Background: an optimization exercise with open tools, aiming at small area. Do not read the settings as production practice.
In this exercise RTL edits were held to simulation tests only and were not proved equivalent to the original.
The series may have gaps, and a smaller design here may also do less where the tests do not look.
The clock cells of runs 5 to 10 come from the design's own scripts or RTL, not from TritonCTS.
The clock port is modelled as an ideal driver, which makes a skipped or thinned clock tree look cheaper than it is; a real chip needs a root buffer or a tree.

run_1/met1.png
Drawn at 2 px/um. Cells faint in the background.
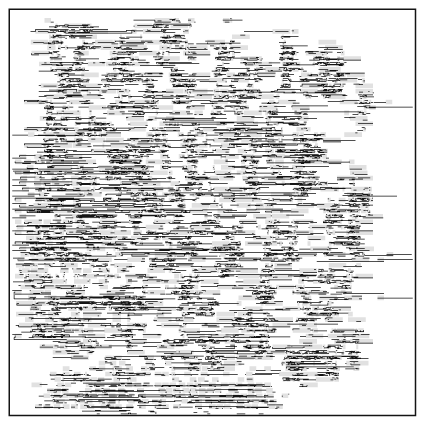
run_1/met2.png
Drawn at 2 px/um.
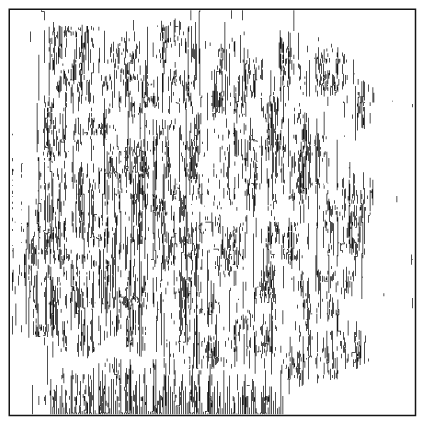
run_1/met3.png
Drawn at 2 px/um. Cells faint in the background.
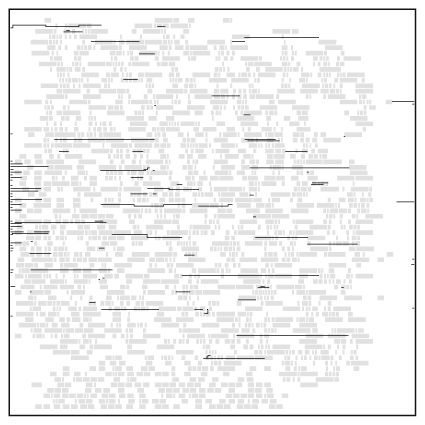
run_1/met4.png
Drawn at 2 px/um. Cells faint in the background.
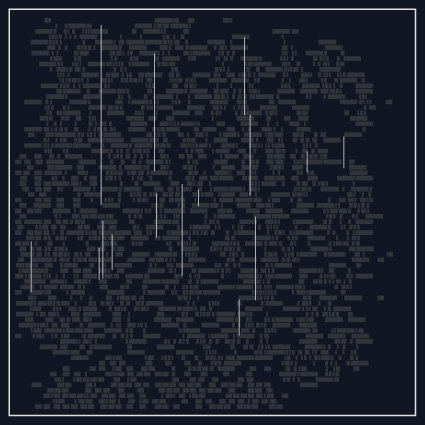
`design/flow/design.v`:
```
module debounce_switches(
input clk,
input rst,
input [17:0]SW, 
output [17:0]SW_db
);
debounce db0(clk, rst, SW[0], SW_db[0]);
debounce db1(clk, rst, SW[1], SW_db[1]);
debounce db2(clk, rst, SW[2], SW_db[2]);
debounce db3(clk, rst, SW[3], SW_db[3]);
debounce db4(clk, rst, SW[4], SW_db[4]);
debounce db5(clk, rst, SW[5], SW_db[5]);
debounce db6(clk, rst, SW[6], SW_db[6]);
debounce db7(clk, rst, SW[7], SW_db[7]);
debounce db10(clk, rst, SW[8], SW_db[8]);
debounce db11(clk, rst, SW[9], SW_db[9]);
debounce db12(clk, rst, SW[10], SW_db[10]);
debounce db13(clk, rst, SW[11], SW_db[11]);
debounce db14(clk, rst, SW[12], SW_db[12]);
debounce db15(clk, rst, SW[13], SW_db[13]);
debounce db16(clk, rst, SW[14], SW_db[14]);
debounce db17(clk, rst, SW[15], SW_db[15]);
debounce db18(clk, rst, SW[16], SW_db[16]);
debounce db19(clk, rst, SW[17], SW_db[17]);
endmodule
module debounce (
input clk,
input rst,
input SW, 
output reg SW_db
);
reg [7:0]count;
parameter CALMING_WINDOW = 8'd100;
reg [2:0]S;
reg [2:0]NS;
parameter
	START = 3'd0,
	ONE = 3'd1,
	MAYBE_ONE = 3'd2,
	ZERO = 3'd3,
	MAYBE_ZERO = 3'd4,
	ERROR = 3'hF;
always @(posedge clk or negedge rst)
begin
	if (rst == 1'b0)
		S <= START;
	else
		S <= NS;
end
always @(*)
begin
	case (S)
		START: NS = ZERO;  
		ONE: 
			if (SW == 1'b0)
				NS = MAYBE_ZERO;
			else
				NS = ONE;
		MAYBE_ONE:
			if (SW == 1'b1 && count > 8'd100)
				NS = ONE;
			else if (SW == 1'b1)
				NS = MAYBE_ONE;
			else
				NS = ZERO;
		ZERO:
			if (SW == 1'b1)
				NS = MAYBE_ONE;
			else
				NS = ZERO;
		MAYBE_ZERO:
			if (SW == 1'b0 && count > 8'd100)
				NS = ZERO;
			else if (SW == 1'b0)
				NS = MAYBE_ZERO;
			else
				NS = ONE;
		default: NS = ERROR;
	endcase
end
always @(posedge clk or negedge rst)
begin
	if (rst == 1'b0)
	begin
		count <= 8'd0;
		SW_db <= 1'b0;
	end
	else
		case (S)
			START:
			begin
				count <= 8'd0;
			end
			ONE: 
			begin
				count <= 8'd0;
				SW_db <= 1'b1;
			end
			MAYBE_ONE:
			begin
				count <= count + 1'b1;
				SW_db <= 1'b0;
			end
			ZERO:
			begin
				count <= 8'd0;				
				SW_db <= 1'b0;
			end
			MAYBE_ZERO:
			begin
				count <= count + 1'b1;
				SW_db <= 1'b1;
			end
		endcase
end
endmodule
module vga_driver(
input clk,
input rst,
output reg vga_clk,
output reg hsync,  
output reg vsync,  
output reg active_pixels,  
output reg frame_done,  
output reg [9:0]xPixel,  
output reg [9:0]yPixel,  
output reg VGA_BLANK_N,	 
output reg VGA_SYNC_N		 
);
parameter HA_END = 10'd639;            
parameter HS_STA = HA_END + 16;    
parameter HS_END = HS_STA + 96;    
parameter WIDTH   = 10'd799;            
parameter VA_END = 10'd479;            
parameter VS_STA = VA_END + 10;    
parameter VS_END = VS_STA + 2;     
parameter HEIGHT = 10'd524;            
always @(*)
begin 
	hsync = ~((xPixel >= HS_STA) && (xPixel < HS_END));
	vsync = ~((yPixel >= VS_STA) && (yPixel < VS_END));
	active_pixels = (xPixel <= HA_END && yPixel <= VA_END);
	frame_done = (yPixel >= VA_END);
	VGA_BLANK_N = active_pixels;
	VGA_SYNC_N = 1'b1;
end
always @(posedge clk or negedge rst)
begin
	if (rst == 1'b0)
	begin
		vga_clk <= 1'b0;
		xPixel <= 10'd0;
		yPixel <= 10'd0;
	end
	else
	begin
		vga_clk = ~vga_clk;  
		if (vga_clk == 1'b1)
			if(xPixel == WIDTH)
			begin
				xPixel <= 10'd0;
				if(yPixel == HEIGHT)
				begin
					yPixel<=10'd0;
				end
				else
				begin
					yPixel <= yPixel+1'b1;
				end
			end
			else
			begin
				xPixel <= xPixel+1'b1;
			end
		end
end
endmodule
module space_invader(
    input clk,
    input rst,
	 input start,
	 input left,
	 input right,
	 output reg [9:0]player_x_pos,
	 output reg done
	 );
reg [6:0]S;
reg [6:0]NS;
parameter START = 7'd0,
			 START_GAME = 7'd1,
			 PLAYER_WIN = 7'd2,
			 ENEMY_WIN = 7'd3,
			 WIN = 7'd4,
			 GAME_OVER = 7'd5,
			 ERROR = 7'd6;
parameter width = 15,
			 height = 15,
			 i = 0;
wire all_enemy_die = 1'b0;
reg player_die;
reg [9:0] px;  
reg [7:0] score;
reg [9:0] enemy1_x_pos;
reg [9:0] enemy1_y_pos;
reg [9:0] p_bullet_x_pos;
reg [9:0] p_bullet_y_pos;
always @(*)
begin
	case (S)
		START:
		begin
			if (start == 1'b1)
				NS = START_GAME;
			else
				NS = START;
		end
		START_GAME:
		begin
			if (all_enemy_die)
				NS = WIN;
			else if (player_die)
				NS = GAME_OVER;
			else
				NS = START_GAME;
		end
		PLAYER_WIN: 
		if(done == 1'b1)
			NS = WIN;
		else
			NS = PLAYER_WIN;
		ENEMY_WIN: 
		if(done == 1'b1)
			NS = GAME_OVER;
		else
			NS = ENEMY_WIN;
		WIN:
		begin 
			if(start == 1'b1)
				NS = START;
			else
				NS = WIN;
		end
		GAME_OVER: 
		begin
				if(start == 1'b1)
				NS = START;
			else
				NS = WIN;
		end
		default NS = ERROR;
	endcase
end
always @(posedge clk or negedge rst)
begin
	if (rst == 1'b0)
	begin
		done = 1'b0;
		player_die = 1'b0;
		player_x_pos <= 320; 
		enemy1_x_pos = 320; 
		enemy1_y_pos = 240;
		score = 0;
		p_bullet_x_pos = 320;
		p_bullet_y_pos = 15;	
	end
	else
		case (S)
			START_GAME: 
			begin
				if (~done) begin
					px = player_x_pos;
					if ((left == 1) && (px >= 15))
						px = px - 6;
					if ((right == 1) && (px <= 625))
						px = px + 6;
					else if (px >=625)
						px = 625;
					else if (px <=14)
						px = 15;
					player_x_pos <= px;
				end
				if (~done) begin
					enemy1_x_pos = enemy1_x_pos - 1;
					if (enemy1_x_pos <= 14) 
					begin
						enemy1_x_pos = enemy1_x_pos + 1;
						if (enemy1_x_pos >=625)
						begin
							enemy1_y_pos = enemy1_y_pos - 1;
							score = score + 1;
							if (enemy1_y_pos <= 15)
							begin
								player_die = 1'b1;
							end
						end
					end
				end
			end
			PLAYER_WIN: done = 1'b1;
			ENEMY_WIN: done = 1'b1;
		endcase
end
always @(posedge clk or negedge rst)
begin
	if (rst == 1'b0)
	begin
		S <= START;
	end
	else
	begin
		S <= NS;
	end
end
endmodule
module space_invaders_vga (
  input         clk,           
  input         rst_n,         
  input  [3:1]  key,           
  input  [17:0] sw,            
  output        vga_clk,
  output        vga_hs,
  output        vga_vs,
  output        vga_blank_n,
  output        vga_sync_n,
  output reg [7:0] vga_r,
  output reg [7:0] vga_g,
  output reg [7:0] vga_b,
  output        led_done,
  output reg [14:0] fb0_addr,
  output reg [23:0] fb0_wdata,
  output reg        fb0_wren,
  input      [23:0] fb0_rdata,
  output reg [14:0] fb1_addr,
  output reg [23:0] fb1_wdata,
  output reg        fb1_wren,
  input      [23:0] fb1_rdata
);
wire rst;
assign rst = rst_n;
wire left;
wire shoot;
wire right;
assign left = key[3];
assign shoot = key[2];
assign right = key[1];
wire [17:0]SW_db;
debounce_switches db(
.clk(clk),
.rst(rst),
.SW(sw),
.SW_db(SW_db)
);
wire active_pixels;  
wire frame_done;
wire [9:0]posi_x;
wire [9:0]x;  
wire [9:0]y;  
space_invader game(clk ,rst, shoot, left, right, posi_x, led_done);
vga_driver the_vga(
.clk(clk),
.rst(rst),
.vga_clk(vga_clk),
.hsync(vga_hs),
.vsync(vga_vs),
.active_pixels(active_pixels),
.frame_done(frame_done),
.xPixel(x),
.yPixel(y),
.VGA_BLANK_N(vga_blank_n),
.VGA_SYNC_N(vga_sync_n)
);
reg [15:0]i;
reg [7:0]S;
reg [7:0]NS;
parameter
	START 			= 8'd0,
	W2M_INIT 		= 8'd1,
	W2M_COND 		= 8'd2,
	W2M_INC 		= 8'd3,
	W2M_DONE 		= 8'd4,
	RFM_INIT_START 	= 8'd5,
	RFM_INIT_WAIT 	= 8'd6,
	RFM_DRAWING 	= 8'd7,
	ERROR 			= 8'hFF;
parameter MEMORY_SIZE = 16'd19200;  
parameter PIXEL_VIRTUAL_SIZE = 16'd4;  
parameter VGA_WIDTH = 16'd640;
parameter VGA_HEIGHT = 16'd480;
parameter VIRTUAL_PIXEL_WIDTH = VGA_WIDTH/PIXEL_VIRTUAL_SIZE;  
parameter VIRTUAL_PIXEL_HEIGHT = VGA_HEIGHT/PIXEL_VIRTUAL_SIZE;  
reg [1:0]wr_id;
reg [14:0] write_buf_mem_address;
reg [23:0] write_buf_mem_data;
reg write_buf_mem_wren;
reg [23:0]read_buf_mem_q;
reg [14:0] read_buf_mem_address;
parameter MEM_INIT_WRITE = 2'd0,
		  MEM_M0_READ_M1_WRITE = 2'd1,
		  MEM_M0_WRITE_M1_READ = 2'd2,
		  MEM_ERROR = 2'd3;
always @(*)
begin
	if (S == RFM_INIT_WAIT || S == RFM_INIT_START || S == RFM_DRAWING)
	begin
		{vga_r, vga_g, vga_b} = read_buf_mem_q;
	end
	else  
		{vga_r, vga_g, vga_b} = 24'hFFFFFF;
end
always @(*)
	case (S)
		START:
			if (key[1] == 1'b0)  
				NS = W2M_INIT;
			else
				NS = W2M_DONE;
		W2M_INIT: NS = W2M_COND;
		W2M_COND:
			if (i < MEMORY_SIZE)
				NS = W2M_INC;
			else
				NS = W2M_DONE;
		W2M_INC: NS = W2M_COND;
		W2M_DONE:
			if (frame_done == 1'b1)
				NS = RFM_INIT_START;
			else
				NS = W2M_DONE;
		RFM_INIT_START: NS = RFM_INIT_WAIT;
		RFM_INIT_WAIT:
			if (frame_done == 1'b0)
				NS = RFM_DRAWING;
			else
				NS = RFM_INIT_WAIT;
		RFM_DRAWING:
			if (frame_done == 1'b1)
				NS = RFM_INIT_START;
			else
				NS = RFM_DRAWING;
		default:	NS = ERROR;
	endcase
always @(posedge clk or negedge rst)
begin
	if (rst == 1'b0)
	begin
			S <= START;
	end
	else
	begin
			S <= NS;
	end
end
always @(posedge clk or negedge rst)
begin
	if (rst == 1'b0)
	begin
		write_buf_mem_address <= 14'd0;
		write_buf_mem_data <= 24'd0;
		write_buf_mem_wren <= 1'd0;
		i <= 16'd0;
		wr_id <= MEM_INIT_WRITE;
		read_buf_mem_address <= 15'd0;
	end
	else
	begin
		case (S)
			START:
			begin
				write_buf_mem_address <= 14'd0;
				write_buf_mem_data <= 24'd0;
				write_buf_mem_wren <= 1'd0;
				i <= 16'd0;
				wr_id <= MEM_INIT_WRITE;
			end
			W2M_INIT:
			begin
				write_buf_mem_address <= 14'd0;
				write_buf_mem_data <= 24'd0;
				write_buf_mem_wren <= 1'd1;
				i <= 16'd0;
			end
			W2M_COND:
			begin
			end
			W2M_INC:
			begin
				i <= i + 1'b1;
				write_buf_mem_address <= write_buf_mem_address + 1'b1;
				write_buf_mem_data <= 24'hFFFFFF;  
			end
			W2M_DONE: write_buf_mem_wren <= 1'd0;  
			RFM_INIT_START:
			begin
				write_buf_mem_wren <= 1'd0;  
				if (wr_id == MEM_INIT_WRITE)
					wr_id <= MEM_M0_READ_M1_WRITE;
				else if (wr_id == MEM_M0_READ_M1_WRITE)
					wr_id <= MEM_M0_WRITE_M1_READ;
				else
					wr_id <= MEM_M0_READ_M1_WRITE;
				if (y < VGA_HEIGHT-1 && x < VGA_WIDTH-1)  
					read_buf_mem_address <= (x/PIXEL_VIRTUAL_SIZE) * VIRTUAL_PIXEL_HEIGHT + (y/PIXEL_VIRTUAL_SIZE) ;
			end
			RFM_INIT_WAIT:
			begin
				if (y < VGA_HEIGHT-1 && x < VGA_WIDTH-1)  
					read_buf_mem_address <= (x/PIXEL_VIRTUAL_SIZE) * VIRTUAL_PIXEL_HEIGHT + (y/PIXEL_VIRTUAL_SIZE) ;
			end
			RFM_DRAWING:
			begin
				if (y < VGA_HEIGHT-1 && x < VGA_WIDTH-1)
					read_buf_mem_address <= (x/PIXEL_VIRTUAL_SIZE) * VIRTUAL_PIXEL_HEIGHT + (y/PIXEL_VIRTUAL_SIZE) ;
				if (SW_db[17] == 1'b1)  
				begin
					write_buf_mem_address <= posi_x * VIRTUAL_PIXEL_HEIGHT + (SW_db[6:0]);
					write_buf_mem_data <= {SW_db[16]*8'hFF, SW_db[15]*8'hFF, SW_db[14]*8'hFF};
					write_buf_mem_wren <= 1'b1;
				end
				else
					write_buf_mem_wren <= 1'b0;
			end
		endcase
	end
end
always @(*)
begin
	if (wr_id == MEM_INIT_WRITE)  
	begin
		fb0_addr = write_buf_mem_address;
		fb0_wdata = write_buf_mem_data;
		fb0_wren = write_buf_mem_wren;
		fb1_addr = write_buf_mem_address;
		fb1_wdata = write_buf_mem_data;
		fb1_wren = write_buf_mem_wren;
		read_buf_mem_q = fb1_rdata;  
	end
	else if (wr_id == MEM_M0_WRITE_M1_READ)  
	begin
		fb0_addr = write_buf_mem_address;
		fb0_wdata = write_buf_mem_data;
		fb0_wren = write_buf_mem_wren;
		fb1_addr = read_buf_mem_address;
		fb1_wdata = 24'd0;
		fb1_wren = 1'b0;
		read_buf_mem_q = fb1_rdata;
	end
	else  
	begin
		fb0_addr = read_buf_mem_address;
		fb0_wdata = 24'd0;
		fb0_wren = 1'b0;
		read_buf_mem_q = fb0_rdata;
		fb1_addr = write_buf_mem_address;
		fb1_wdata = write_buf_mem_data;
		fb1_wren = write_buf_mem_wren;
	end
end
endmodule
```
`design/flow/run.sh`:
```
#!/bin/bash
# synth_recipe.tcl (not shown) runs the flow's synth.tcl, then flattens the netlist and writes it again
# the make line also repeats each setting of config.mk as NAME=value (left out here)
make -C /OpenROAD-flow-scripts/flow DESIGN_CONFIG=/design/flow/config.mk WORK_HOME=/design/flow/orfs CLKGATE_MAP_FILE= SYNTH_SCRIPT=/design/flow/synth_recipe.tcl finish
```
`design/flow/config.mk`:
```
export PLATFORM = sky130hd
export DESIGN_NAME = space_invaders_vga
export DESIGN_NICKNAME = space_invaders_vga
export VERILOG_FILES = /design/flow/design.v
export SDC_FILE = /design/flow/constraint.sdc
export NUM_CORES = 4
export LEC_CHECK = 0
export CAP_MARGIN = 20
export CORE_MARGIN = 2
export CORE_UTILIZATION = 40
export PLACE_DENSITY = 0.6
export SLEW_MARGIN = 20
```
`design/flow/constraint.sdc`:
```
create_clock -name core_clock -period 20.0 [get_ports {clk}]
set_input_delay 4.0000 -clock core_clock [delete_from_list [all_inputs] [get_ports {clk}]]
set_output_delay 4.0000 -clock core_clock [all_outputs]
set_load 0.01 [all_outputs]
```
==> results.tsv, run 1 <==
metric	value	unit
vias in the first global route	12390	
row count	72	
flops & latches, synth	224	
Clk pin slew, worst setup/hold paths	0.06	ns
Fin. Hold Viols	0	
Synth top area share	0.3528	
area delta synth->final	17.72	%
Routed Antenna Nets	0	
Worst Hold Path Cells	0	
hold buffer count at cts	0	
Synth Warn #	5	
status	finished clean	
fin crit share	0.4623	
Fin Hold WS	0.3799	ns
Die Y	202.4	um
final setup violation count	0	
Residual DRC	0	
DR pass1 iterations	5	
top cells by area, synth	dfrtp_1 (35%), ha_1 (7.2%), o21ai_0 (6.4%)	
critical path capture point type	primary output	
core box area	38740	um2
largest net degree at the start of global routing	95	
Most Crowded Layer GR	met2	
Synth Instances	1842	
ys flop type	dfrtp_1	
hpwl dp	25940	um
synth unique cells	77	
Multi-input gate area	9112	um2
## Picture notes: met1.png
main direction = horizontal
nets with wire on the layer = 1965
wire length on this layer = 17800 um
share of all routed wire = 50%
longest straight run = 45.1 um
met1 GRT Util: 0.2572
DR vias: 12840
Total Wirelength: 35830 um

## Picture notes: met2.png
share of all routed wire = 46%
wire length on this layer = 16500 um
nets with wire on the layer = 1718
GR Layer Usage met2: 0.2882

## Picture notes: met3.png
main direction = horizontal
wire length on this layer = 1060 um
share of all routed wire = 2.9%
nets with wire on the layer = 75
GR Layer Usage met3: 0.02290

## Picture notes: met4.png
share of all routed wire = 1.3%
longest straight run = 89.8 um
nets with wire on the layer = 9
main direction = vertical

run 1: metal layers:
metal / vias to the layer above / routed length, um
met2: 143 / 16520
li1: 6478 / -
met4: 0 / 474
met5: - / 0
met3: 35 / 1058
met1: 6179 / 17780
run 1: cells by family after synthesis:
group           after synthesis  share of synthesized area
simple gates                648                     0.1898
compound gates              454                     0.1755
buf+inv                     233                    0.06650
flops                       224                     0.3561
fa+ha+maj                   123                     0.1130
xor+xnor                     93                    0.05387
mux                          66                    0.04497
other cells                   1                  0.0002381
run 1: final cells by class:
type | instances | share of cell area
Timing Repair Buffer | 179 | 0.09598
Inverter | 122 | 0.02470
Sequential cell | 224 | 0.3026
Clock buffer | 36 | 0.04097
Multi-Input combinational cell | 1385 | 0.4916
Clock inverter | 12 | 0.009247
Tap cell | 518 | 0.03496
run 1: stage by stage:
step                cells  worst slack (ns)  instance area, um2    util
floorplan            1842             11.79               15750       -
global placement     2428             10.76               17590  0.4542
detailed placement   2428             10.76               17600  0.4544
CTS                  2476             10.76               18530  0.4784
global route         2476             10.72               18540  0.4786
finish               2476             10.75               18540  0.4786
run 1: sequential cells by signal (all words and copies together) (netlist names), 4 cells and up:
name / count
db.db2.count: 8
write_buf_mem_address: 15
db.db16.count: 8
db.db1.count: 8
db.db5.count: 8
the_vga.xPixel: 10
game.player_x_pos: 10
db.db6.count: 8
db.db17.count: 8
S: 4
db.db19.count: 8
db.db18.count: 8
i: 16
db.db0.count: 8
read_buf_mem_address: 15
the_vga.yPixel: 10
db.db3.count: 8
db.db4.count: 8
run 1: Yosys cell counts, types with 6 or more instances:
cell type,number
a21o_1,11
a21oi_1,88
a22o_1,8
a31oi_1,35
a41oi_1,9
and2_1,8
and3_1,24
buf_4,44
clkbuf_1,66
dfrtp_1,222
fa_1,32
ha_1,91
inv_1,122
mux2_2,38
mux2i_1,28
nand2_1,204
nand2b_1,22
nand3_1,51
nand4_1,17
nor2_1,209
nor2b_1,37
nor3_1,31
nor3b_1,8
o211ai_1,6
o21a_1,11
o21ai_0,201
o21ai_1,9
o22ai_1,7
o31ai_1,17
or3_1,8
xnor2_1,49
xor2_1,41
run 1: worst max-delay path, cell delays in order:
cell,delay [ns]
clkdlybuf4s50_1,0.52
mux2i_1,0.09
nand2_1,0.10
clkdlybuf4s50_1,0.53
run 1: worst paths after layout:
| check | from | endpoint | slack, ns |
|---|---|---|---|
| min in group asynchronous | rst_n | the_vga.xPixel[5]$_DFFE_PN0N_ | 3.52 |
| setup reg to reg | game.player_x_pos[1]$_DFFE_PN0P_ | write_buf_mem_address[14]$_DFFE_PN0P_ | 15.70 |
| setup / recovery | fb0_rdata[16] | vga_r[0] | 10.75 |
| hold reg to reg | game.player_die$_DFFE_PN0P_ | game.player_die$_DFFE_PN0P_ | 0.38 |
| hold / removal | game.player_die$_DFFE_PN0P_ | game.player_die$_DFFE_PN0P_ | 0.38 |
| max in group asynchronous | rst_n | game.S[1]$_DFF_PN0_ | 15.04 |
--- run 2 (changed files replaced; the others as in run 1) ---
==> design/flow/design.v <==
module space_invaders_vga (
  input         clk,
  input         rst_n,
  input  [3:1]  key,
  input  [17:0] sw,
  output        vga_clk,
  output        vga_hs,
  output        vga_vs,
  output        vga_blank_n,
  output        vga_sync_n,
  output [7:0]  vga_r,
  output [7:0]  vga_g,
  output [7:0]  vga_b,
  output        led_done,
  output [14:0] fb0_addr,
  output [23:0] fb0_wdata,
  output        fb0_wren,
  input  [23:0] fb0_rdata,
  output [14:0] fb1_addr,
  output [23:0] fb1_wdata,
  output        fb1_wren,
  input  [23:0] fb1_rdata
);
reg       vclk;
reg [9:0] x;    
reg [9:0] y;    
wire x_end = x[9] & x[8] & (&x[4:0]);    
wire y_end = y[9] & y[3] & y[2];          
always @(posedge clk or negedge rst_n)
	if (!rst_n) begin
		vclk <= 1'b0;
		x <= 10'd0;
		y <= 10'd0;
	end else begin
		vclk <= ~vclk;
		if (!vclk) begin
			if (x_end) begin
				x <= 10'd0;
				y <= y_end ? 10'd0 : y + 1'b1;
			end else
				x <= x + 1'b1;
		end
	end
wire x_act = ~(x[9] & (x[8] | x[7]));                 
wire y_act = ~(y[9] | (y[8] & y[7] & y[6] & y[5]));   
assign vga_clk     = vclk;
assign vga_hs      = ~((x >= 10'd655) && (x < 10'd751));
assign vga_vs      = ~(~y[9] & (y[8:4] == 5'b11110) & y[3] & ~y[2] & (y[1] ^ y[0]));  
assign vga_blank_n = x_act & y_act;
assign vga_sync_n  = 1'b1;
assign led_done    = 1'b0;
wire fd = y[9] | (y[8] & y[7] & y[6] & (y[5] | (&y[4:0])));
wire y479 = ~y[9] & (y[8:5] == 4'b1110) & (&y[4:0]);
wire x0 = (x == 10'd0);
wire istart = y479 & x0 & ~vclk;    
reg first;    
wire [10:0] sw_in = {sw[17:14], sw[6:0]};
wire [10:0] db;
genvar gi;
generate for (gi = 0; gi < 11; gi = gi + 1) begin : dbs
	reg       lvl;
	reg       out;
	reg [6:0] c;     
	wire eq = sw_in[gi] ^ lvl;
	wire term = c[6] & c[5] & c[2] & c[1];    
	always @(posedge clk or negedge rst_n)
		if (!rst_n) begin
			lvl <= 1'b0;
			out <= 1'b0;
			c <= 7'd0;
		end else begin
			out <= lvl;
			if (first | ~eq | term)
				c <= 7'd0;
			else
				c <= c + 1'b1;
			if (eq & term)
				lvl <= ~lvl;
		end
	assign db[gi] = out;
end endgenerate
wire        db17 = db[10];
wire [2:0]  dbc  = db[9:7];
wire [6:0]  dby  = db[6:0];
reg       started;
reg [9:0] px;
reg [9:0] p1, p2;
always @(*) begin
	p1 = px;
	if (key[3] && (p1 >= 10'd15))
		p1 = p1 - 10'd6;
	if (key[1] && (p1 <= 10'd625))
		p2 = p1 + 10'd6;
	else if (p1 >= 10'd625)
		p2 = 10'd625;
	else if (p1 <= 10'd14)
		p2 = 10'd15;
	else
		p2 = p1;
end
always @(posedge clk or negedge rst_n)
	if (!rst_n) begin
		started <= 1'b0;
		px <= 10'd320;
	end else begin
		if (!started)
			started <= key[2];
		else
			px <= p2;
	end
reg        w2m_init;
reg        rfm;       
reg        sel;       
reg        fd_d;
reg        wren;
reg [2:0]  wd;
reg [14:0] waddr;
reg [14:0] raddr;
wire rfm_s   = rfm | istart;
wire drawing = rfm & ~fd_d;
wire cnt_end = raddr[14] & raddr[11] & raddr[9] & raddr[8];   
wire inc     = wren & vclk & ~cnt_end;
wire [14:0] pa = px * 15'd120 + dby;
wire [14:0] radd = raddr + (rfm ? 15'd120 : 15'd1);
always @(posedge clk or negedge rst_n)
	if (!rst_n) begin
		first <= 1'b1;
		w2m_init <= 1'b0;
		rfm <= 1'b0;
		sel <= 1'b0;
		fd_d <= 1'b0;
		wren <= 1'b0;
		wd <= 3'd0;
		waddr <= 15'd0;
		raddr <= 15'd0;
	end else begin
		first <= 1'b0;
		w2m_init <= first & ~key[1];
		fd_d <= fd;
		rfm <= rfm_s;
		if (istart & rfm)
			sel <= ~sel;
		if (drawing & db17)
			waddr <= pa;
		else if (istart & ~rfm)
			waddr <= raddr;
		if (rfm_s) begin
			wren <= drawing & db17;
			wd <= dbc;
			if (istart & ~rfm)
				raddr <= 15'd0;
			else if (~fd & x_act) begin
				if (x0)
					raddr <= {8'd0, y[8:2]};
				else if (x[1:0] == 2'b00 && vclk)
					raddr <= radd;
			end
		end else begin
			wren <= w2m_init | (wren & ~(vclk & cnt_end));
			if (inc) begin
				raddr <= radd;
				wd <= 3'b111;
			end
		end
	end
wire rd0 = rfm & ~sel;    
wire rd1 = rfm & sel;     
assign fb0_addr  = rd1 ? waddr : raddr;
assign fb1_addr  = rd0 ? waddr : raddr;
assign fb0_wdata = {{8{wd[2]}}, {8{wd[1]}}, {8{wd[0]}}};
assign fb1_wdata = fb0_wdata;
assign fb0_wren  = wren & ~rd0;
assign fb1_wren  = wren & ~rd1;
wire [23:0] q = rd0 ? fb0_rdata : fb1_rdata;
assign {vga_r, vga_g, vga_b} = rfm_s ? q : 24'hFFFFFF;
endmodule
run_2/met3.png
Drawn at 3 px/um. Cells faint in the background.
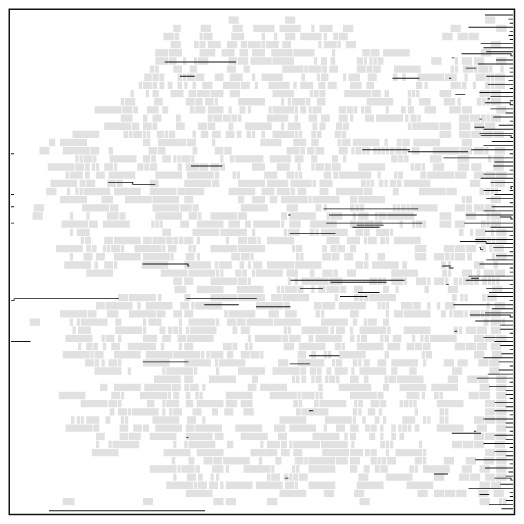
wire length on this layer = 1300 um
nets with wire on the layer = 155
main direction = horizontal
share of all routed wire = 4.9%
longest straight run = 51.8 um
DR vias: 8444
GR Layer Usage met3: 0.03197

==> results.tsv, run 2 <==
metric	value	unit	change
Synth Warn #	1		-4
hold buffer count at cts	0		unchanged
row count	60		-17%
type of the worst setup path	primary input to primary output		
Synth top area share	0.3887		+0.03592
Routed Antenna Nets	0		unchanged
synth unique cells	74		-3.9%
largest net degree at the start of global routing	102		+7.4%
Residual DRC	0		unchanged
vias in the first global route	8220		-34%
Synth top cells by count	nor2_1 (178), dfrtp_1 (167), nand2_1 (117)		
hold_sp	dbs[4].lvl$_DFFE_PN0P_		
Largest Register	dbs.c		
final setup violation count	0		unchanged
CTS Buf Count	17		
most common cell in the netlist	nor2_1		
max reg flops	77		+61
top cells by area, synth	dfrtp_1 (39%), nor2_1 (6.2%), ha_1 (5.8%)		
dpl ws	10.20	ns	-0.5646 ns
status	finished clean		
Fin. Hold Viols	0		unchanged
hpwl dp	19950	um	-23%
flops & latches, synth	170		-24%
Synth Instances	1175		-36%
R2R Path Start	px[3]$_DFFE_PN0P_		
critical path capture point type	primary output		
Regs by FF count	dbs.c x77, raddr x15, waddr x15		
Clk pin slew, worst setup/hold paths	0.06	ns	about the same
fin crit share	0.4872		+0.02483
CP Launch Point	fb1_rdata[6]		
Die Y	167.9	um	-17%
core box area	26650	um2	-31%
DR pass1 iterations	4		-1
final setup margin	10.26	ns	-0.4965 ns
area delta synth->final	20.53	%	
Fin Hold WS	0.4113	ns	+0.03138 ns
ys flop type	dfrtp_1		
wire per inst	16.45	um	
run_2/met2.png
Drawn at 2 px/um.
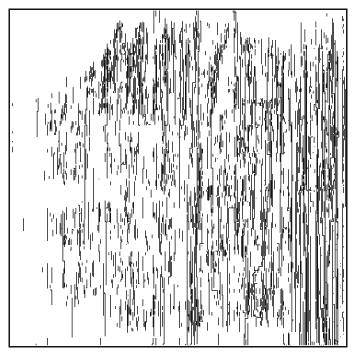
share of all routed wire = 49%
longest straight run = 75.1 um
wire length on this layer = 13200 um
nets with wire on the layer = 1123
main direction = vertical
Total Wirelength: 26790 um
GR Layer Usage met2: 0.3349

-- run 2: final cells by class --
cell class | instances | area [um2] | area share
Multi-Input combinational cell | 857 | 5729 | 0.4421
Sequential cell | 170 | 4258 | 0.3286
Timing Repair Buffer | 175 | 1743 | 0.1345
Clock buffer | 18 | 439.2 | 0.03389
Tap cell | 341 | 426.7 | 0.03292
Inverter | 54 | 202.7 | 0.01564
Clock inverter | 14 | 160.2 | 0.01236
-- run 2: through the flow --
stage	instance area, um2	cells	util
2_1_floorplan	10760	1176	-
3_3_place_gp	12360	1597	0.4638
3_5_place_dp	12360	1597	0.4638
4_1_cts	12960	1629	0.4862
5_1_grt	12960	1629	0.4862
6_report	12960	1629	0.4862
-- run 2: routing by layer --
layer  GRT usage  share of wire
met4     0.07637          0.031
met3     0.03197          0.048
met5           0              0
met2      0.3349           0.49
met1      0.2414           0.43
-- run 2: cells by family after synthesis --
kind of cell | count (synthesis) | share of synthesized area
and+or+nand+nor | 457 | 0.1981
AOI/OAI and AO/OA | 184 | 0.1123
DFF | 170 | 0.3960
buffers and inverters | 149 | 0.07273
xor gates and xnor gates | 103 | 0.08460
adders and majority gates | 68 | 0.09170
muxes | 42 | 0.04387
other | 2 | 0.0006985
-- run 2: worst max-delay path: stages --
cell and delay (ns):
clkdlybuf4s50_1 0.46, nor2_1 0.04, o21ai_0 0.58, clkdlybuf4s50_1 0.67
-- run 2: path summary, 6_finish.rpt --
kind | cells after the start | slack, ns | to
worst min register to register | 0 | 0.41 | dbs[4].out$_DFF_PN0_
worst max-delay path | 4 | 10.26 | vga_b[6]
worst min-delay path | 0 | 0.41 | dbs[4].out$_DFF_PN0_
min in group asynchronous | 1 | 3.65 | dbs[7].c[2]$_DFF_PN0_
worst max register to register | 13 | 15.77 | waddr[14]$_DFFE_PN0P_
max in group asynchronous | 2 | 14.86 | dbs[2].out$_DFF_PN0_
==> run 3, diff against run 2 <==
--- a/design/flow/design.v
+++ b/design/flow/design.v
@@ -59,44 +59,39 @@
 genvar gi;
 generate for (gi = 0; gi < 11; gi = gi + 1) begin : dbs
 	reg       lvl;
-	reg       out;
-	reg [6:0] c;     
-	wire eq = sw_in[gi] ^ lvl;
-	wire term = c[6] & c[5] & c[2] & c[1];    
+	reg [6:0] c;
+	wire eq   = sw_in[gi] ^ lvl;
+	wire term = ~(c[6] | c[4] | c[2] | c[1] | c[0]);    
+	wire jt   = ~(c[6] | c[3] | c[2] | c[1] | c[0]);    
+	wire gate = eq & ~first;
+	always @(posedge clk)
+		c <= gate ? {c[5:2], c[1], c[0] | jt, c[6] ^ c[5]} : 7'd17;
 	always @(posedge clk or negedge rst_n)
-		if (!rst_n) begin
+		if (!rst_n)
 			lvl <= 1'b0;
-			out <= 1'b0;
-			c <= 7'd0;
-		end else begin
-			out <= lvl;
-			if (first | ~eq | term)
-				c <= 7'd0;
-			else
-				c <= c + 1'b1;
-			if (eq & term)
-				lvl <= ~lvl;
-		end
-	assign db[gi] = out;
+		else if (gate & term)
+			lvl <= ~lvl;
+	assign db[gi] = lvl ^ jt;
 end endgenerate
 wire        db17 = db[10];
 wire [2:0]  dbc  = db[9:7];
 wire [6:0]  dby  = db[6:0];
 reg       started;
 reg [9:0] px;
-reg [9:0] p1, p2;
+wire hi = px[9] & px[6] & px[5] & px[4] & (px[1] | px[2]);
+wire lo = ~|px[9:5] & (~px[4] | (~px[3] & ~(px[2] & px[0])));
+wire kl = key[3], kr = key[1];
+wire [9:0] psum = px + (kr ? 10'd6 : 10'h3FA);
+reg  [9:0] pn;
 always @(*) begin
-	p1 = px;
-	if (key[3] && (p1 >= 10'd15))
-		p1 = p1 - 10'd6;
-	if (key[1] && (p1 <= 10'd625))
-		p2 = p1 + 10'd6;
-	else if (p1 >= 10'd625)
-		p2 = 10'd625;
-	else if (p1 <= 10'd14)
-		p2 = 10'd15;
+	if (kl & ~kr & lo)
+		pn = 10'd15;
+	else if (~kl & hi)
+		pn = 10'd625;
+	else if (kl ^ kr)
+		pn = psum;
 	else
-		p2 = p1;
+		pn = px;
 end
 always @(posedge clk or negedge rst_n)
 	if (!rst_n) begin
@@ -106,7 +101,7 @@
 		if (!started)
 			started <= key[2];
 		else
-			px <= p2;
+			px <= pn;
 	end
 reg        w2m_init;
 reg        rfm;       
@@ -120,49 +115,48 @@
 wire drawing = rfm & ~fd_d;
 wire cnt_end = raddr[14] & raddr[11] & raddr[9] & raddr[8];   
 wire inc     = wren & vclk & ~cnt_end;
-wire [14:0] pa = px * 15'd120 + dby;
+wire [11:0] px15 = {px[7:0], 4'b0} - {2'b0, px};
+wire [14:0] pa = {px15 + {8'd0, dby[6:3]}, dby[2:0]};
 wire [14:0] radd = raddr + (rfm ? 15'd120 : 15'd1);
+wire zero = first | (istart & ~rfm);
+wire ld   = rfm & ~fd & x0;
+wire step = rfm ? (~fd & x_act & (x[1:0] == 2'b00) & vclk) : inc;
 always @(posedge clk or negedge rst_n)
 	if (!rst_n) begin
 		first <= 1'b1;
 		w2m_init <= 1'b0;
 		rfm <= 1'b0;
 		sel <= 1'b0;
-		fd_d <= 1'b0;
 		wren <= 1'b0;
 		wd <= 3'd0;
-		waddr <= 15'd0;
-		raddr <= 15'd0;
 	end else begin
 		first <= 1'b0;
 		w2m_init <= first & ~key[1];
-		fd_d <= fd;
 		rfm <= rfm_s;
 		if (istart & rfm)
 			sel <= ~sel;
-		if (drawing & db17)
-			waddr <= pa;
-		else if (istart & ~rfm)
-			waddr <= raddr;
 		if (rfm_s) begin
 			wren <= drawing & db17;
 			wd <= dbc;
-			if (istart & ~rfm)
-				raddr <= 15'd0;
-			else if (~fd & x_act) begin
-				if (x0)
-					raddr <= {8'd0, y[8:2]};
-				else if (x[1:0] == 2'b00 && vclk)
-					raddr <= radd;
-			end
 		end else begin
 			wren <= w2m_init | (wren & ~(vclk & cnt_end));
-			if (inc) begin
-				raddr <= radd;
+			if (inc)
 				wd <= 3'b111;
-			end
 		end
 	end
+always @(posedge clk) begin
+	fd_d <= fd;
+	if (drawing & db17)
+		waddr <= pa;
+	else if (istart & ~rfm)
+		waddr <= raddr;
+	if (zero)
+		raddr <= 15'd0;
+	else if (ld)
+		raddr <= {8'd0, y[8:2]};
+	else if (step)
+		raddr <= radd;
+end
 wire rd0 = rfm & ~sel;    
 wire rd1 = rfm & sel;     
 assign fb0_addr  = rd1 ? waddr : raddr;
run_3/met3.png
Drawn at 3 px/um. Cells faint in the background.
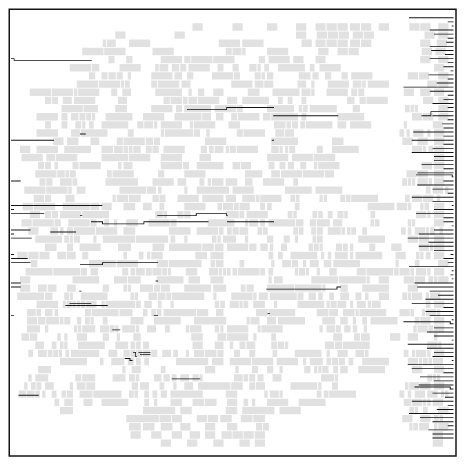
share of all routed wire = 5.7%
main direction = horizontal
GR Layer Usage met3: 0.04356
DR vias: 6546
Total Wirelength: 18860 um

==> results.tsv, run 3 <==
metric	value	unit	change
flops & latches, synth	159		-6.5%
hold buffer count at cts	0		unchanged
Fin Hold WS	0.4468	ns	+0.03551 ns
final setup margin	10.60	ns	+0.3387 ns
row count	52		-13%
Die Y	148.5	um	-12%
hpwl dp	13870	um	-30%
Synth Area in Simple Gates	0.2015		+0.003401
Synth Instances	900		-23%
post-synthesis compound-gate area fraction	0.1204		+0.008071
Worst Hold Path Cells	1		+1
Residual DRC	0		unchanged
area delta synth->final	25.77	%	
final setup violation count	0		unchanged
top cells by area, synth	dfxtp_1 (22%), dfrtp_1 (14%), mux2_2 (5.7%)		
max reg flops	77		unchanged
Post-DP Area	9941	um2	-20%
wire per inst	14.47	um	-12%
core box area	20360	um2	-24%
type of the worst setup path	primary input to primary output		
Regs by FF count	dbs.c x77, raddr x15, waddr x15		
Adder-Cell Fraction of Synth Area	0.04827		-0.04343
Synth top cells by count	dfxtp_1 (93), nand2_1 (93), o21ai_0 (78)		
status	finished clean		
Clk pin slew, worst setup/hold paths	0.07	ns	about the same
CTS Buf Count	17		unchanged
dpl ws	10.57	ns	+0.3760 ns
Routed Antenna Nets	0		unchanged
run_3/met2.png
Drawn at 2 px/um.
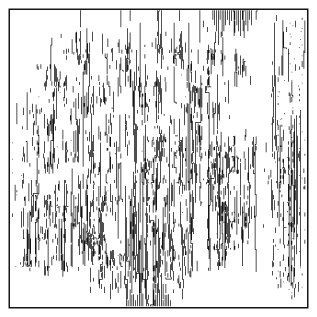
share of all routed wire = 48%
main direction = vertical
GR Layer Usage met2: 0.2984

run 3: cell types whose count changed after synthesis, moves of 24 or more:
cell / change
and2_1: +41
clkbuf_1: -25
dfrtp_1: -119
dfxtp_1: +93
inv_1: -31
nand2_1: -24
nand3_1: -27
nor2_1: -106
run 3: worst paths after layout:
path,startpoint,end
max reg2reg,dbs[4].c[6]$_SDFF_PN0_,waddr[12]$_DFFE_PP_
min,dbs[8].c[1]$_SDFF_PN0_,dbs[8].c[2]$_SDFF_PN0_
max in group asynchronous,rst_n,dbs[6].lvl$_DFFE_PN0P_
min in group asynchronous,rst_n,x[2]$_DFFE_PN0N_
max,fb1_rdata[22],vga_r[6]
min reg2reg,dbs[8].c[1]$_SDFF_PN0_,dbs[8].c[2]$_SDFF_PN0_
run 3: critical path: stages:
cell and delay [ns]:
clkdlybuf4s50_1 0.45, nor2_1 0.04, o21ai_0 0.31, clkdlybuf4s50_1 0.61
run 3: cell families (layout without fill, tap and decap cells):
family / Yosys count / in the layout
buffers and inverters: 98 / 230
xor gates and xnor gates: 65 / 65
muxes: 46 / 46
AOI/OAI and AO/OA: 164 / 164
and+or+nand+nor: 335 / 335
other: 2 / 3
DFF: 159 / 159
adders and majority gates: 31 / 31
run 3: metrics by stage:
step | util | cells
floorplan | - | 901
finish | 0.5155 | 1303
detailed placement | 0.4881 | 1271
global route | 0.5155 | 1303
global placement | 0.4881 | 1271
CTS | 0.5155 | 1303
run 3: cell type report:
class	instances	area [um2]	area share
Clock inverter	14	117.6	0.01120
Sequential cell	159	3592	0.3422
Tap cell	270	337.8	0.03218
Timing Repair Buffer	174	1729	0.1647
Inverter	24	90.09	0.008582
Clock buffer	18	439.2	0.04184
Multi-Input combinational cell	644	4192	0.3993
run 3: routing by layer:
layer | GRT usage | vias up | wire length [um]
li1 | - | 3329 | -
met1 | 0.2167 | 3044 | 8593
met2 | 0.2984 | 156 | 8991
met3 | 0.04356 | 17 | 1067
met4 | 0.05000 | 0 | 208
met5 | 0 | - | 0
==> run 4, diff against run 3 <==
==> design/flow/flow/run.sh (new file) <==
#!/bin/bash
# Layout flow: the standard ORFS flow, with
#  - synthesis mapped by an area-oriented ABC script, without Yosys's
#    full-adder extraction (the registers are those of the standard synthesis);
#  - the smallest buffer (buf_1) on every input and output port;
#  - clock tree synthesis with clkbuf_8 only and without dummy loads.
# Each step's full output goes to a log file in the work folder.
set -euo pipefail
W=$(pwd)
S=$W/scripts
rm -rf "$S"
cp -r "$FLOW_HOME/scripts" "$S"
cp "$W/flow/abc_area.script" "$S/abc_area.script"
export BUFFER_PORTS_ARGS="-buffer_cell sky130_fd_sc_hd__buf_1"
export CTS_ARGS="${CTS_ARGS_OVERRIDE:--sink_clustering_enable -repair_clock_nets -dont_use_dummy_load -buf_list sky130_fd_sc_hd__clkbuf_8}"
V=(SCRIPTS_DIR=$S ABC_AREA=1 ADDER_MAP_FILE=)
bash standard.sh synth "${V[@]}" > "$W/log_1_synth.txt" 2>&1
bash standard.sh floorplan "${V[@]}" > "$W/log_2_floorplan.txt" 2>&1
bash standard.sh place "${V[@]}" > "$W/log_3_place.txt" 2>&1
bash standard.sh cts "${V[@]}" > "$W/log_4_cts.txt" 2>&1
bash standard.sh route "${V[@]}" > "$W/log_5_route.txt" 2>&1
bash standard.sh finish "${V[@]}" > "$W/log_6_finish.txt" 2>&1
==> design/flow/flow/abc_area.script (new file) <==
strash
&get -n
&st
&dch
&nf -a -R 1000
&put
==> design/flow/standard.sh (new file) <==
#!/bin/bash
# synth_recipe.tcl (not shown) runs the flow's synth.tcl, then flattens the netlist and writes it again
# the make line also repeats each setting of config.mk as NAME=value (left out here)
make -C /OpenROAD-flow-scripts/flow DESIGN_CONFIG=/design/flow/config.mk WORK_HOME=/design/flow/orfs CLKGATE_MAP_FILE= SYNTH_SCRIPT=/design/flow/synth_recipe.tcl "${@:-finish}"
removed: design/flow/run.sh
run_4/met2.png
Drawn at 2 px/um.
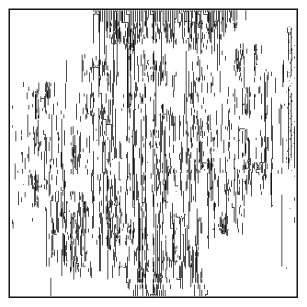
share of all routed wire = 48%
longest straight run = 48.3 um
DR vias: 6327
GR Layer Usage met2: 0.2745
Total Wirelength: 17200 um

==> results.tsv, run 4 <==
metric	value	unit	change
die width	143.3	um	
Post-DP Area	8442	um2	-15%
Synth top cells by count	nor2_1 (131), dfxtp_1 (93), nand2_1 (88)		
row count	50		-3.8%
Largest Register	dbs.c		
DR pass1 iterations	4		
ys async rst share	0.3208		
fin area	8703	um2	
hold buffer count at cts	0		unchanged
Nets	1092		
core box area	18890	um2	-7.2%
status	finished clean		
max reg flops	77		unchanged
Worst path slowest cell	a21oi_1		
Final GP Congestion	0.8189		
Worst R2R Path Depth	11		
ys flop type	dfxtp_1		
RR Endpoint	raddr[12]$_SDFFE_PP0P_		
flops & latches, synth	159		unchanged
fin crit share	0.4251		
final setup violation count	0		unchanged
synth unique cells	43		
Critical Path Most Common Cell	buf_1		
R2R Path Start	rfm$_DFF_PN0_		
Cell Chain, Critical Path	buf_1, nor2_1, a21oi_1, buf_1		
Residual DRC	0		unchanged
Routed Antenna Nets	0		unchanged
type of the worst setup path	primary input to primary output		
global-route wire length before repair	27790	um	
wire per inst	13.44	um	-7.1%
Worst Hold End	dbs[3].c[4]$_SDFF_PN1_		
Die Y	143.3	um	-3.5%
Clk pin slew, worst setup/hold paths	0.06	ns	about the same
dpl ws	11.50	ns	+0.9300 ns
Synth Instances	871		-3.2%
Clk Latency, worst-skew pair	0.44	ns	
min cycle time layout	8.503	ns	
CTS Buf Count	17		unchanged
TritonCTS clock tree	built		
die area	20540	um2	
hpwl dp	12270	um	-12%
Regs by FF count	dbs.c x77, raddr x15, waddr x15		
final setup margin	11.50	ns	+0.9017 ns
commonest non-fill, non-tap cell in the layout	buf_1		
most frequent cells in the layout	buf_1 (170), nor2_1 (130), dfxtp_1 (93), nand2_1 (88), a21oi_1 (75)		
hold_sp	dbs[3].c[3]$_SDFF_PN0_		
Worst setup SP type	primary input		
Worst Hold Path Cells	1		unchanged
CP max stage delay	0.22	ns	-0.39 ns
initial antenna violation count	0		
top cells by area, synth	dfxtp_1 (24%), dfrtp_1 (15%), xnor2_1 (7.2%)		
area delta synth->final	12.12	%	
H-Tree Level Count	4		
sequential share of the synthesized area	0.4628		
layout cells sized above 1	0.02944		
run_4/met4.png
Drawn at 3 px/um. Cells faint in the background.
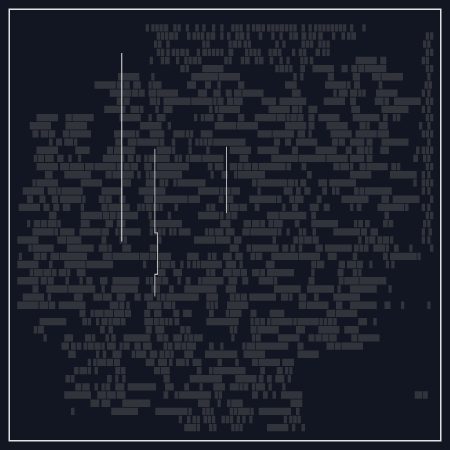
main direction = vertical
nets with wire on the layer = 3

run 4: worst max path at each step:
stage                     cells after the start     startpoint  endpoint  slack, ns
final                                         4   fb1_rdata[2]  vga_b[2]      11.50
after global routing                          4   fb1_rdata[2]  vga_b[2]      11.44
after CTS                                     4  fb1_rdata[14]  vga_g[6]      11.50
after detailed placement                      4   fb1_rdata[2]  vga_b[2]      11.50
after global placement                        4   fb1_rdata[2]  vga_b[2]      11.50
after floorplan                               2   fb1_rdata[0]  vga_b[0]      11.68
run 4: final cells by class:
type                       count  area, um2  area share
clock buffer                  17      234.0     0.02688
multi-input combinational    647       3772      0.4334
tap                          260      325.3     0.03738
inverter                      19      71.32    0.008194
sequential                   159       3592      0.4127
timing repair buffer         177      708.2     0.08137
run 4: metrics by stage:
step / hold slack [ns] / std cells / util
detailed placement: 0.4210 / 1261 / 0.4468
global placement: 0.4202 / 1261 / 0.4468
floorplan: 0.4068 / 872 / -
global route: 0.4706 / 1279 / 0.4607
finish: 0.4377 / 1279 / 0.4607
CTS: 0.4421 / 1278 / 0.4592
run 4: per-layer routing:
layer | vias to the layer above | track usage | part of all wire
met3 | 7 | 0.04965 | 0.044
met5 | - | 0 | 0
li1 | 3220 | - | -
met2 | 130 | 0.2745 | 0.48
met1 | 2970 | 0.2266 | 0.47
met4 | 0 | 0.03818 | 0.0079
run 4: cell families (layout without fill, tap and decap cells):
logic type	count (synthesis)	in the layout	share of synthesized area
and+or+nand+nor	388	388	0.2392
DFF	159	159	0.4628
AOI/OAI and AO/OA	144	144	0.1098
xor gates and xnor gates	90	90	0.1015
buffers and inverters	66	213	0.05464
muxes	17	17	0.02466
adders and majority gates	5	5	0.006448
other	2	3	0.0009675
run 4: worst max-delay path, delay by kind of cell:
family	cells	cell delay, ns
buffers and inverters	2	0.25
AO/OA/AOI/OAI	1	0.22
AND/OR/NAND/NOR	1	0.04
==> run 5, diff against run 4 <==
--- a/design/flow/design.v
+++ b/design/flow/design.v
@@ -60,18 +60,17 @@
 generate for (gi = 0; gi < 11; gi = gi + 1) begin : dbs
 	reg       lvl;
 	reg [6:0] c;
-	wire eq   = sw_in[gi] ^ lvl;
-	wire term = ~(c[6] | c[4] | c[2] | c[1] | c[0]);    
 	wire jt   = ~(c[6] | c[3] | c[2] | c[1] | c[0]);    
+	wire eq   = sw_in[gi] ^ lvl ^ jt;                   
 	wire gate = eq & ~first;
 	always @(posedge clk)
 		c <= gate ? {c[5:2], c[1], c[0] | jt, c[6] ^ c[5]} : 7'd17;
 	always @(posedge clk or negedge rst_n)
 		if (!rst_n)
 			lvl <= 1'b0;
-		else if (gate & term)
+		else if (jt & ~first)
 			lvl <= ~lvl;
-	assign db[gi] = lvl ^ jt;
+	assign db[gi] = lvl;
 end endgenerate
 wire        db17 = db[10];
 wire [2:0]  dbc  = db[9:7];
==> design/flow/flow/run.sh (replaced) <==
#!/bin/bash
# Layout flow: the standard ORFS flow, with
#  - synthesis mapped by an area-oriented ABC script, without Yosys's
#    full-adder extraction (the registers are those of the standard synthesis);
#  - the smallest buffer (buf_1) on every input and output port;
#  - a clock tree built by hand (flow/cts_tree.tcl): a root and six leaf
#    clkbuf_16 buffers,
#    each driving one cluster of flip-flops, in place of clock_tree_synthesis.
# Each step's full output goes to a log file in the work folder.
set -euo pipefail
W=$(pwd)
S=$W/scripts
rm -rf "$S"
cp -r "$FLOW_HOME/scripts" "$S"
cp "$W/flow/abc_area.script" "$S/abc_area.script"
sed -i "s|^log_cmd clock_tree_synthesis .*|source $W/flow/cts_tree.tcl|" "$S/cts.tcl"
grep -q "cts_tree.tcl" "$S/cts.tcl"
export BUFFER_PORTS_ARGS="-buffer_cell sky130_fd_sc_hd__buf_1"
V=(SCRIPTS_DIR=$S ABC_AREA=1 ADDER_MAP_FILE=)
bash standard.sh synth "${V[@]}" > "$W/log_1_synth.txt" 2>&1
bash standard.sh floorplan "${V[@]}" > "$W/log_2_floorplan.txt" 2>&1
bash standard.sh place "${V[@]}" > "$W/log_3_place.txt" 2>&1
bash standard.sh cts "${V[@]}" > "$W/log_4_cts.txt" 2>&1
bash standard.sh route "${V[@]}" > "$W/log_5_route.txt" 2>&1
bash standard.sh finish "${V[@]}" > "$W/log_6_finish.txt" 2>&1
==> design/flow/flow/cts_tree.tcl (new file) <==
# A two-level clock tree built by hand, in place of clock_tree_synthesis:
# the clock port drives a root clkbuf_16, which drives NLEAF (6) clkbuf_16
# buffers, each placed at the centre of
# a cluster of flip-flops (k-means on their placed positions) and driving the
# clock pins of that cluster. Every flip-flop is one buffer away from the port.
set nleaf [expr {[info exists ::env(CTS_NLEAF)] ? $::env(CTS_NLEAF) : 6}]
set block [ord::get_db_block]
set clknet [$block findNet clk]
set sinks {}
foreach it [$clknet getITerms] {
  if {[$it isInputSignal] || [[$it getMTerm] getSigType] eq "CLOCK" || [$it isInput]} {
    set b [[$it getInst] getBBox]
    lappend sinks [list $it [expr {([$b xMin] + [$b xMax]) / 2.0}] [expr {([$b yMin] + [$b yMax]) / 2.0}]]
  }
}
set n [llength $sinks]
puts "manual CTS: $n sinks, $nleaf leaf buffers"
# k-means, seeded by sorting on x then y
set sorted [lsort -real -index 1 $sinks]
set cx {}; set cy {}
for {set k 0} {$k < $nleaf} {incr k} {
  set s [lindex $sorted [expr {int(($k + 0.5) * $n / $nleaf)}]]
  lappend cx [lindex $s 1]; lappend cy [lindex $s 2]
}
for {set iter 0} {$iter < 50} {incr iter} {
  set sx [lrepeat $nleaf 0.0]; set sy [lrepeat $nleaf 0.0]; set cnt [lrepeat $nleaf 0]
  set assign {}
  foreach s $sinks {
    set best 0; set bd 1e30
    for {set k 0} {$k < $nleaf} {incr k} {
      set d [expr {abs([lindex $s 1] - [lindex $cx $k]) + abs([lindex $s 2] - [lindex $cy $k])}]
      if {$d < $bd} { set bd $d; set best $k }
    }
    lappend assign $best
    lset sx $best [expr {[lindex $sx $best] + [lindex $s 1]}]
    lset sy $best [expr {[lindex $sy $best] + [lindex $s 2]}]
    lset cnt $best [expr {[lindex $cnt $best] + 1}]
  }
  for {set k 0} {$k < $nleaf} {incr k} {
    if {[lindex $cnt $k] > 0} {
      lset cx $k [expr {[lindex $sx $k] / [lindex $cnt $k]}]
      lset cy $k [expr {[lindex $sy $k] / [lindex $cnt $k]}]
    }
  }
}
puts "manual CTS: cluster sizes $cnt"
set leafcell [expr {[info exists ::env(CTS_LEAF)] ? $::env(CTS_LEAF) : "sky130_fd_sc_hd__clkbuf_16"}]
set master [[ord::get_db] findMaster $leafcell]
set bufs {}
set leafs {}
for {set k 0} {$k < $nleaf} {incr k} {
  set inst [odb::dbInst_create $block $master "clkbuf_leaf_$k"]
  set w [$master getWidth]; set h [$master getHeight]
  $inst setLocation [expr {int([lindex $cx $k] - $w / 2)}] [expr {int([lindex $cy $k] - $h / 2)}]
  $inst setPlacementStatus PLACED
  set net [odb::dbNet_create $block "clknet_leaf_$k"]
  $net setSigType CLOCK
  [$inst findITerm A] connect $clknet
  [$inst findITerm X] connect $net
  lappend bufs $net
  lappend leafs $inst
}
if {$nleaf > 4} {
  set rmaster [[ord::get_db] findMaster [expr {[info exists ::env(CTS_ROOT)] ? $::env(CTS_ROOT) : "sky130_fd_sc_hd__clkbuf_16"}]]
  set root [odb::dbInst_create $block $rmaster "clkbuf_root"]
  set sx 0.0; set sy 0.0
  for {set k 0} {$k < $nleaf} {incr k} { set sx [expr {$sx + [lindex $cx $k]}]; set sy [expr {$sy + [lindex $cy $k]}] }
  $root setLocation [expr {int($sx / $nleaf)}] [expr {int($sy / $nleaf)}]
  $root setPlacementStatus PLACED
  set rnet [odb::dbNet_create $block "clknet_root"]
  $rnet setSigType CLOCK
  for {set k 0} {$k < $nleaf} {incr k} {
    set it [[lindex $leafs $k] findITerm A]
    $it disconnect
    $it connect $rnet
  }
  [$root findITerm A] connect $clknet
  [$root findITerm X] connect $rnet
}
set i 0
foreach s $sinks {
  set it [lindex $s 0]
  set k [lindex $assign $i]
  $it disconnect
  $it connect [lindex $bufs $k]
  incr i
}
$clknet setSigType CLOCK
--- a/design/flow/config.mk
+++ b/design/flow/config.mk
@@ -7,6 +7,6 @@
 export LEC_CHECK = 0
 export CAP_MARGIN = 20
 export CORE_MARGIN = 2
-export CORE_UTILIZATION = 40
-export PLACE_DENSITY = 0.6
+export CORE_UTILIZATION = 65
+export PLACE_DENSITY = 0.75
 export SLEW_MARGIN = 20
run_5/met1.png
Drawn at 4 px/um. Cells faint in the background.
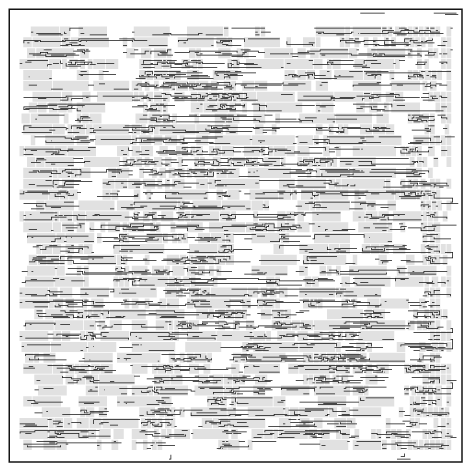
wire length on this layer = 7010 um
share of all routed wire = 43%
longest straight run = 30.4 um
main direction = horizontal
nets with wire on the layer = 907
met1 GRT Util: 0.3339
Total Wirelength: 16480 um
DR vias: 6199

==> results.tsv, run 5 <==
metric	value	unit	change
status	finished clean		
DR pass1 iterations	4		unchanged
Routed Antenna Nets	0		unchanged
Synth Instances	846		-2.9%
hold_sp	dbs[4].c[4]$_SDFF_PN1_		
layout cells sized above 1	0.02132		-0.008121
Synth top cells by count	nor2_1 (107), nand2_1 (99), dfxtp_1 (93)		
Multi-input gate area	3721	um2	-1.4%
area delta synth->final	9.286	%	
R2R Path Start	y[0]$_DFFE_PN0P_		
top cells by area, synth	dfxtp_1 (24%), dfrtp_1 (16%), xnor2_1 (6.7%)		
Residual DRC	0		unchanged
hpwl dp	12100	um	-1.4%
sequential share of the synthesized area	0.4669		+0.004139
FF+latch area	3592	um2	unchanged
dpl ws	11.46	ns	-0.04930 ns
min cycle time layout	8.534	ns	+0.03150 ns
fin crit share	0.4267		+0.001575
Die Y	112.8	um	-21%
Worst Hold End	dbs[4].c[5]$_SDFF_PN0_		
final design utilization	0.7332		+0.2726
commonest non-fill, non-tap cell in the layout	buf_1		
Final GP Congestion	0.8698		+6.2%
Clk Latency, worst-skew pair	0.36	ns	-0.08 ns
Fin Hold WS	0.4426	ns	+0.004873 ns
core box area	11470	um2	-39%
Nets	1058		-3.1%
global-route wire length before repair	27650	um	-0.50%
ys flop type	dfxtp_1		
Largest Register	dbs.c		
die width	112.8	um	-21%
run_5/met2.png
Drawn at 3 px/um.
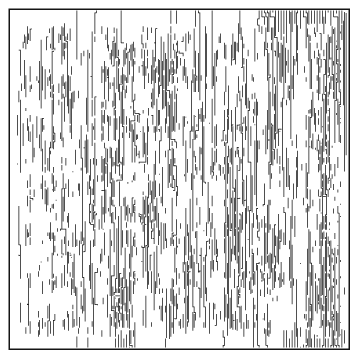
wire length on this layer = 8050 um
nets with wire on the layer = 872
longest straight run = 53.0 um
GR Layer Usage met2: 0.4635

==> run 5: worst max path at each step <==
| stage | startpoint | to | slack, ns | cells past startpoint |
|---|---|---|---|---|
| 2_1_floorplan | fb1_rdata[0] | vga_b[0] | 11.73 | 2 |
| 3_3_place_gp | fb1_rdata[9] | vga_g[1] | 11.47 | 4 |
| 3_5_place_dp | fb1_rdata[9] | vga_g[1] | 11.46 | 4 |
| 4_1_cts | fb1_rdata[9] | vga_g[1] | 11.45 | 4 |
| 5_1_grt | fb1_rdata[4] | vga_b[4] | 11.42 | 4 |
| 6_report | fb1_rdata[9] | vga_g[1] | 11.47 | 4 |
==> run 5: logic make-up after synthesis <==
logic type / count (synthesis) / synth area share
fa+ha+maj: 2 / 0.002602
simple gates: 395 / 0.2495
other cells: 2 / 0.0009761
buf+inv: 59 / 0.05172
mux: 19 / 0.02781
xor+xnor: 99 / 0.1127
flops: 159 / 0.4669
compound gates: 111 / 0.08782
==> run 5: area by class of cell <==
cell class              count  area share
plain buffers               7     0.02083
inverters                  12    0.005357
multi-input cells         629      0.4426
flip-flops and latches    159      0.4272
well taps                 143     0.02128
repair buffers            178     0.08274
==> run 5: through the flow <==
stage	std cells	area, um2
finish	1128	8408
global route	1128	8408
CTS	1128	8403
detailed placement	1121	8228
global placement	1121	8228
floorplan	847	7697
==> run 5: routing by layer <==
layer / track usage / vias to the layer above / share of wire
met5: 0 / - / 0
met4: 0.03821 / 0 / 0.017
met3: 0.03964 / 22 / 0.069
met2: 0.4635 / 187 / 0.49
met1: 0.3339 / 2880 / 0.43
li1: - / 3110 / -
==> run 5: worst max-delay path: stages <==
cell and delay [ns]:
buf_1 0.07, nor3_1 0.24, nor2_1 0.09, buf_1 0.13
==> run 6, diff against run 5 <==
--- a/design/flow/design.v
+++ b/design/flow/design.v
@@ -164,6 +164,7 @@
 assign fb1_wdata = fb0_wdata;
 assign fb0_wren  = wren & ~rd0;
 assign fb1_wren  = wren & ~rd1;
-wire [23:0] q = rd0 ? fb0_rdata : fb1_rdata;
-assign {vga_r, vga_g, vga_b} = rfm_s ? q : 24'hFFFFFF;
+wire show0 = rfm_s & rd0;
+wire show1 = rfm_s & ~rd0;
+assign {vga_r, vga_g, vga_b} = (fb0_rdata | {24{~show0}}) & (fb1_rdata | {24{~show1}});
 endmodule
--- a/design/flow/flow/run.sh
+++ b/design/flow/flow/run.sh
@@ -1,6 +1,6 @@
 #!/bin/bash
 # Layout flow: the standard ORFS flow, with
-#  - synthesis mapped by an area-oriented ABC script, without Yosys's
+#  - synthesis mapped by an area-oriented ABC script (with deepsyn), without Yosys's
 #    full-adder extraction (the registers are those of the standard synthesis);
 #  - the smallest buffer (buf_1) on every input and output port;
 #  - a clock tree built by hand (flow/cts_tree.tcl): a root and six leaf
==> design/flow/flow/abc_area.script (replaced) <==
strash
&get -n
&st
&deepsyn -T 120
&dch
&nf -a -R 1000
&put
--- a/design/flow/flow/cts_tree.tcl
+++ b/design/flow/flow/cts_tree.tcl
@@ -2,7 +2,7 @@
 # the clock port drives a root clkbuf_16, which drives NLEAF (6) clkbuf_16
 # buffers, each placed at the centre of
 # a cluster of flip-flops (k-means on their placed positions) and driving the
-# clock pins of that cluster. Every flip-flop is one buffer away from the port.
+# clock pins of that cluster. Every flip-flop is two buffers away from the port.
 set nleaf [expr {[info exists ::env(CTS_NLEAF)] ? $::env(CTS_NLEAF) : 6}]
 set block [ord::get_db_block]
 set clknet [$block findNet clk]
run_6/met4.png
Drawn at 4 px/um. Cells faint in the background.
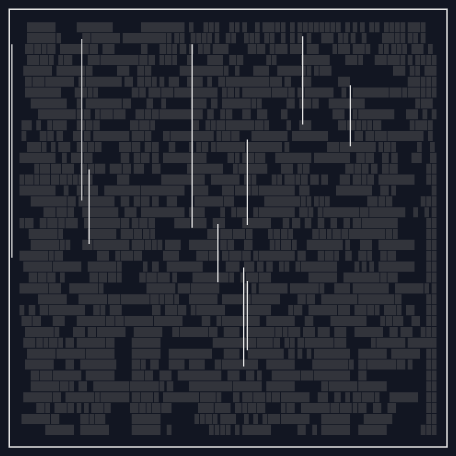
nets with wire on the layer = 7
longest straight run = 53.0 um
DR vias: 5531
Total Wirelength: 14260 um

==> results.tsv, run 6 <==
metric	value	unit	change
status	finished clean		
final setup margin	11.57	ns	
Initial DRC Count	296		
Clk Latency, worst-skew pair	0.36	ns	about the same
hpwl dp	10490	um	-13%
Post-DP Area	7666	um2	-6.8%
Final GP Congestion	0.8933		+2.7%
Fmax achieved	118.6	MHz	
most common cell in the netlist	dfxtp_1		
Nets	947		-10%
Cells after DPL	1007		-10%
ys async rst share	0.3208		
Layout fillers	808		
sequential share of the synthesized area	0.5009		+0.03397
core box area	10790	um2	-5.9%
flops & latches, synth	159		
vias per cell	5.455		
hold buffer count at cts	0		
delay-heaviest family, CP	buffers and inverters		
Residual DRC	0		unchanged
dpl ws	11.57	ns	+0.1154 ns
Fin. Hold Viols	0		
antenna cells	0		
area delta synth->final	9.334	%	about the same
RSZ-0062 raised after global routing	false		
vias in the first global route	5022		
Worst path slowest cell	o22a_1		
Post-synth EDFFs	15		
Synth top cells by count	dfxtp_1 (93), nand2_1 (64), nor2_1 (61)		
CP max stage delay	0.22	ns	-0.02 ns
min cycle time layout	8.433	ns	-0.1009 ns
Buffers & Inverters on Critical Path	2		unchanged
commonest non-fill, non-tap cell in the layout	buf_1		
Largest Register	dbs.c		
top cells by area, synth	dfxtp_1 (26%), dfrtp_1 (17%), edfxtp_1 (6.3%)		
Final Instance Count excl. Fillers	1014		-10%
Synth Instances	739		-13%
global-route wire length before repair	22910	um	-17%
Cell Chain, Critical Path	buf_1, o22a_1, buf_1		
ys flop type	dfxtp_1		
I/O Pins	181		
Setup Skew	0.02897	ns	
die area	11890	um2	
fin area	7841	um2	-6.7%
fin crit share	0.4217		-0.005045
die width	109.0	um	-3.3%
Rel. slew slack	0.3384		
initial antenna violation count	0		
layout cells sized above 1	0.01716		-0.004157
Die Y	109.0	um	-3.3%
Slew Limit Fails	0		
post_cts resized	0		
Routed Antenna Nets	0		unchanged
Critical Path Most Common Cell	buf_1		
DR pass1 iterations	4		unchanged
run_6/met1.png
Drawn at 4 px/um. Cells faint in the background.
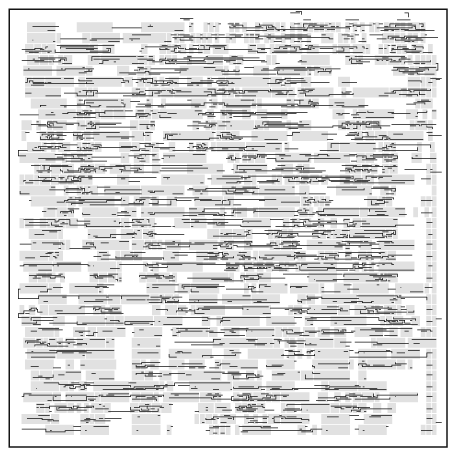
nets with wire on the layer = 817
main direction = horizontal
longest straight run = 27.6 um
share of all routed wire = 44%
met1 GRT Util: 0.3021

==> run 6: cell count changes after synthesis, sizes merged, moves of 6 or more <==
cell,previous run,this run
a21o,1,7
a21oi,30,52
a22oi,7,1
nand2,99,64
nand2b,7,19
nor2,107,61
nor2b,22,7
nor3,42,30
o22a,1,27
or3,12,4
xnor2,59,49
xor2,40,9
==> run 6: routing by layer <==
metal  wire length, um  GRT usage
met4               270    0.04579
met2              7005     0.4277
met1              6315     0.3021
met5                 0          0
met3               667    0.02271
==> run 6: metrics by stage <==
stage / hold slack [ns] / util
floorplan: 0.4030 / -
global placement: 0.4109 / 0.7103
detailed placement: 0.4182 / 0.7103
CTS: 0.4206 / 0.7265
global route: 0.4586 / 0.7265
finish: 0.4372 / 0.7265
==> run 6: final cells by class <==
type	instances	area, um2	area share
timing repair buffer	174	665.6	0.08489
multi-input combinational	520	3181	0.4056
tap	140	175.2	0.02234
buffer	7	175.2	0.02234
inverter	14	52.55	0.006702
sequential	159	3592	0.4581
==> run 6: worst paths after layout <==
check,from,to,slack [ns],cells after the start
worst max register to register,y[6]$_DFFE_PN0P_,raddr[14]$_SDFFE_PP0P_,16.74,11
worst max-delay path,fb0_rdata[21],vga_r[5],11.57,3
max in group asynchronous,rst_n,px[3]$_DFFE_PN0P_,15.77,2
worst min-delay path,dbs[9].c[2]$_SDFF_PN0_,dbs[9].c[3]$_SDFF_PN0_,0.44,2
worst min register to register,dbs[9].c[2]$_SDFF_PN0_,dbs[9].c[3]$_SDFF_PN0_,0.44,2
min in group asynchronous,rst_n,x[5]$_DFFE_PN0N_,3.73,2
==> run 6: cells by family (layout without fill, tap and decap cells) <==
family                 Yosys count  in the layout  synth area share
buffers and inverters           61            195           0.05652
XOR/XNOR                        58             58           0.07083
multiplexers                    24             24           0.03751
AO/OA/AOI/OAI                  150            150            0.1324
flip-flops                     159            159            0.5009
AND/OR/NAND/NOR                285            285            0.2008
other                            2              3          0.001047
==> run 6: tightest hold or removal path: cells and delay by family (launching register included) <==
kind                   cells  cell delay (ns)
buffers and inverters      1             0.05
DFF                        1             0.32
and+or+nand+nor            1             0.04
==> run 7, diff against run 6 <==
--- a/design/flow/design.v
+++ b/design/flow/design.v
@@ -65,11 +65,8 @@
 	wire gate = eq & ~first;
 	always @(posedge clk)
 		c <= gate ? {c[5:2], c[1], c[0] | jt, c[6] ^ c[5]} : 7'd17;
-	always @(posedge clk or negedge rst_n)
-		if (!rst_n)
-			lvl <= 1'b0;
-		else if (jt & ~first)
-			lvl <= ~lvl;
+	always @(posedge clk)
+		lvl <= (lvl ^ jt) & ~first;
 	assign db[gi] = lvl;
 end endgenerate
 wire        db17 = db[10];
@@ -93,15 +90,15 @@
 		pn = px;
 end
 always @(posedge clk or negedge rst_n)
-	if (!rst_n) begin
+	if (!rst_n)
 		started <= 1'b0;
+	else if (!started)
+		started <= key[2];
+always @(posedge clk)
+	if (first)
 		px <= 10'd320;
-	end else begin
-		if (!started)
-			started <= key[2];
-		else
-			px <= pn;
-	end
+	else if (started)
+		px <= pn;
 reg        w2m_init;
 reg        rfm;       
 reg        sel;       
@@ -125,25 +122,22 @@
 		first <= 1'b1;
 		w2m_init <= 1'b0;
 		rfm <= 1'b0;
-		sel <= 1'b0;
 		wren <= 1'b0;
-		wd <= 3'd0;
 	end else begin
 		first <= 1'b0;
 		w2m_init <= first & ~key[1];
 		rfm <= rfm_s;
-		if (istart & rfm)
-			sel <= ~sel;
-		if (rfm_s) begin
+		if (rfm_s)
 			wren <= drawing & db17;
-			wd <= dbc;
-		end else begin
+		else
 			wren <= w2m_init | (wren & ~(vclk & cnt_end));
-			if (inc)
-				wd <= 3'b111;
-		end
 	end
 always @(posedge clk) begin
+	sel <= (sel ^ (istart & rfm)) & ~first;
+	if (rfm_s)
+		wd <= dbc;
+	else
+		wd <= {3{inc}} | (wd & {3{~first}});
 	fd_d <= fd;
 	if (drawing & db17)
 		waddr <= pa;
--- a/design/flow/flow/cts_tree.tcl
+++ b/design/flow/flow/cts_tree.tcl
@@ -1,7 +1,8 @@
 # A two-level clock tree built by hand, in place of clock_tree_synthesis:
 # the clock port drives a root clkbuf_16, which drives NLEAF (6) clkbuf_16
 # buffers, each placed at the centre of
-# a cluster of flip-flops (k-means on their placed positions) and driving the
+# a cluster of flip-flops (k-means with equal-sized clusters, on their placed
+# positions) and driving the
 # clock pins of that cluster. Every flip-flop is two buffers away from the port.
 set nleaf [expr {[info exists ::env(CTS_NLEAF)] ? $::env(CTS_NLEAF) : 6}]
 set block [ord::get_db_block]
@@ -22,19 +23,43 @@
   set s [lindex $sorted [expr {int(($k + 0.5) * $n / $nleaf)}]]
   lappend cx [lindex $s 1]; lappend cy [lindex $s 2]
 }
+# k-means with a capacity: no cluster gets more than cap sinks. Each round
+# assigns the sinks in order of how much they lose by not getting their
+# nearest centre, each to the nearest centre that still has room.
+set cap [expr {int(ceil(double($n) / $nleaf)) + 1}]
 for {set iter 0} {$iter < 50} {incr iter} {
-  set sx [lrepeat $nleaf 0.0]; set sy [lrepeat $nleaf 0.0]; set cnt [lrepeat $nleaf 0]
-  set assign {}
+  set order {}
+  set i 0
   foreach s $sinks {
-    set best 0; set bd 1e30
+    set ds {}
     for {set k 0} {$k < $nleaf} {incr k} {
-      set d [expr {abs([lindex $s 1] - [lindex $cx $k]) + abs([lindex $s 2] - [lindex $cy $k])}]
-      if {$d < $bd} { set bd $d; set best $k }
+      lappend ds [list $k [expr {abs([lindex $s 1] - [lindex $cx $k]) + abs([lindex $s 2] - [lindex $cy $k])}]]
     }
-    lappend assign $best
-    lset sx $best [expr {[lindex $sx $best] + [lindex $s 1]}]
-    lset sy $best [expr {[lindex $sy $best] + [lindex $s 2]}]
-    lset cnt $best [expr {[lindex $cnt $best] + 1}]
+    set ds [lsort -real -index 1 $ds]
+    set regret [expr {[lindex $ds 1 1] - [lindex $ds 0 1]}]
+    lappend order [list $i $regret $ds]
+    incr i
+  }
+  set order [lsort -real -decreasing -index 1 $order]
+  set cnt [lrepeat $nleaf 0]
+  set assign [lrepeat $n 0]
+  foreach o $order {
+    foreach kd [lindex $o 2] {
+      set k [lindex $kd 0]
+      if {[lindex $cnt $k] < $cap} {
+        lset assign [lindex $o 0] $k
+        lset cnt $k [expr {[lindex $cnt $k] + 1}]
+        break
+      }
+    }
+  }
+  set sx [lrepeat $nleaf 0.0]; set sy [lrepeat $nleaf 0.0]
+  set i 0
+  foreach s $sinks {
+    set k [lindex $assign $i]
+    lset sx $k [expr {[lindex $sx $k] + [lindex $s 1]}]
+    lset sy $k [expr {[lindex $sy $k] + [lindex $s 2]}]
+    incr i
   }
   for {set k 0} {$k < $nleaf} {incr k} {
     if {[lindex $cnt $k] > 0} {
run_7/met3.png
Drawn at 4 px/um. Cells faint in the background.
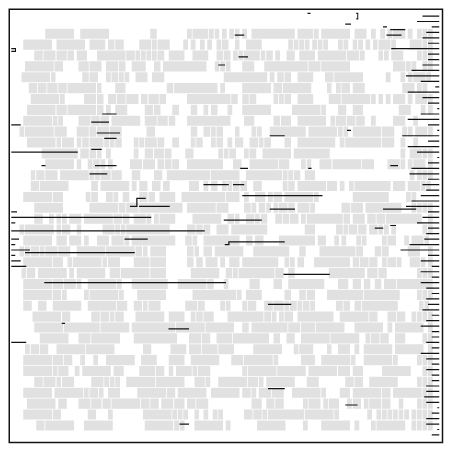
nets with wire on the layer = 120
longest straight run = 48.1 um
GR Layer Usage met3: 0.01808
Total Wirelength: 14760 um
DR vias: 5566

==> results.tsv, run 7 <==
metric	value	unit	change
Post-synth EDFFs	15		unchanged
Setup Skew	0.01821	ns	-0.01076 ns
Worst path slowest cell	o22a_1		
Initial DRC Count	268		-9.5%
top cells by area, synth	dfxtp_1 (34%), dfrtp_1 (8.9%), edfxtp_1 (6.4%)		
Fmax achieved	118.3	MHz	-0.19%
post_cts resized	0		unchanged
initial antenna violation count	0		unchanged
vias per cell	5.549		+1.7%
die width	107.9	um	-1.0%
CP max stage delay	0.23	ns	about the same
min cycle time layout	8.450	ns	+0.01640 ns
Synth Instances	731		-1.1%
DR pass1 iterations	4		unchanged
Worst Hold End	dbs[8].c[5]$_SDFF_PN0_		
Nets	940		-0.74%
hpwl dp	11130	um	+6.1%
ys flop type	dfxtp_1		
status	finished clean		
RR Endpoint	raddr[14]$_SDFFE_PP0P_		
Largest Register	dbs.c		
RSZ-0062 raised after global routing	false		
commonest non-fill, non-tap cell in the layout	buf_1		
die area	11650	um2	-2.0%
Residual DRC	0		unchanged
Cell Chain, Critical Path	buf_1, o22a_1, buf_1		
hold_sp	dbs[8].c[4]$_SDFF_PN1_		
vias in the first global route	5205		+3.6%
layout cells sized above 1	0.01499		-0.002168
flops & latches, synth	159		unchanged
ys async rst share	0.1635		-0.1572
Rel. slew slack	0.3547		+0.01629
Cells after DPL	996		-1.1%
most common cell in the netlist	dfxtp_1		
run_7/met1.png
Drawn at 4 px/um. Cells faint in the background.
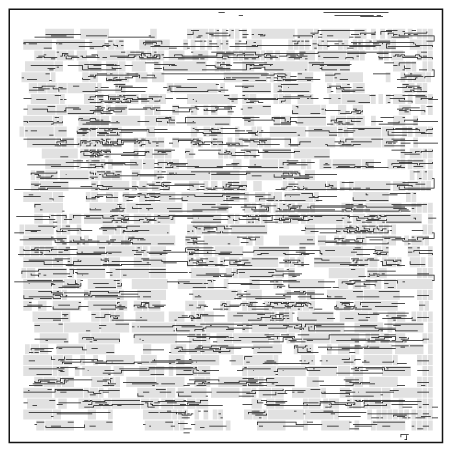
longest straight run = 26.7 um
wire length on this layer = 6200 um
share of all routed wire = 42%
met1 GRT Util: 0.3199

[run 7: worst max-delay path by stage]
stage	startpoint	end	cells past startpoint
CTS	fb0_rdata[1]	vga_b[1]	3
global placement	fb0_rdata[1]	vga_b[1]	3
detailed placement	fb0_rdata[1]	vga_b[1]	3
finish	fb0_rdata[13]	vga_g[5]	3
floorplan	fb0_rdata[0]	vga_b[0]	1
global route	fb0_rdata[13]	vga_g[5]	3
[run 7: metrics by stage]
stage | worst slack [ns] | utilization | hold slack, ns | instance area [um2]
finish | 11.55 | 0.7385 | 0.4364 | 7692
global route | 11.53 | 0.7385 | 0.4551 | 7692
CTS | 11.55 | 0.7385 | 0.4134 | 7692
detailed placement | 11.55 | 0.7217 | 0.4201 | 7517
global placement | 11.55 | 0.7217 | 0.4105 | 7517
floorplan | 11.78 | - | 0.4058 | 7025
[run 7: final cells by class]
class	count	area [um2]
multi-input combinational	503	3124
tap	136	170.2
timing repair buffer	175	671.9
buffer	7	175.2
sequential	159	3465
inverter	23	86.33
fill	778	2724
[run 7: cells by family (layout without fill, tap and decap cells)]
logic type,Yosys count,count (layout),share of synthesized area
other,2,3,0.001070
AND/OR/NAND/NOR,286,286,0.2076
buffers and inverters,70,205,0.06254
AO/OA/AOI/OAI,131,131,0.1222
flip-flops,159,159,0.4934
XOR/XNOR,55,55,0.06860
multiplexers,27,27,0.04312
adder cells (fa/ha/maj),1,1,0.001426
[run 7: routing by layer]
metal | global-route usage | wire length, um | up-vias | share of wire
li1 | - | - | 2764 | -
met1 | 0.3199 | 6202 | 2617 | 0.42
met2 | 0.4641 | 7473 | 157 | 0.51
met3 | 0.01808 | 648 | 28 | 0.044
met4 | 0.05952 | 439 | 0 | 0.030
met5 | 0 | 0 | - | 0
[run 7: critical path, delay by kind of cell]
family	cells	cell delay, ns
buf+inv	2	0.22
compound gates	1	0.23
==> run 8, diff against run 7 <==
--- a/design/flow/flow/run.sh
+++ b/design/flow/flow/run.sh
@@ -1,6 +1,7 @@
 #!/bin/bash
 # Layout flow: the standard ORFS flow, with
-#  - synthesis mapped by an area-oriented ABC script (with deepsyn), without Yosys's
+#  - synthesis mapped by an area-oriented ABC script (deepsyn, then amap),
+#    without Yosys's
 #    full-adder extraction (the registers are those of the standard synthesis);
 #  - the smallest buffer (buf_1) on every input and output port;
 #  - a clock tree built by hand (flow/cts_tree.tcl): a root and six leaf
==> design/flow/flow/abc_area.script (replaced) <==
strash
&get -n
&st
&deepsyn -T 120
&put
dch
amap
run_8/met4.png
Drawn at 4 px/um. Cells faint in the background.
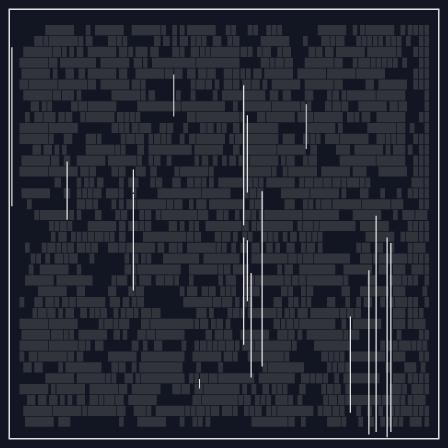
wire length on this layer = 486 um
main direction = vertical
share of all routed wire = 3.0%
longest straight run = 53.7 um
Total Wirelength: 16000 um
DR vias: 6048

==> results.tsv, run 8 <==
metric	value	unit	change
post_cts resized	0		unchanged
initial antenna violation count	0		unchanged
DR pass1 iterations	5		+1
Post-DP Area	7392	um2	-1.7%
Multi-input gate area	2733	um2	-13%
RSZ-0062 raised after global routing	false		
hold_sp	dbs[7].c[4]$_SDFF_PN1_		
Worst Hold End	dbs[7].c[5]$_SDFF_PN0_		
XOR/XNOR Fraction of Synth Area	0		-0.06860
min cycle time layout	8.461	ns	+0.01090 ns
Nets	1016		+8.1%
fin area	7567	um2	-1.6%
ys flop type	dfxtp_1		
Synth area leader	dfxtp_1		
vias in the first global route	5716		+9.8%
Fmax achieved	118.2	MHz	-0.13%
Synth Instances	807		+10%
layout cells sized above 1	0.01273		-0.002269
Layout fillers	817		+5.0%
commonest non-fill, non-tap cell in the layout	buf_1		
Cells after DPL	1072		+7.6%
Adder-Cell Fraction of Synth Area	0		-0.001426
mux contribution to synthesized area	0		-0.04312
Post-synth EDFFs	15		unchanged
RR Endpoint	raddr[14]$_SDFFE_PP0P_		
Residual DRC	0		unchanged
die area	11450	um2	-1.7%
status	finished clean		
Rel. slew slack	0.2779		-0.07678
post-synthesis compound-gate area fraction	0.1957		+0.07345
hpwl dp	11950	um	+7.4%
top cells by area, synth	dfxtp_1 (34%), dfrtp_1 (9.1%), nor2_1 (7.4%)		
largest family of logic cells by synthesized area	simple AND/OR/NAND/NOR gates		
Setup Skew	0.01475	ns	-0.003468 ns
Initial DRC Count	455		+70%
die width	107.0	um	-0.84%
run_8/met1.png
Drawn at 4 px/um. Cells faint in the background.
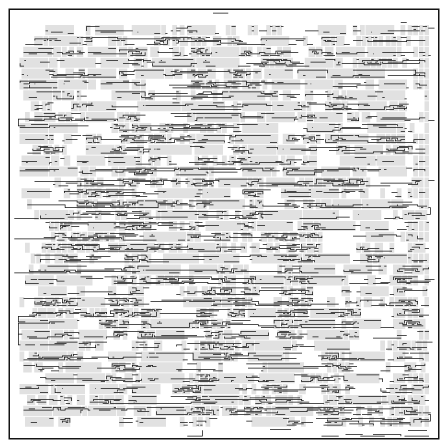
main direction = horizontal
nets with wire on the layer = 898
wire length on this layer = 6420 um
met1 GRT Util: 0.3191

-- run 8: cell count changes in the layout (fill, tap and decap cells not counted), sizes merged, moves of 26 or more --
cell and change:
clkinv +71, xnor2 -38, mux2 -26, o22ai +46
nor2 +57, nor2b +50, and2 -54
-- run 8: worst max path at each step --
stage | start | to | cells after the start
finish | fb0_rdata[15] | vga_g[7] | 3
global route | fb0_rdata[4] | vga_b[4] | 3
CTS | fb1_rdata[18] | vga_r[2] | 3
detailed placement | fb1_rdata[18] | vga_r[2] | 3
global placement | fb1_rdata[18] | vga_r[2] | 3
floorplan | fb0_rdata[0] | vga_b[0] | 1
-- run 8: area by class of cell --
cell class | instances | area share
sequential | 159 | 0.4578
timing repair buffer | 175 | 0.08879
tap | 136 | 0.02249
buffer | 7 | 0.02315
inverter | 94 | 0.04663
multi-input combinational | 508 | 0.3611
-- run 8: per-layer routing --
layer | wire (um) | vias up | GRT usage
li1 | - | 3016 | -
met5 | 0 | - | 0
met1 | 6422 | 2751 | 0.3191
met2 | 8112 | 245 | 0.5063
met3 | 977 | 36 | 0.02492
met4 | 485 | 0 | 0.1020
-- run 8: critical path: stages --
cell,delay [ns]
buf_1,0.08
o22a_1,0.14
buf_1,0.24
-- run 8: kinds of logic after synthesis --
kind of cell	Yosys count
AOI/OAI and AO/OA	212
buffers and inverters	141
and+or+nand+nor	293
DFF	159
other	2
-- run 8: metrics by stage --
step / hold WS [ns] / setup WS [ns] / utilization
floorplan: 0.4138 / 11.78 / -
global placement: 0.4152 / 11.51 / 0.7160
detailed placement: 0.4320 / 11.53 / 0.7160
CTS: 0.4283 / 11.53 / 0.7330
global route: 0.4662 / 11.53 / 0.7330
finish: 0.4431 / 11.54 / 0.7330
==> run 9, diff against run 8 <==
--- a/design/flow/design.v
+++ b/design/flow/design.v
@@ -59,12 +59,13 @@
 genvar gi;
 generate for (gi = 0; gi < 11; gi = gi + 1) begin : dbs
 	reg       lvl;
-	reg [6:0] c;
-	wire jt   = ~(c[6] | c[3] | c[2] | c[1] | c[0]);    
+	reg [6:0] r;
+	wire [6:0] c = r ^ 7'b1010101;
+	wire jt   = c[0] & c[1] & c[3] & c[5] & c[6];        
 	wire eq   = sw_in[gi] ^ lvl ^ jt;                   
 	wire gate = eq & ~first;
 	always @(posedge clk)
-		c <= gate ? {c[5:2], c[1], c[0] | jt, c[6] ^ c[5]} : 7'd17;
+		r <= (gate ? {c[5] & ~jt, c[4:0], ~(c[6] ^ c[5])} : 7'd27) ^ 7'b1010101;
 	always @(posedge clk)
 		lvl <= (lvl ^ jt) & ~first;
 	assign db[gi] = lvl;
run_9/met2.png
Drawn at 4 px/um.
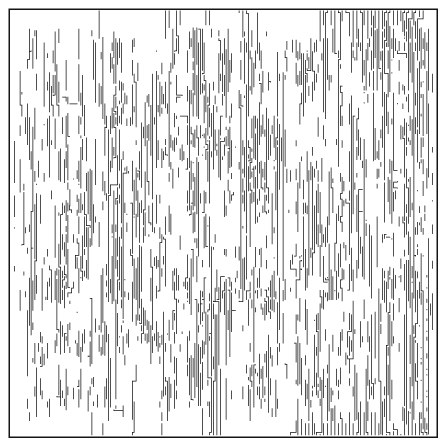
share of all routed wire = 47%
wire length on this layer = 7560 um
longest straight run = 61.5 um
nets with wire on the layer = 868
GR Layer Usage met2: 0.4813
DR vias: 5927
Total Wirelength: 16080 um

==> results.tsv, run 9 <==
metric	value	unit	change
status	finished clean		
DR pass1 iterations	7		+2
Rel. slew slack	0.3271		+0.04915
Worst R2R Path Depth	19		
layout cells sized above 1	0.01515		+0.002426
IO Port Bufs	171		
RSZ-0062 raised after global routing	false		
commonest non-fill, non-tap cell in the layout	buf_1		
die width	106.6	um	-0.40%
post_cts resized	0		unchanged
worst-path fanout max	1		
Synth area leader	dfxtp_1		
Worst Hold Path Cells	1		
core box area	10280	um2	
Post-synth EDFFs	15		unchanged
Residual DRC	0		unchanged
RR Endpoint	raddr[14]$_SDFFE_PP0P_		
flops & latches, synth	159		
Initial DRC Count	448		-1.5%
hpwl dp	11960	um	about the same
vias in the first global route	5337		-6.6%
top cells by area, synth	dfxtp_1 (35%), dfrtp_1 (9.1%), edfxtp_1 (6.6%)		
wire per inst	15.17	um	
Worst Hold End	dbs[0].r[5]$_SDFF_PP0_		
syn_area_per_cell	8.693	um2	
ys async rst share	0.1635		
global-route wire length before repair	25590	um	
Fmax achieved	118.5	MHz	+0.29%
Synth Instances	787		-2.5%
most common cell in the netlist	dfxtp_1		
Fin Hold WS	0.3849	ns	-0.05824 ns
die area	11360	um2	-0.80%
initial antenna violation count	0		unchanged
hold_sp	dbs[0].r[4]$_DFF_P_		
dpl ws	11.55	ns	+0.02030 ns
Nets	997		-1.9%
Setup Skew	0.01258	ns	-0.002168 ns
ys flop type	dfxtp_1		
final setup margin	11.56	ns	+0.02470 ns
run_9/met1.png
Drawn at 4 px/um. Cells faint in the background.
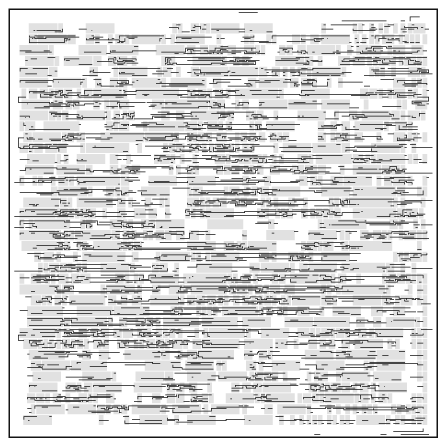
main direction = horizontal
share of all routed wire = 44%
met1 GRT Util: 0.3719

==> run 9: cell count changes in the layout (fill, tap and decap cells not counted), sizes merged, moves of 17 or more <==
| cell | delta |
|---|---|
| nor2 | -23 |
| a21oi | -21 |
| nand2b | +20 |
| nor2b | -43 |
| clkinv | +17 |
==> run 9: metal layers <==
layer | routed length, um | GRT usage
met1 | 7137 | 0.3719
met2 | 7556 | 0.4813
met3 | 994 | 0.02310
met4 | 395 | 0.06030
met5 | 0 | 0
==> run 9: final cells by class <==
type / count / area (um2)
multi-input combinational: 470 / 2608
sequential: 159 / 3465
tap: 136 / 170.2
inverter: 112 / 420.4
buffer: 7 / 175.2
fill: 815 / 2760
timing repair buffer: 176 / 679.4
==> run 9: through the flow <==
stage	instance area, um2	utilization	std cells
floorplan	6845	-	788
global placement	7342	0.7144	1053
detailed placement	7342	0.7144	1053
CTS	7517	0.7314	1060
global route	7517	0.7314	1060
finish	7517	0.7314	1060
==> run 9: logic make-up after synthesis <==
| logic type | count (synthesis) | synth area share |
|---|---|---|
| AO/OA/AOI/OAI | 204 | 0.1953 |
| buffers and inverters | 159 | 0.1130 |
| AND/OR/NAND/NOR | 263 | 0.1842 |
| flip-flops | 159 | 0.5064 |
| other | 2 | 0.001098 |
==> run 9: critical path: stages <==
cell	delay (ns)
buf_1	0.10
o22a_1	0.21
buf_1	0.13
==> run 9: worst max path at each step <==
stage / from / to / slack [ns] / cells after the start
finish: fb0_rdata[8] / vga_g[0] / 11.56 / 3
global route: fb1_rdata[5] / vga_b[5] / 11.54 / 3
CTS: fb1_rdata[5] / vga_b[5] / 11.55 / 3
detailed placement: fb1_rdata[5] / vga_b[5] / 11.55 / 3
global placement: fb1_rdata[5] / vga_b[5] / 11.54 / 3
floorplan: fb0_rdata[0] / vga_b[0] / 11.78 / 1
==> run 10, diff against run 9 <==
--- a/design/flow/design.v
+++ b/design/flow/design.v
@@ -59,13 +59,12 @@
 genvar gi;
 generate for (gi = 0; gi < 11; gi = gi + 1) begin : dbs
 	reg       lvl;
-	reg [6:0] r;
-	wire [6:0] c = r ^ 7'b1010101;
+	reg [6:0] c;
 	wire jt   = c[0] & c[1] & c[3] & c[5] & c[6];        
 	wire eq   = sw_in[gi] ^ lvl ^ jt;                   
 	wire gate = eq & ~first;
 	always @(posedge clk)
-		r <= (gate ? {c[5] & ~jt, c[4:0], ~(c[6] ^ c[5])} : 7'd27) ^ 7'b1010101;
+		c <= gate ? {c[5] & ~jt, c[4:0], ~(c[6] ^ c[5])} : 7'd27;
 	always @(posedge clk)
 		lvl <= (lvl ^ jt) & ~first;
 	assign db[gi] = lvl;
--- a/design/flow/flow/run.sh
+++ b/design/flow/flow/run.sh
@@ -4,8 +4,8 @@
 #    without Yosys's
 #    full-adder extraction (the registers are those of the standard synthesis);
 #  - the smallest buffer (buf_1) on every input and output port;
-#  - a clock tree built by hand (flow/cts_tree.tcl): a root and six leaf
-#    clkbuf_16 buffers,
+#  - a clock tree built by hand (flow/cts_tree.tcl): a root clkbuf_16 and
+#    eight leaf clkbuf_8 buffers,
 #    each driving one cluster of flip-flops, in place of clock_tree_synthesis.
 # Each step's full output goes to a log file in the work folder.
 set -euo pipefail
--- a/design/flow/flow/cts_tree.tcl
+++ b/design/flow/flow/cts_tree.tcl
@@ -1,10 +1,10 @@
 # A two-level clock tree built by hand, in place of clock_tree_synthesis:
-# the clock port drives a root clkbuf_16, which drives NLEAF (6) clkbuf_16
+# the clock port drives a root clkbuf_16, which drives NLEAF (8) clkbuf_8
 # buffers, each placed at the centre of
 # a cluster of flip-flops (k-means with equal-sized clusters, on their placed
 # positions) and driving the
 # clock pins of that cluster. Every flip-flop is two buffers away from the port.
-set nleaf [expr {[info exists ::env(CTS_NLEAF)] ? $::env(CTS_NLEAF) : 6}]
+set nleaf [expr {[info exists ::env(CTS_NLEAF)] ? $::env(CTS_NLEAF) : 8}]
 set block [ord::get_db_block]
 set clknet [$block findNet clk]
 set sinks {}
@@ -69,7 +69,7 @@
   }
 }
 puts "manual CTS: cluster sizes $cnt"
-set leafcell [expr {[info exists ::env(CTS_LEAF)] ? $::env(CTS_LEAF) : "sky130_fd_sc_hd__clkbuf_16"}]
+set leafcell [expr {[info exists ::env(CTS_LEAF)] ? $::env(CTS_LEAF) : "sky130_fd_sc_hd__clkbuf_8"}]
 set master [[ord::get_db] findMaster $leafcell]
 set bufs {}
 set leafs {}
run_10/met3.png
Drawn at 4 px/um. Cells faint in the background.
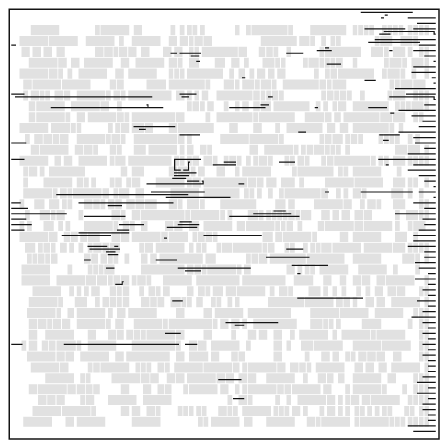
wire length on this layer = 954 um
share of all routed wire = 6.0%
longest straight run = 34.0 um
main direction = horizontal
nets with wire on the layer = 140
GR Layer Usage met3: 0.02553
Total Wirelength: 15970 um

==> results.tsv, run 10 <==
metric	value	unit	change
status	finished clean		
wire per inst	14.91	um	-1.8%
Synth area leader	dfxtp_1		
Setup Buffers After CTS	0		
DR pass1 iterations	6		-1
die area	11460	um2	+0.83%
vias in the first global route	5621		+5.3%
syn_area_per_cell	8.669	um2	-0.28%
Clk Latency, worst-skew pair	0.36	ns	
crit path to	vga_b[0]		
flops & latches, synth	159		unchanged
top cells by area, synth	dfxtp_1 (34%), dfrtp_1 (9.1%), edfxtp_1 (6.5%)		
Residual DRC	0		unchanged
fin area	7541	um2	+0.32%
largest net degree at the start of global routing	40		
IO Port Bufs	171		unchanged
mux contribution to synthesized area	0		unchanged
Post-synth EDFFs	15		unchanged
CP arrival	4.45	ns	
Worst R2R Path Depth	21		+2
die width	107.0	um	+0.41%
initial antenna violation count	0		unchanged
commonest non-fill, non-tap cell in the layout	buf_1		
most common cell in the netlist	dfxtp_1		
Fmax achieved	118.3	MHz	-0.20%
XOR/XNOR Fraction of Synth Area	0		unchanged
Rel. slew slack	0.2891		-0.03800
Fin Hold WS	0.4297	ns	+0.04482 ns
post_cts resized	0		unchanged
global-route wire length before repair	25640	um	+0.21%
largest family of logic cells by synthesized area	simple AND/OR/NAND/NOR gates		
Initial DRC Count	410		-8.5%
hpwl dp	11970	um	about the same
ys async rst share	0.1635		unchanged
Slew Limit Fails	0		
vias per cell	5.642		
met1 GRT Util	0.3311		-0.04080
Synth Area in Simple Gates	0.2169		+0.03270
ys flop type	dfxtp_1		
worst-path fanout max	1		unchanged
post-synthesis compound-gate area fraction	0.1815		-0.01381
Most Crowded Layer GR	met2		
Cells after DPL	1062		+0.85%
layout cells sized above 1	0.01711		+0.001961
core box area	10320	um2	+0.45%
Setup Skew	0.01922	ns	+0.006647 ns
antenna cells	0		
RR Endpoint	raddr[14]$_SDFFE_PP0P_		
Post-DP Area	7406	um2	+0.87%
RSZ-0062 raised after global routing	false		
Synth Instances	796		+1.1%
CP Launch Point	fb0_rdata[0]		
run_10/met2.png
Drawn at 3 px/um.
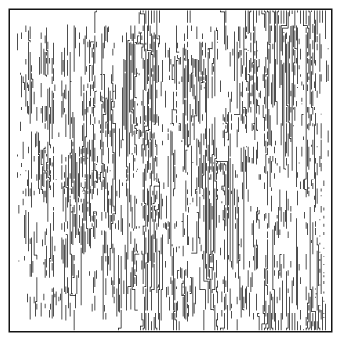
share of all routed wire = 50%
wire length on this layer = 7930 um
longest straight run = 48.1 um
nets with wire on the layer = 893
main direction = vertical
DR vias: 6043
GR Layer Usage met2: 0.4932

-- run 10: changes by cell type in the layout (fill, tap and decap cells not counted), moves of 6 or more --
cell	previous run	this run
clkbuf_8	0	8
clkinv_1	111	87
or2_0	14	36
clkbuf_16	7	1
nor2b_1	14	41
nand2b_1	22	0
nor2_1	113	99
o21ai_0	35	51
o22ai_1	59	50
a211oi_1	23	13
and2_0	3	16
nand2_1	32	49
-- run 10: metal layers --
metal / share of wire / routed length, um
met1: 0.41 / 6522
met2: 0.50 / 7926
met3: 0.060 / 953
met4: 0.035 / 563
met5: 0 / 0
-- run 10: worst min-delay path by stage --
stage | from | to | cells after the start
after floorplan | dbs[0].c[2]$_SDFF_PN0_ | dbs[0].c[3]$_SDFF_PN1_ | 1
after detailed placement | dbs[6].c[2]$_SDFF_PN0_ | dbs[6].c[3]$_SDFF_PN1_ | 1
after CTS | dbs[0].c[2]$_SDFF_PN0_ | dbs[0].c[3]$_SDFF_PN1_ | 1
final | dbs[0].c[2]$_SDFF_PN0_ | dbs[0].c[3]$_SDFF_PN1_ | 1
after global routing | dbs[2].c[2]$_SDFF_PN0_ | dbs[2].c[3]$_SDFF_PN1_ | 1
after global placement | dbs[8].c[2]$_SDFF_PN0_ | dbs[8].c[3]$_SDFF_PN1_ | 1
-- run 10: area by class of cell --
type	instances	area (um2)
Fill cell	842	2783
Tap cell	136	170.2
Sequential cell	159	3465
Inverter	87	326.6
Multi-Input combinational cell	504	2765
Buffer	9	135.1
Timing Repair Buffer	176	679.4
-- run 10: metrics by stage --
| stage | util | worst slack, ns |
|---|---|---|
| CTS | 0.7305 | 11.57 |
| finish | 0.7305 | 11.55 |
| global placement | 0.7174 | 11.57 |
| detailed placement | 0.7174 | 11.57 |
| floorplan | - | 11.78 |
| global route | 0.7305 | 11.51 |
-- run 10: cell families (layout without fill, tap and decap cells) --
group | after synthesis | after routing
DFF | 159 | 159
and+or+nand+nor | 304 | 304
buffers and inverters | 134 | 272
other | 2 | 3
AOI/OAI and AO/OA | 197 | 197
-- run 10: critical path: stages --
cell and delay [ns]:
buf_1 0.08, o22a_1 0.13, buf_1 0.24

-- re-timing with driven ports --
No port has a modelled driver above. Below, the same layouts with a new extraction and two added sets of constraints.
Step 1 assumes that a clkbuf_16 drives the clock port and a buf_2 every other input.
Step 2 adds t to the input delays and takes it off the output delays; t is the mean of the earliest and latest rising clock arrival at the registers after step 1. Input paths then give back, and output paths get back, about the clock's delay inside the block.
a / b / c = no drivers / after step 1 / after step 2; a / b = the first two.
| run | shift t [ns] | setup WS [ns] | hold WS [ns] | worst setup path after step 2 | slew at the worst register clock pin (ns) |
|---|---|---|---|---|---|
| run 1 | 0.577 | 10.754 / 10.722 / 10.722 | 0.380 / 0.380 / 0.380 | input to output | 0.06 / 0.06 |
| run 2 | 0.461 | 10.257 / 10.231 / 10.231 | 0.411 / 0.411 / 0.411 | input to output | 0.08 / 0.08 |
| run 3 | 0.465 | 10.596 / 10.568 / 10.568 | 0.447 / 0.447 / 0.447 | input to output | 0.07 / 0.07 |
| run 4 | 0.464 | 11.497 / 11.474 / 11.474 | 0.438 / 0.438 / 0.438 | input to output | 0.09 / 0.09 |
| run 5 | 0.388 | 11.466 / 11.443 / 11.443 | 0.443 / 0.443 / 0.443 | input to output | 0.11 / 0.11 |
| run 6 | 0.389 | 11.567 / 11.537 / 11.537 | 0.437 / 0.437 / 0.437 | input to output | 0.11 / 0.11 |
| run 7 | 0.383 | 11.550 / 11.524 / 11.524 | 0.436 / 0.436 / 0.436 | input to output | 0.10 / 0.10 |
| run 8 | 0.391 | 11.539 / 11.504 / 11.504 | 0.443 / 0.443 / 0.443 | input to output | 0.11 / 0.11 |
| run 9 | 0.384 | 11.564 / 11.540 / 11.540 | 0.385 / 0.385 / 0.385 | input to output | 0.10 / 0.10 |
| run 10 | 0.388 | 11.547 / 11.523 / 11.523 | 0.430 / 0.430 / 0.430 | input to output | 0.12 / 0.12 |
After both steps every run listed still meets setup and hold. For run 8, which loses most, drivers alone change the setup slack by -0.035 ns; drivers and shift together by -0.035 ns.
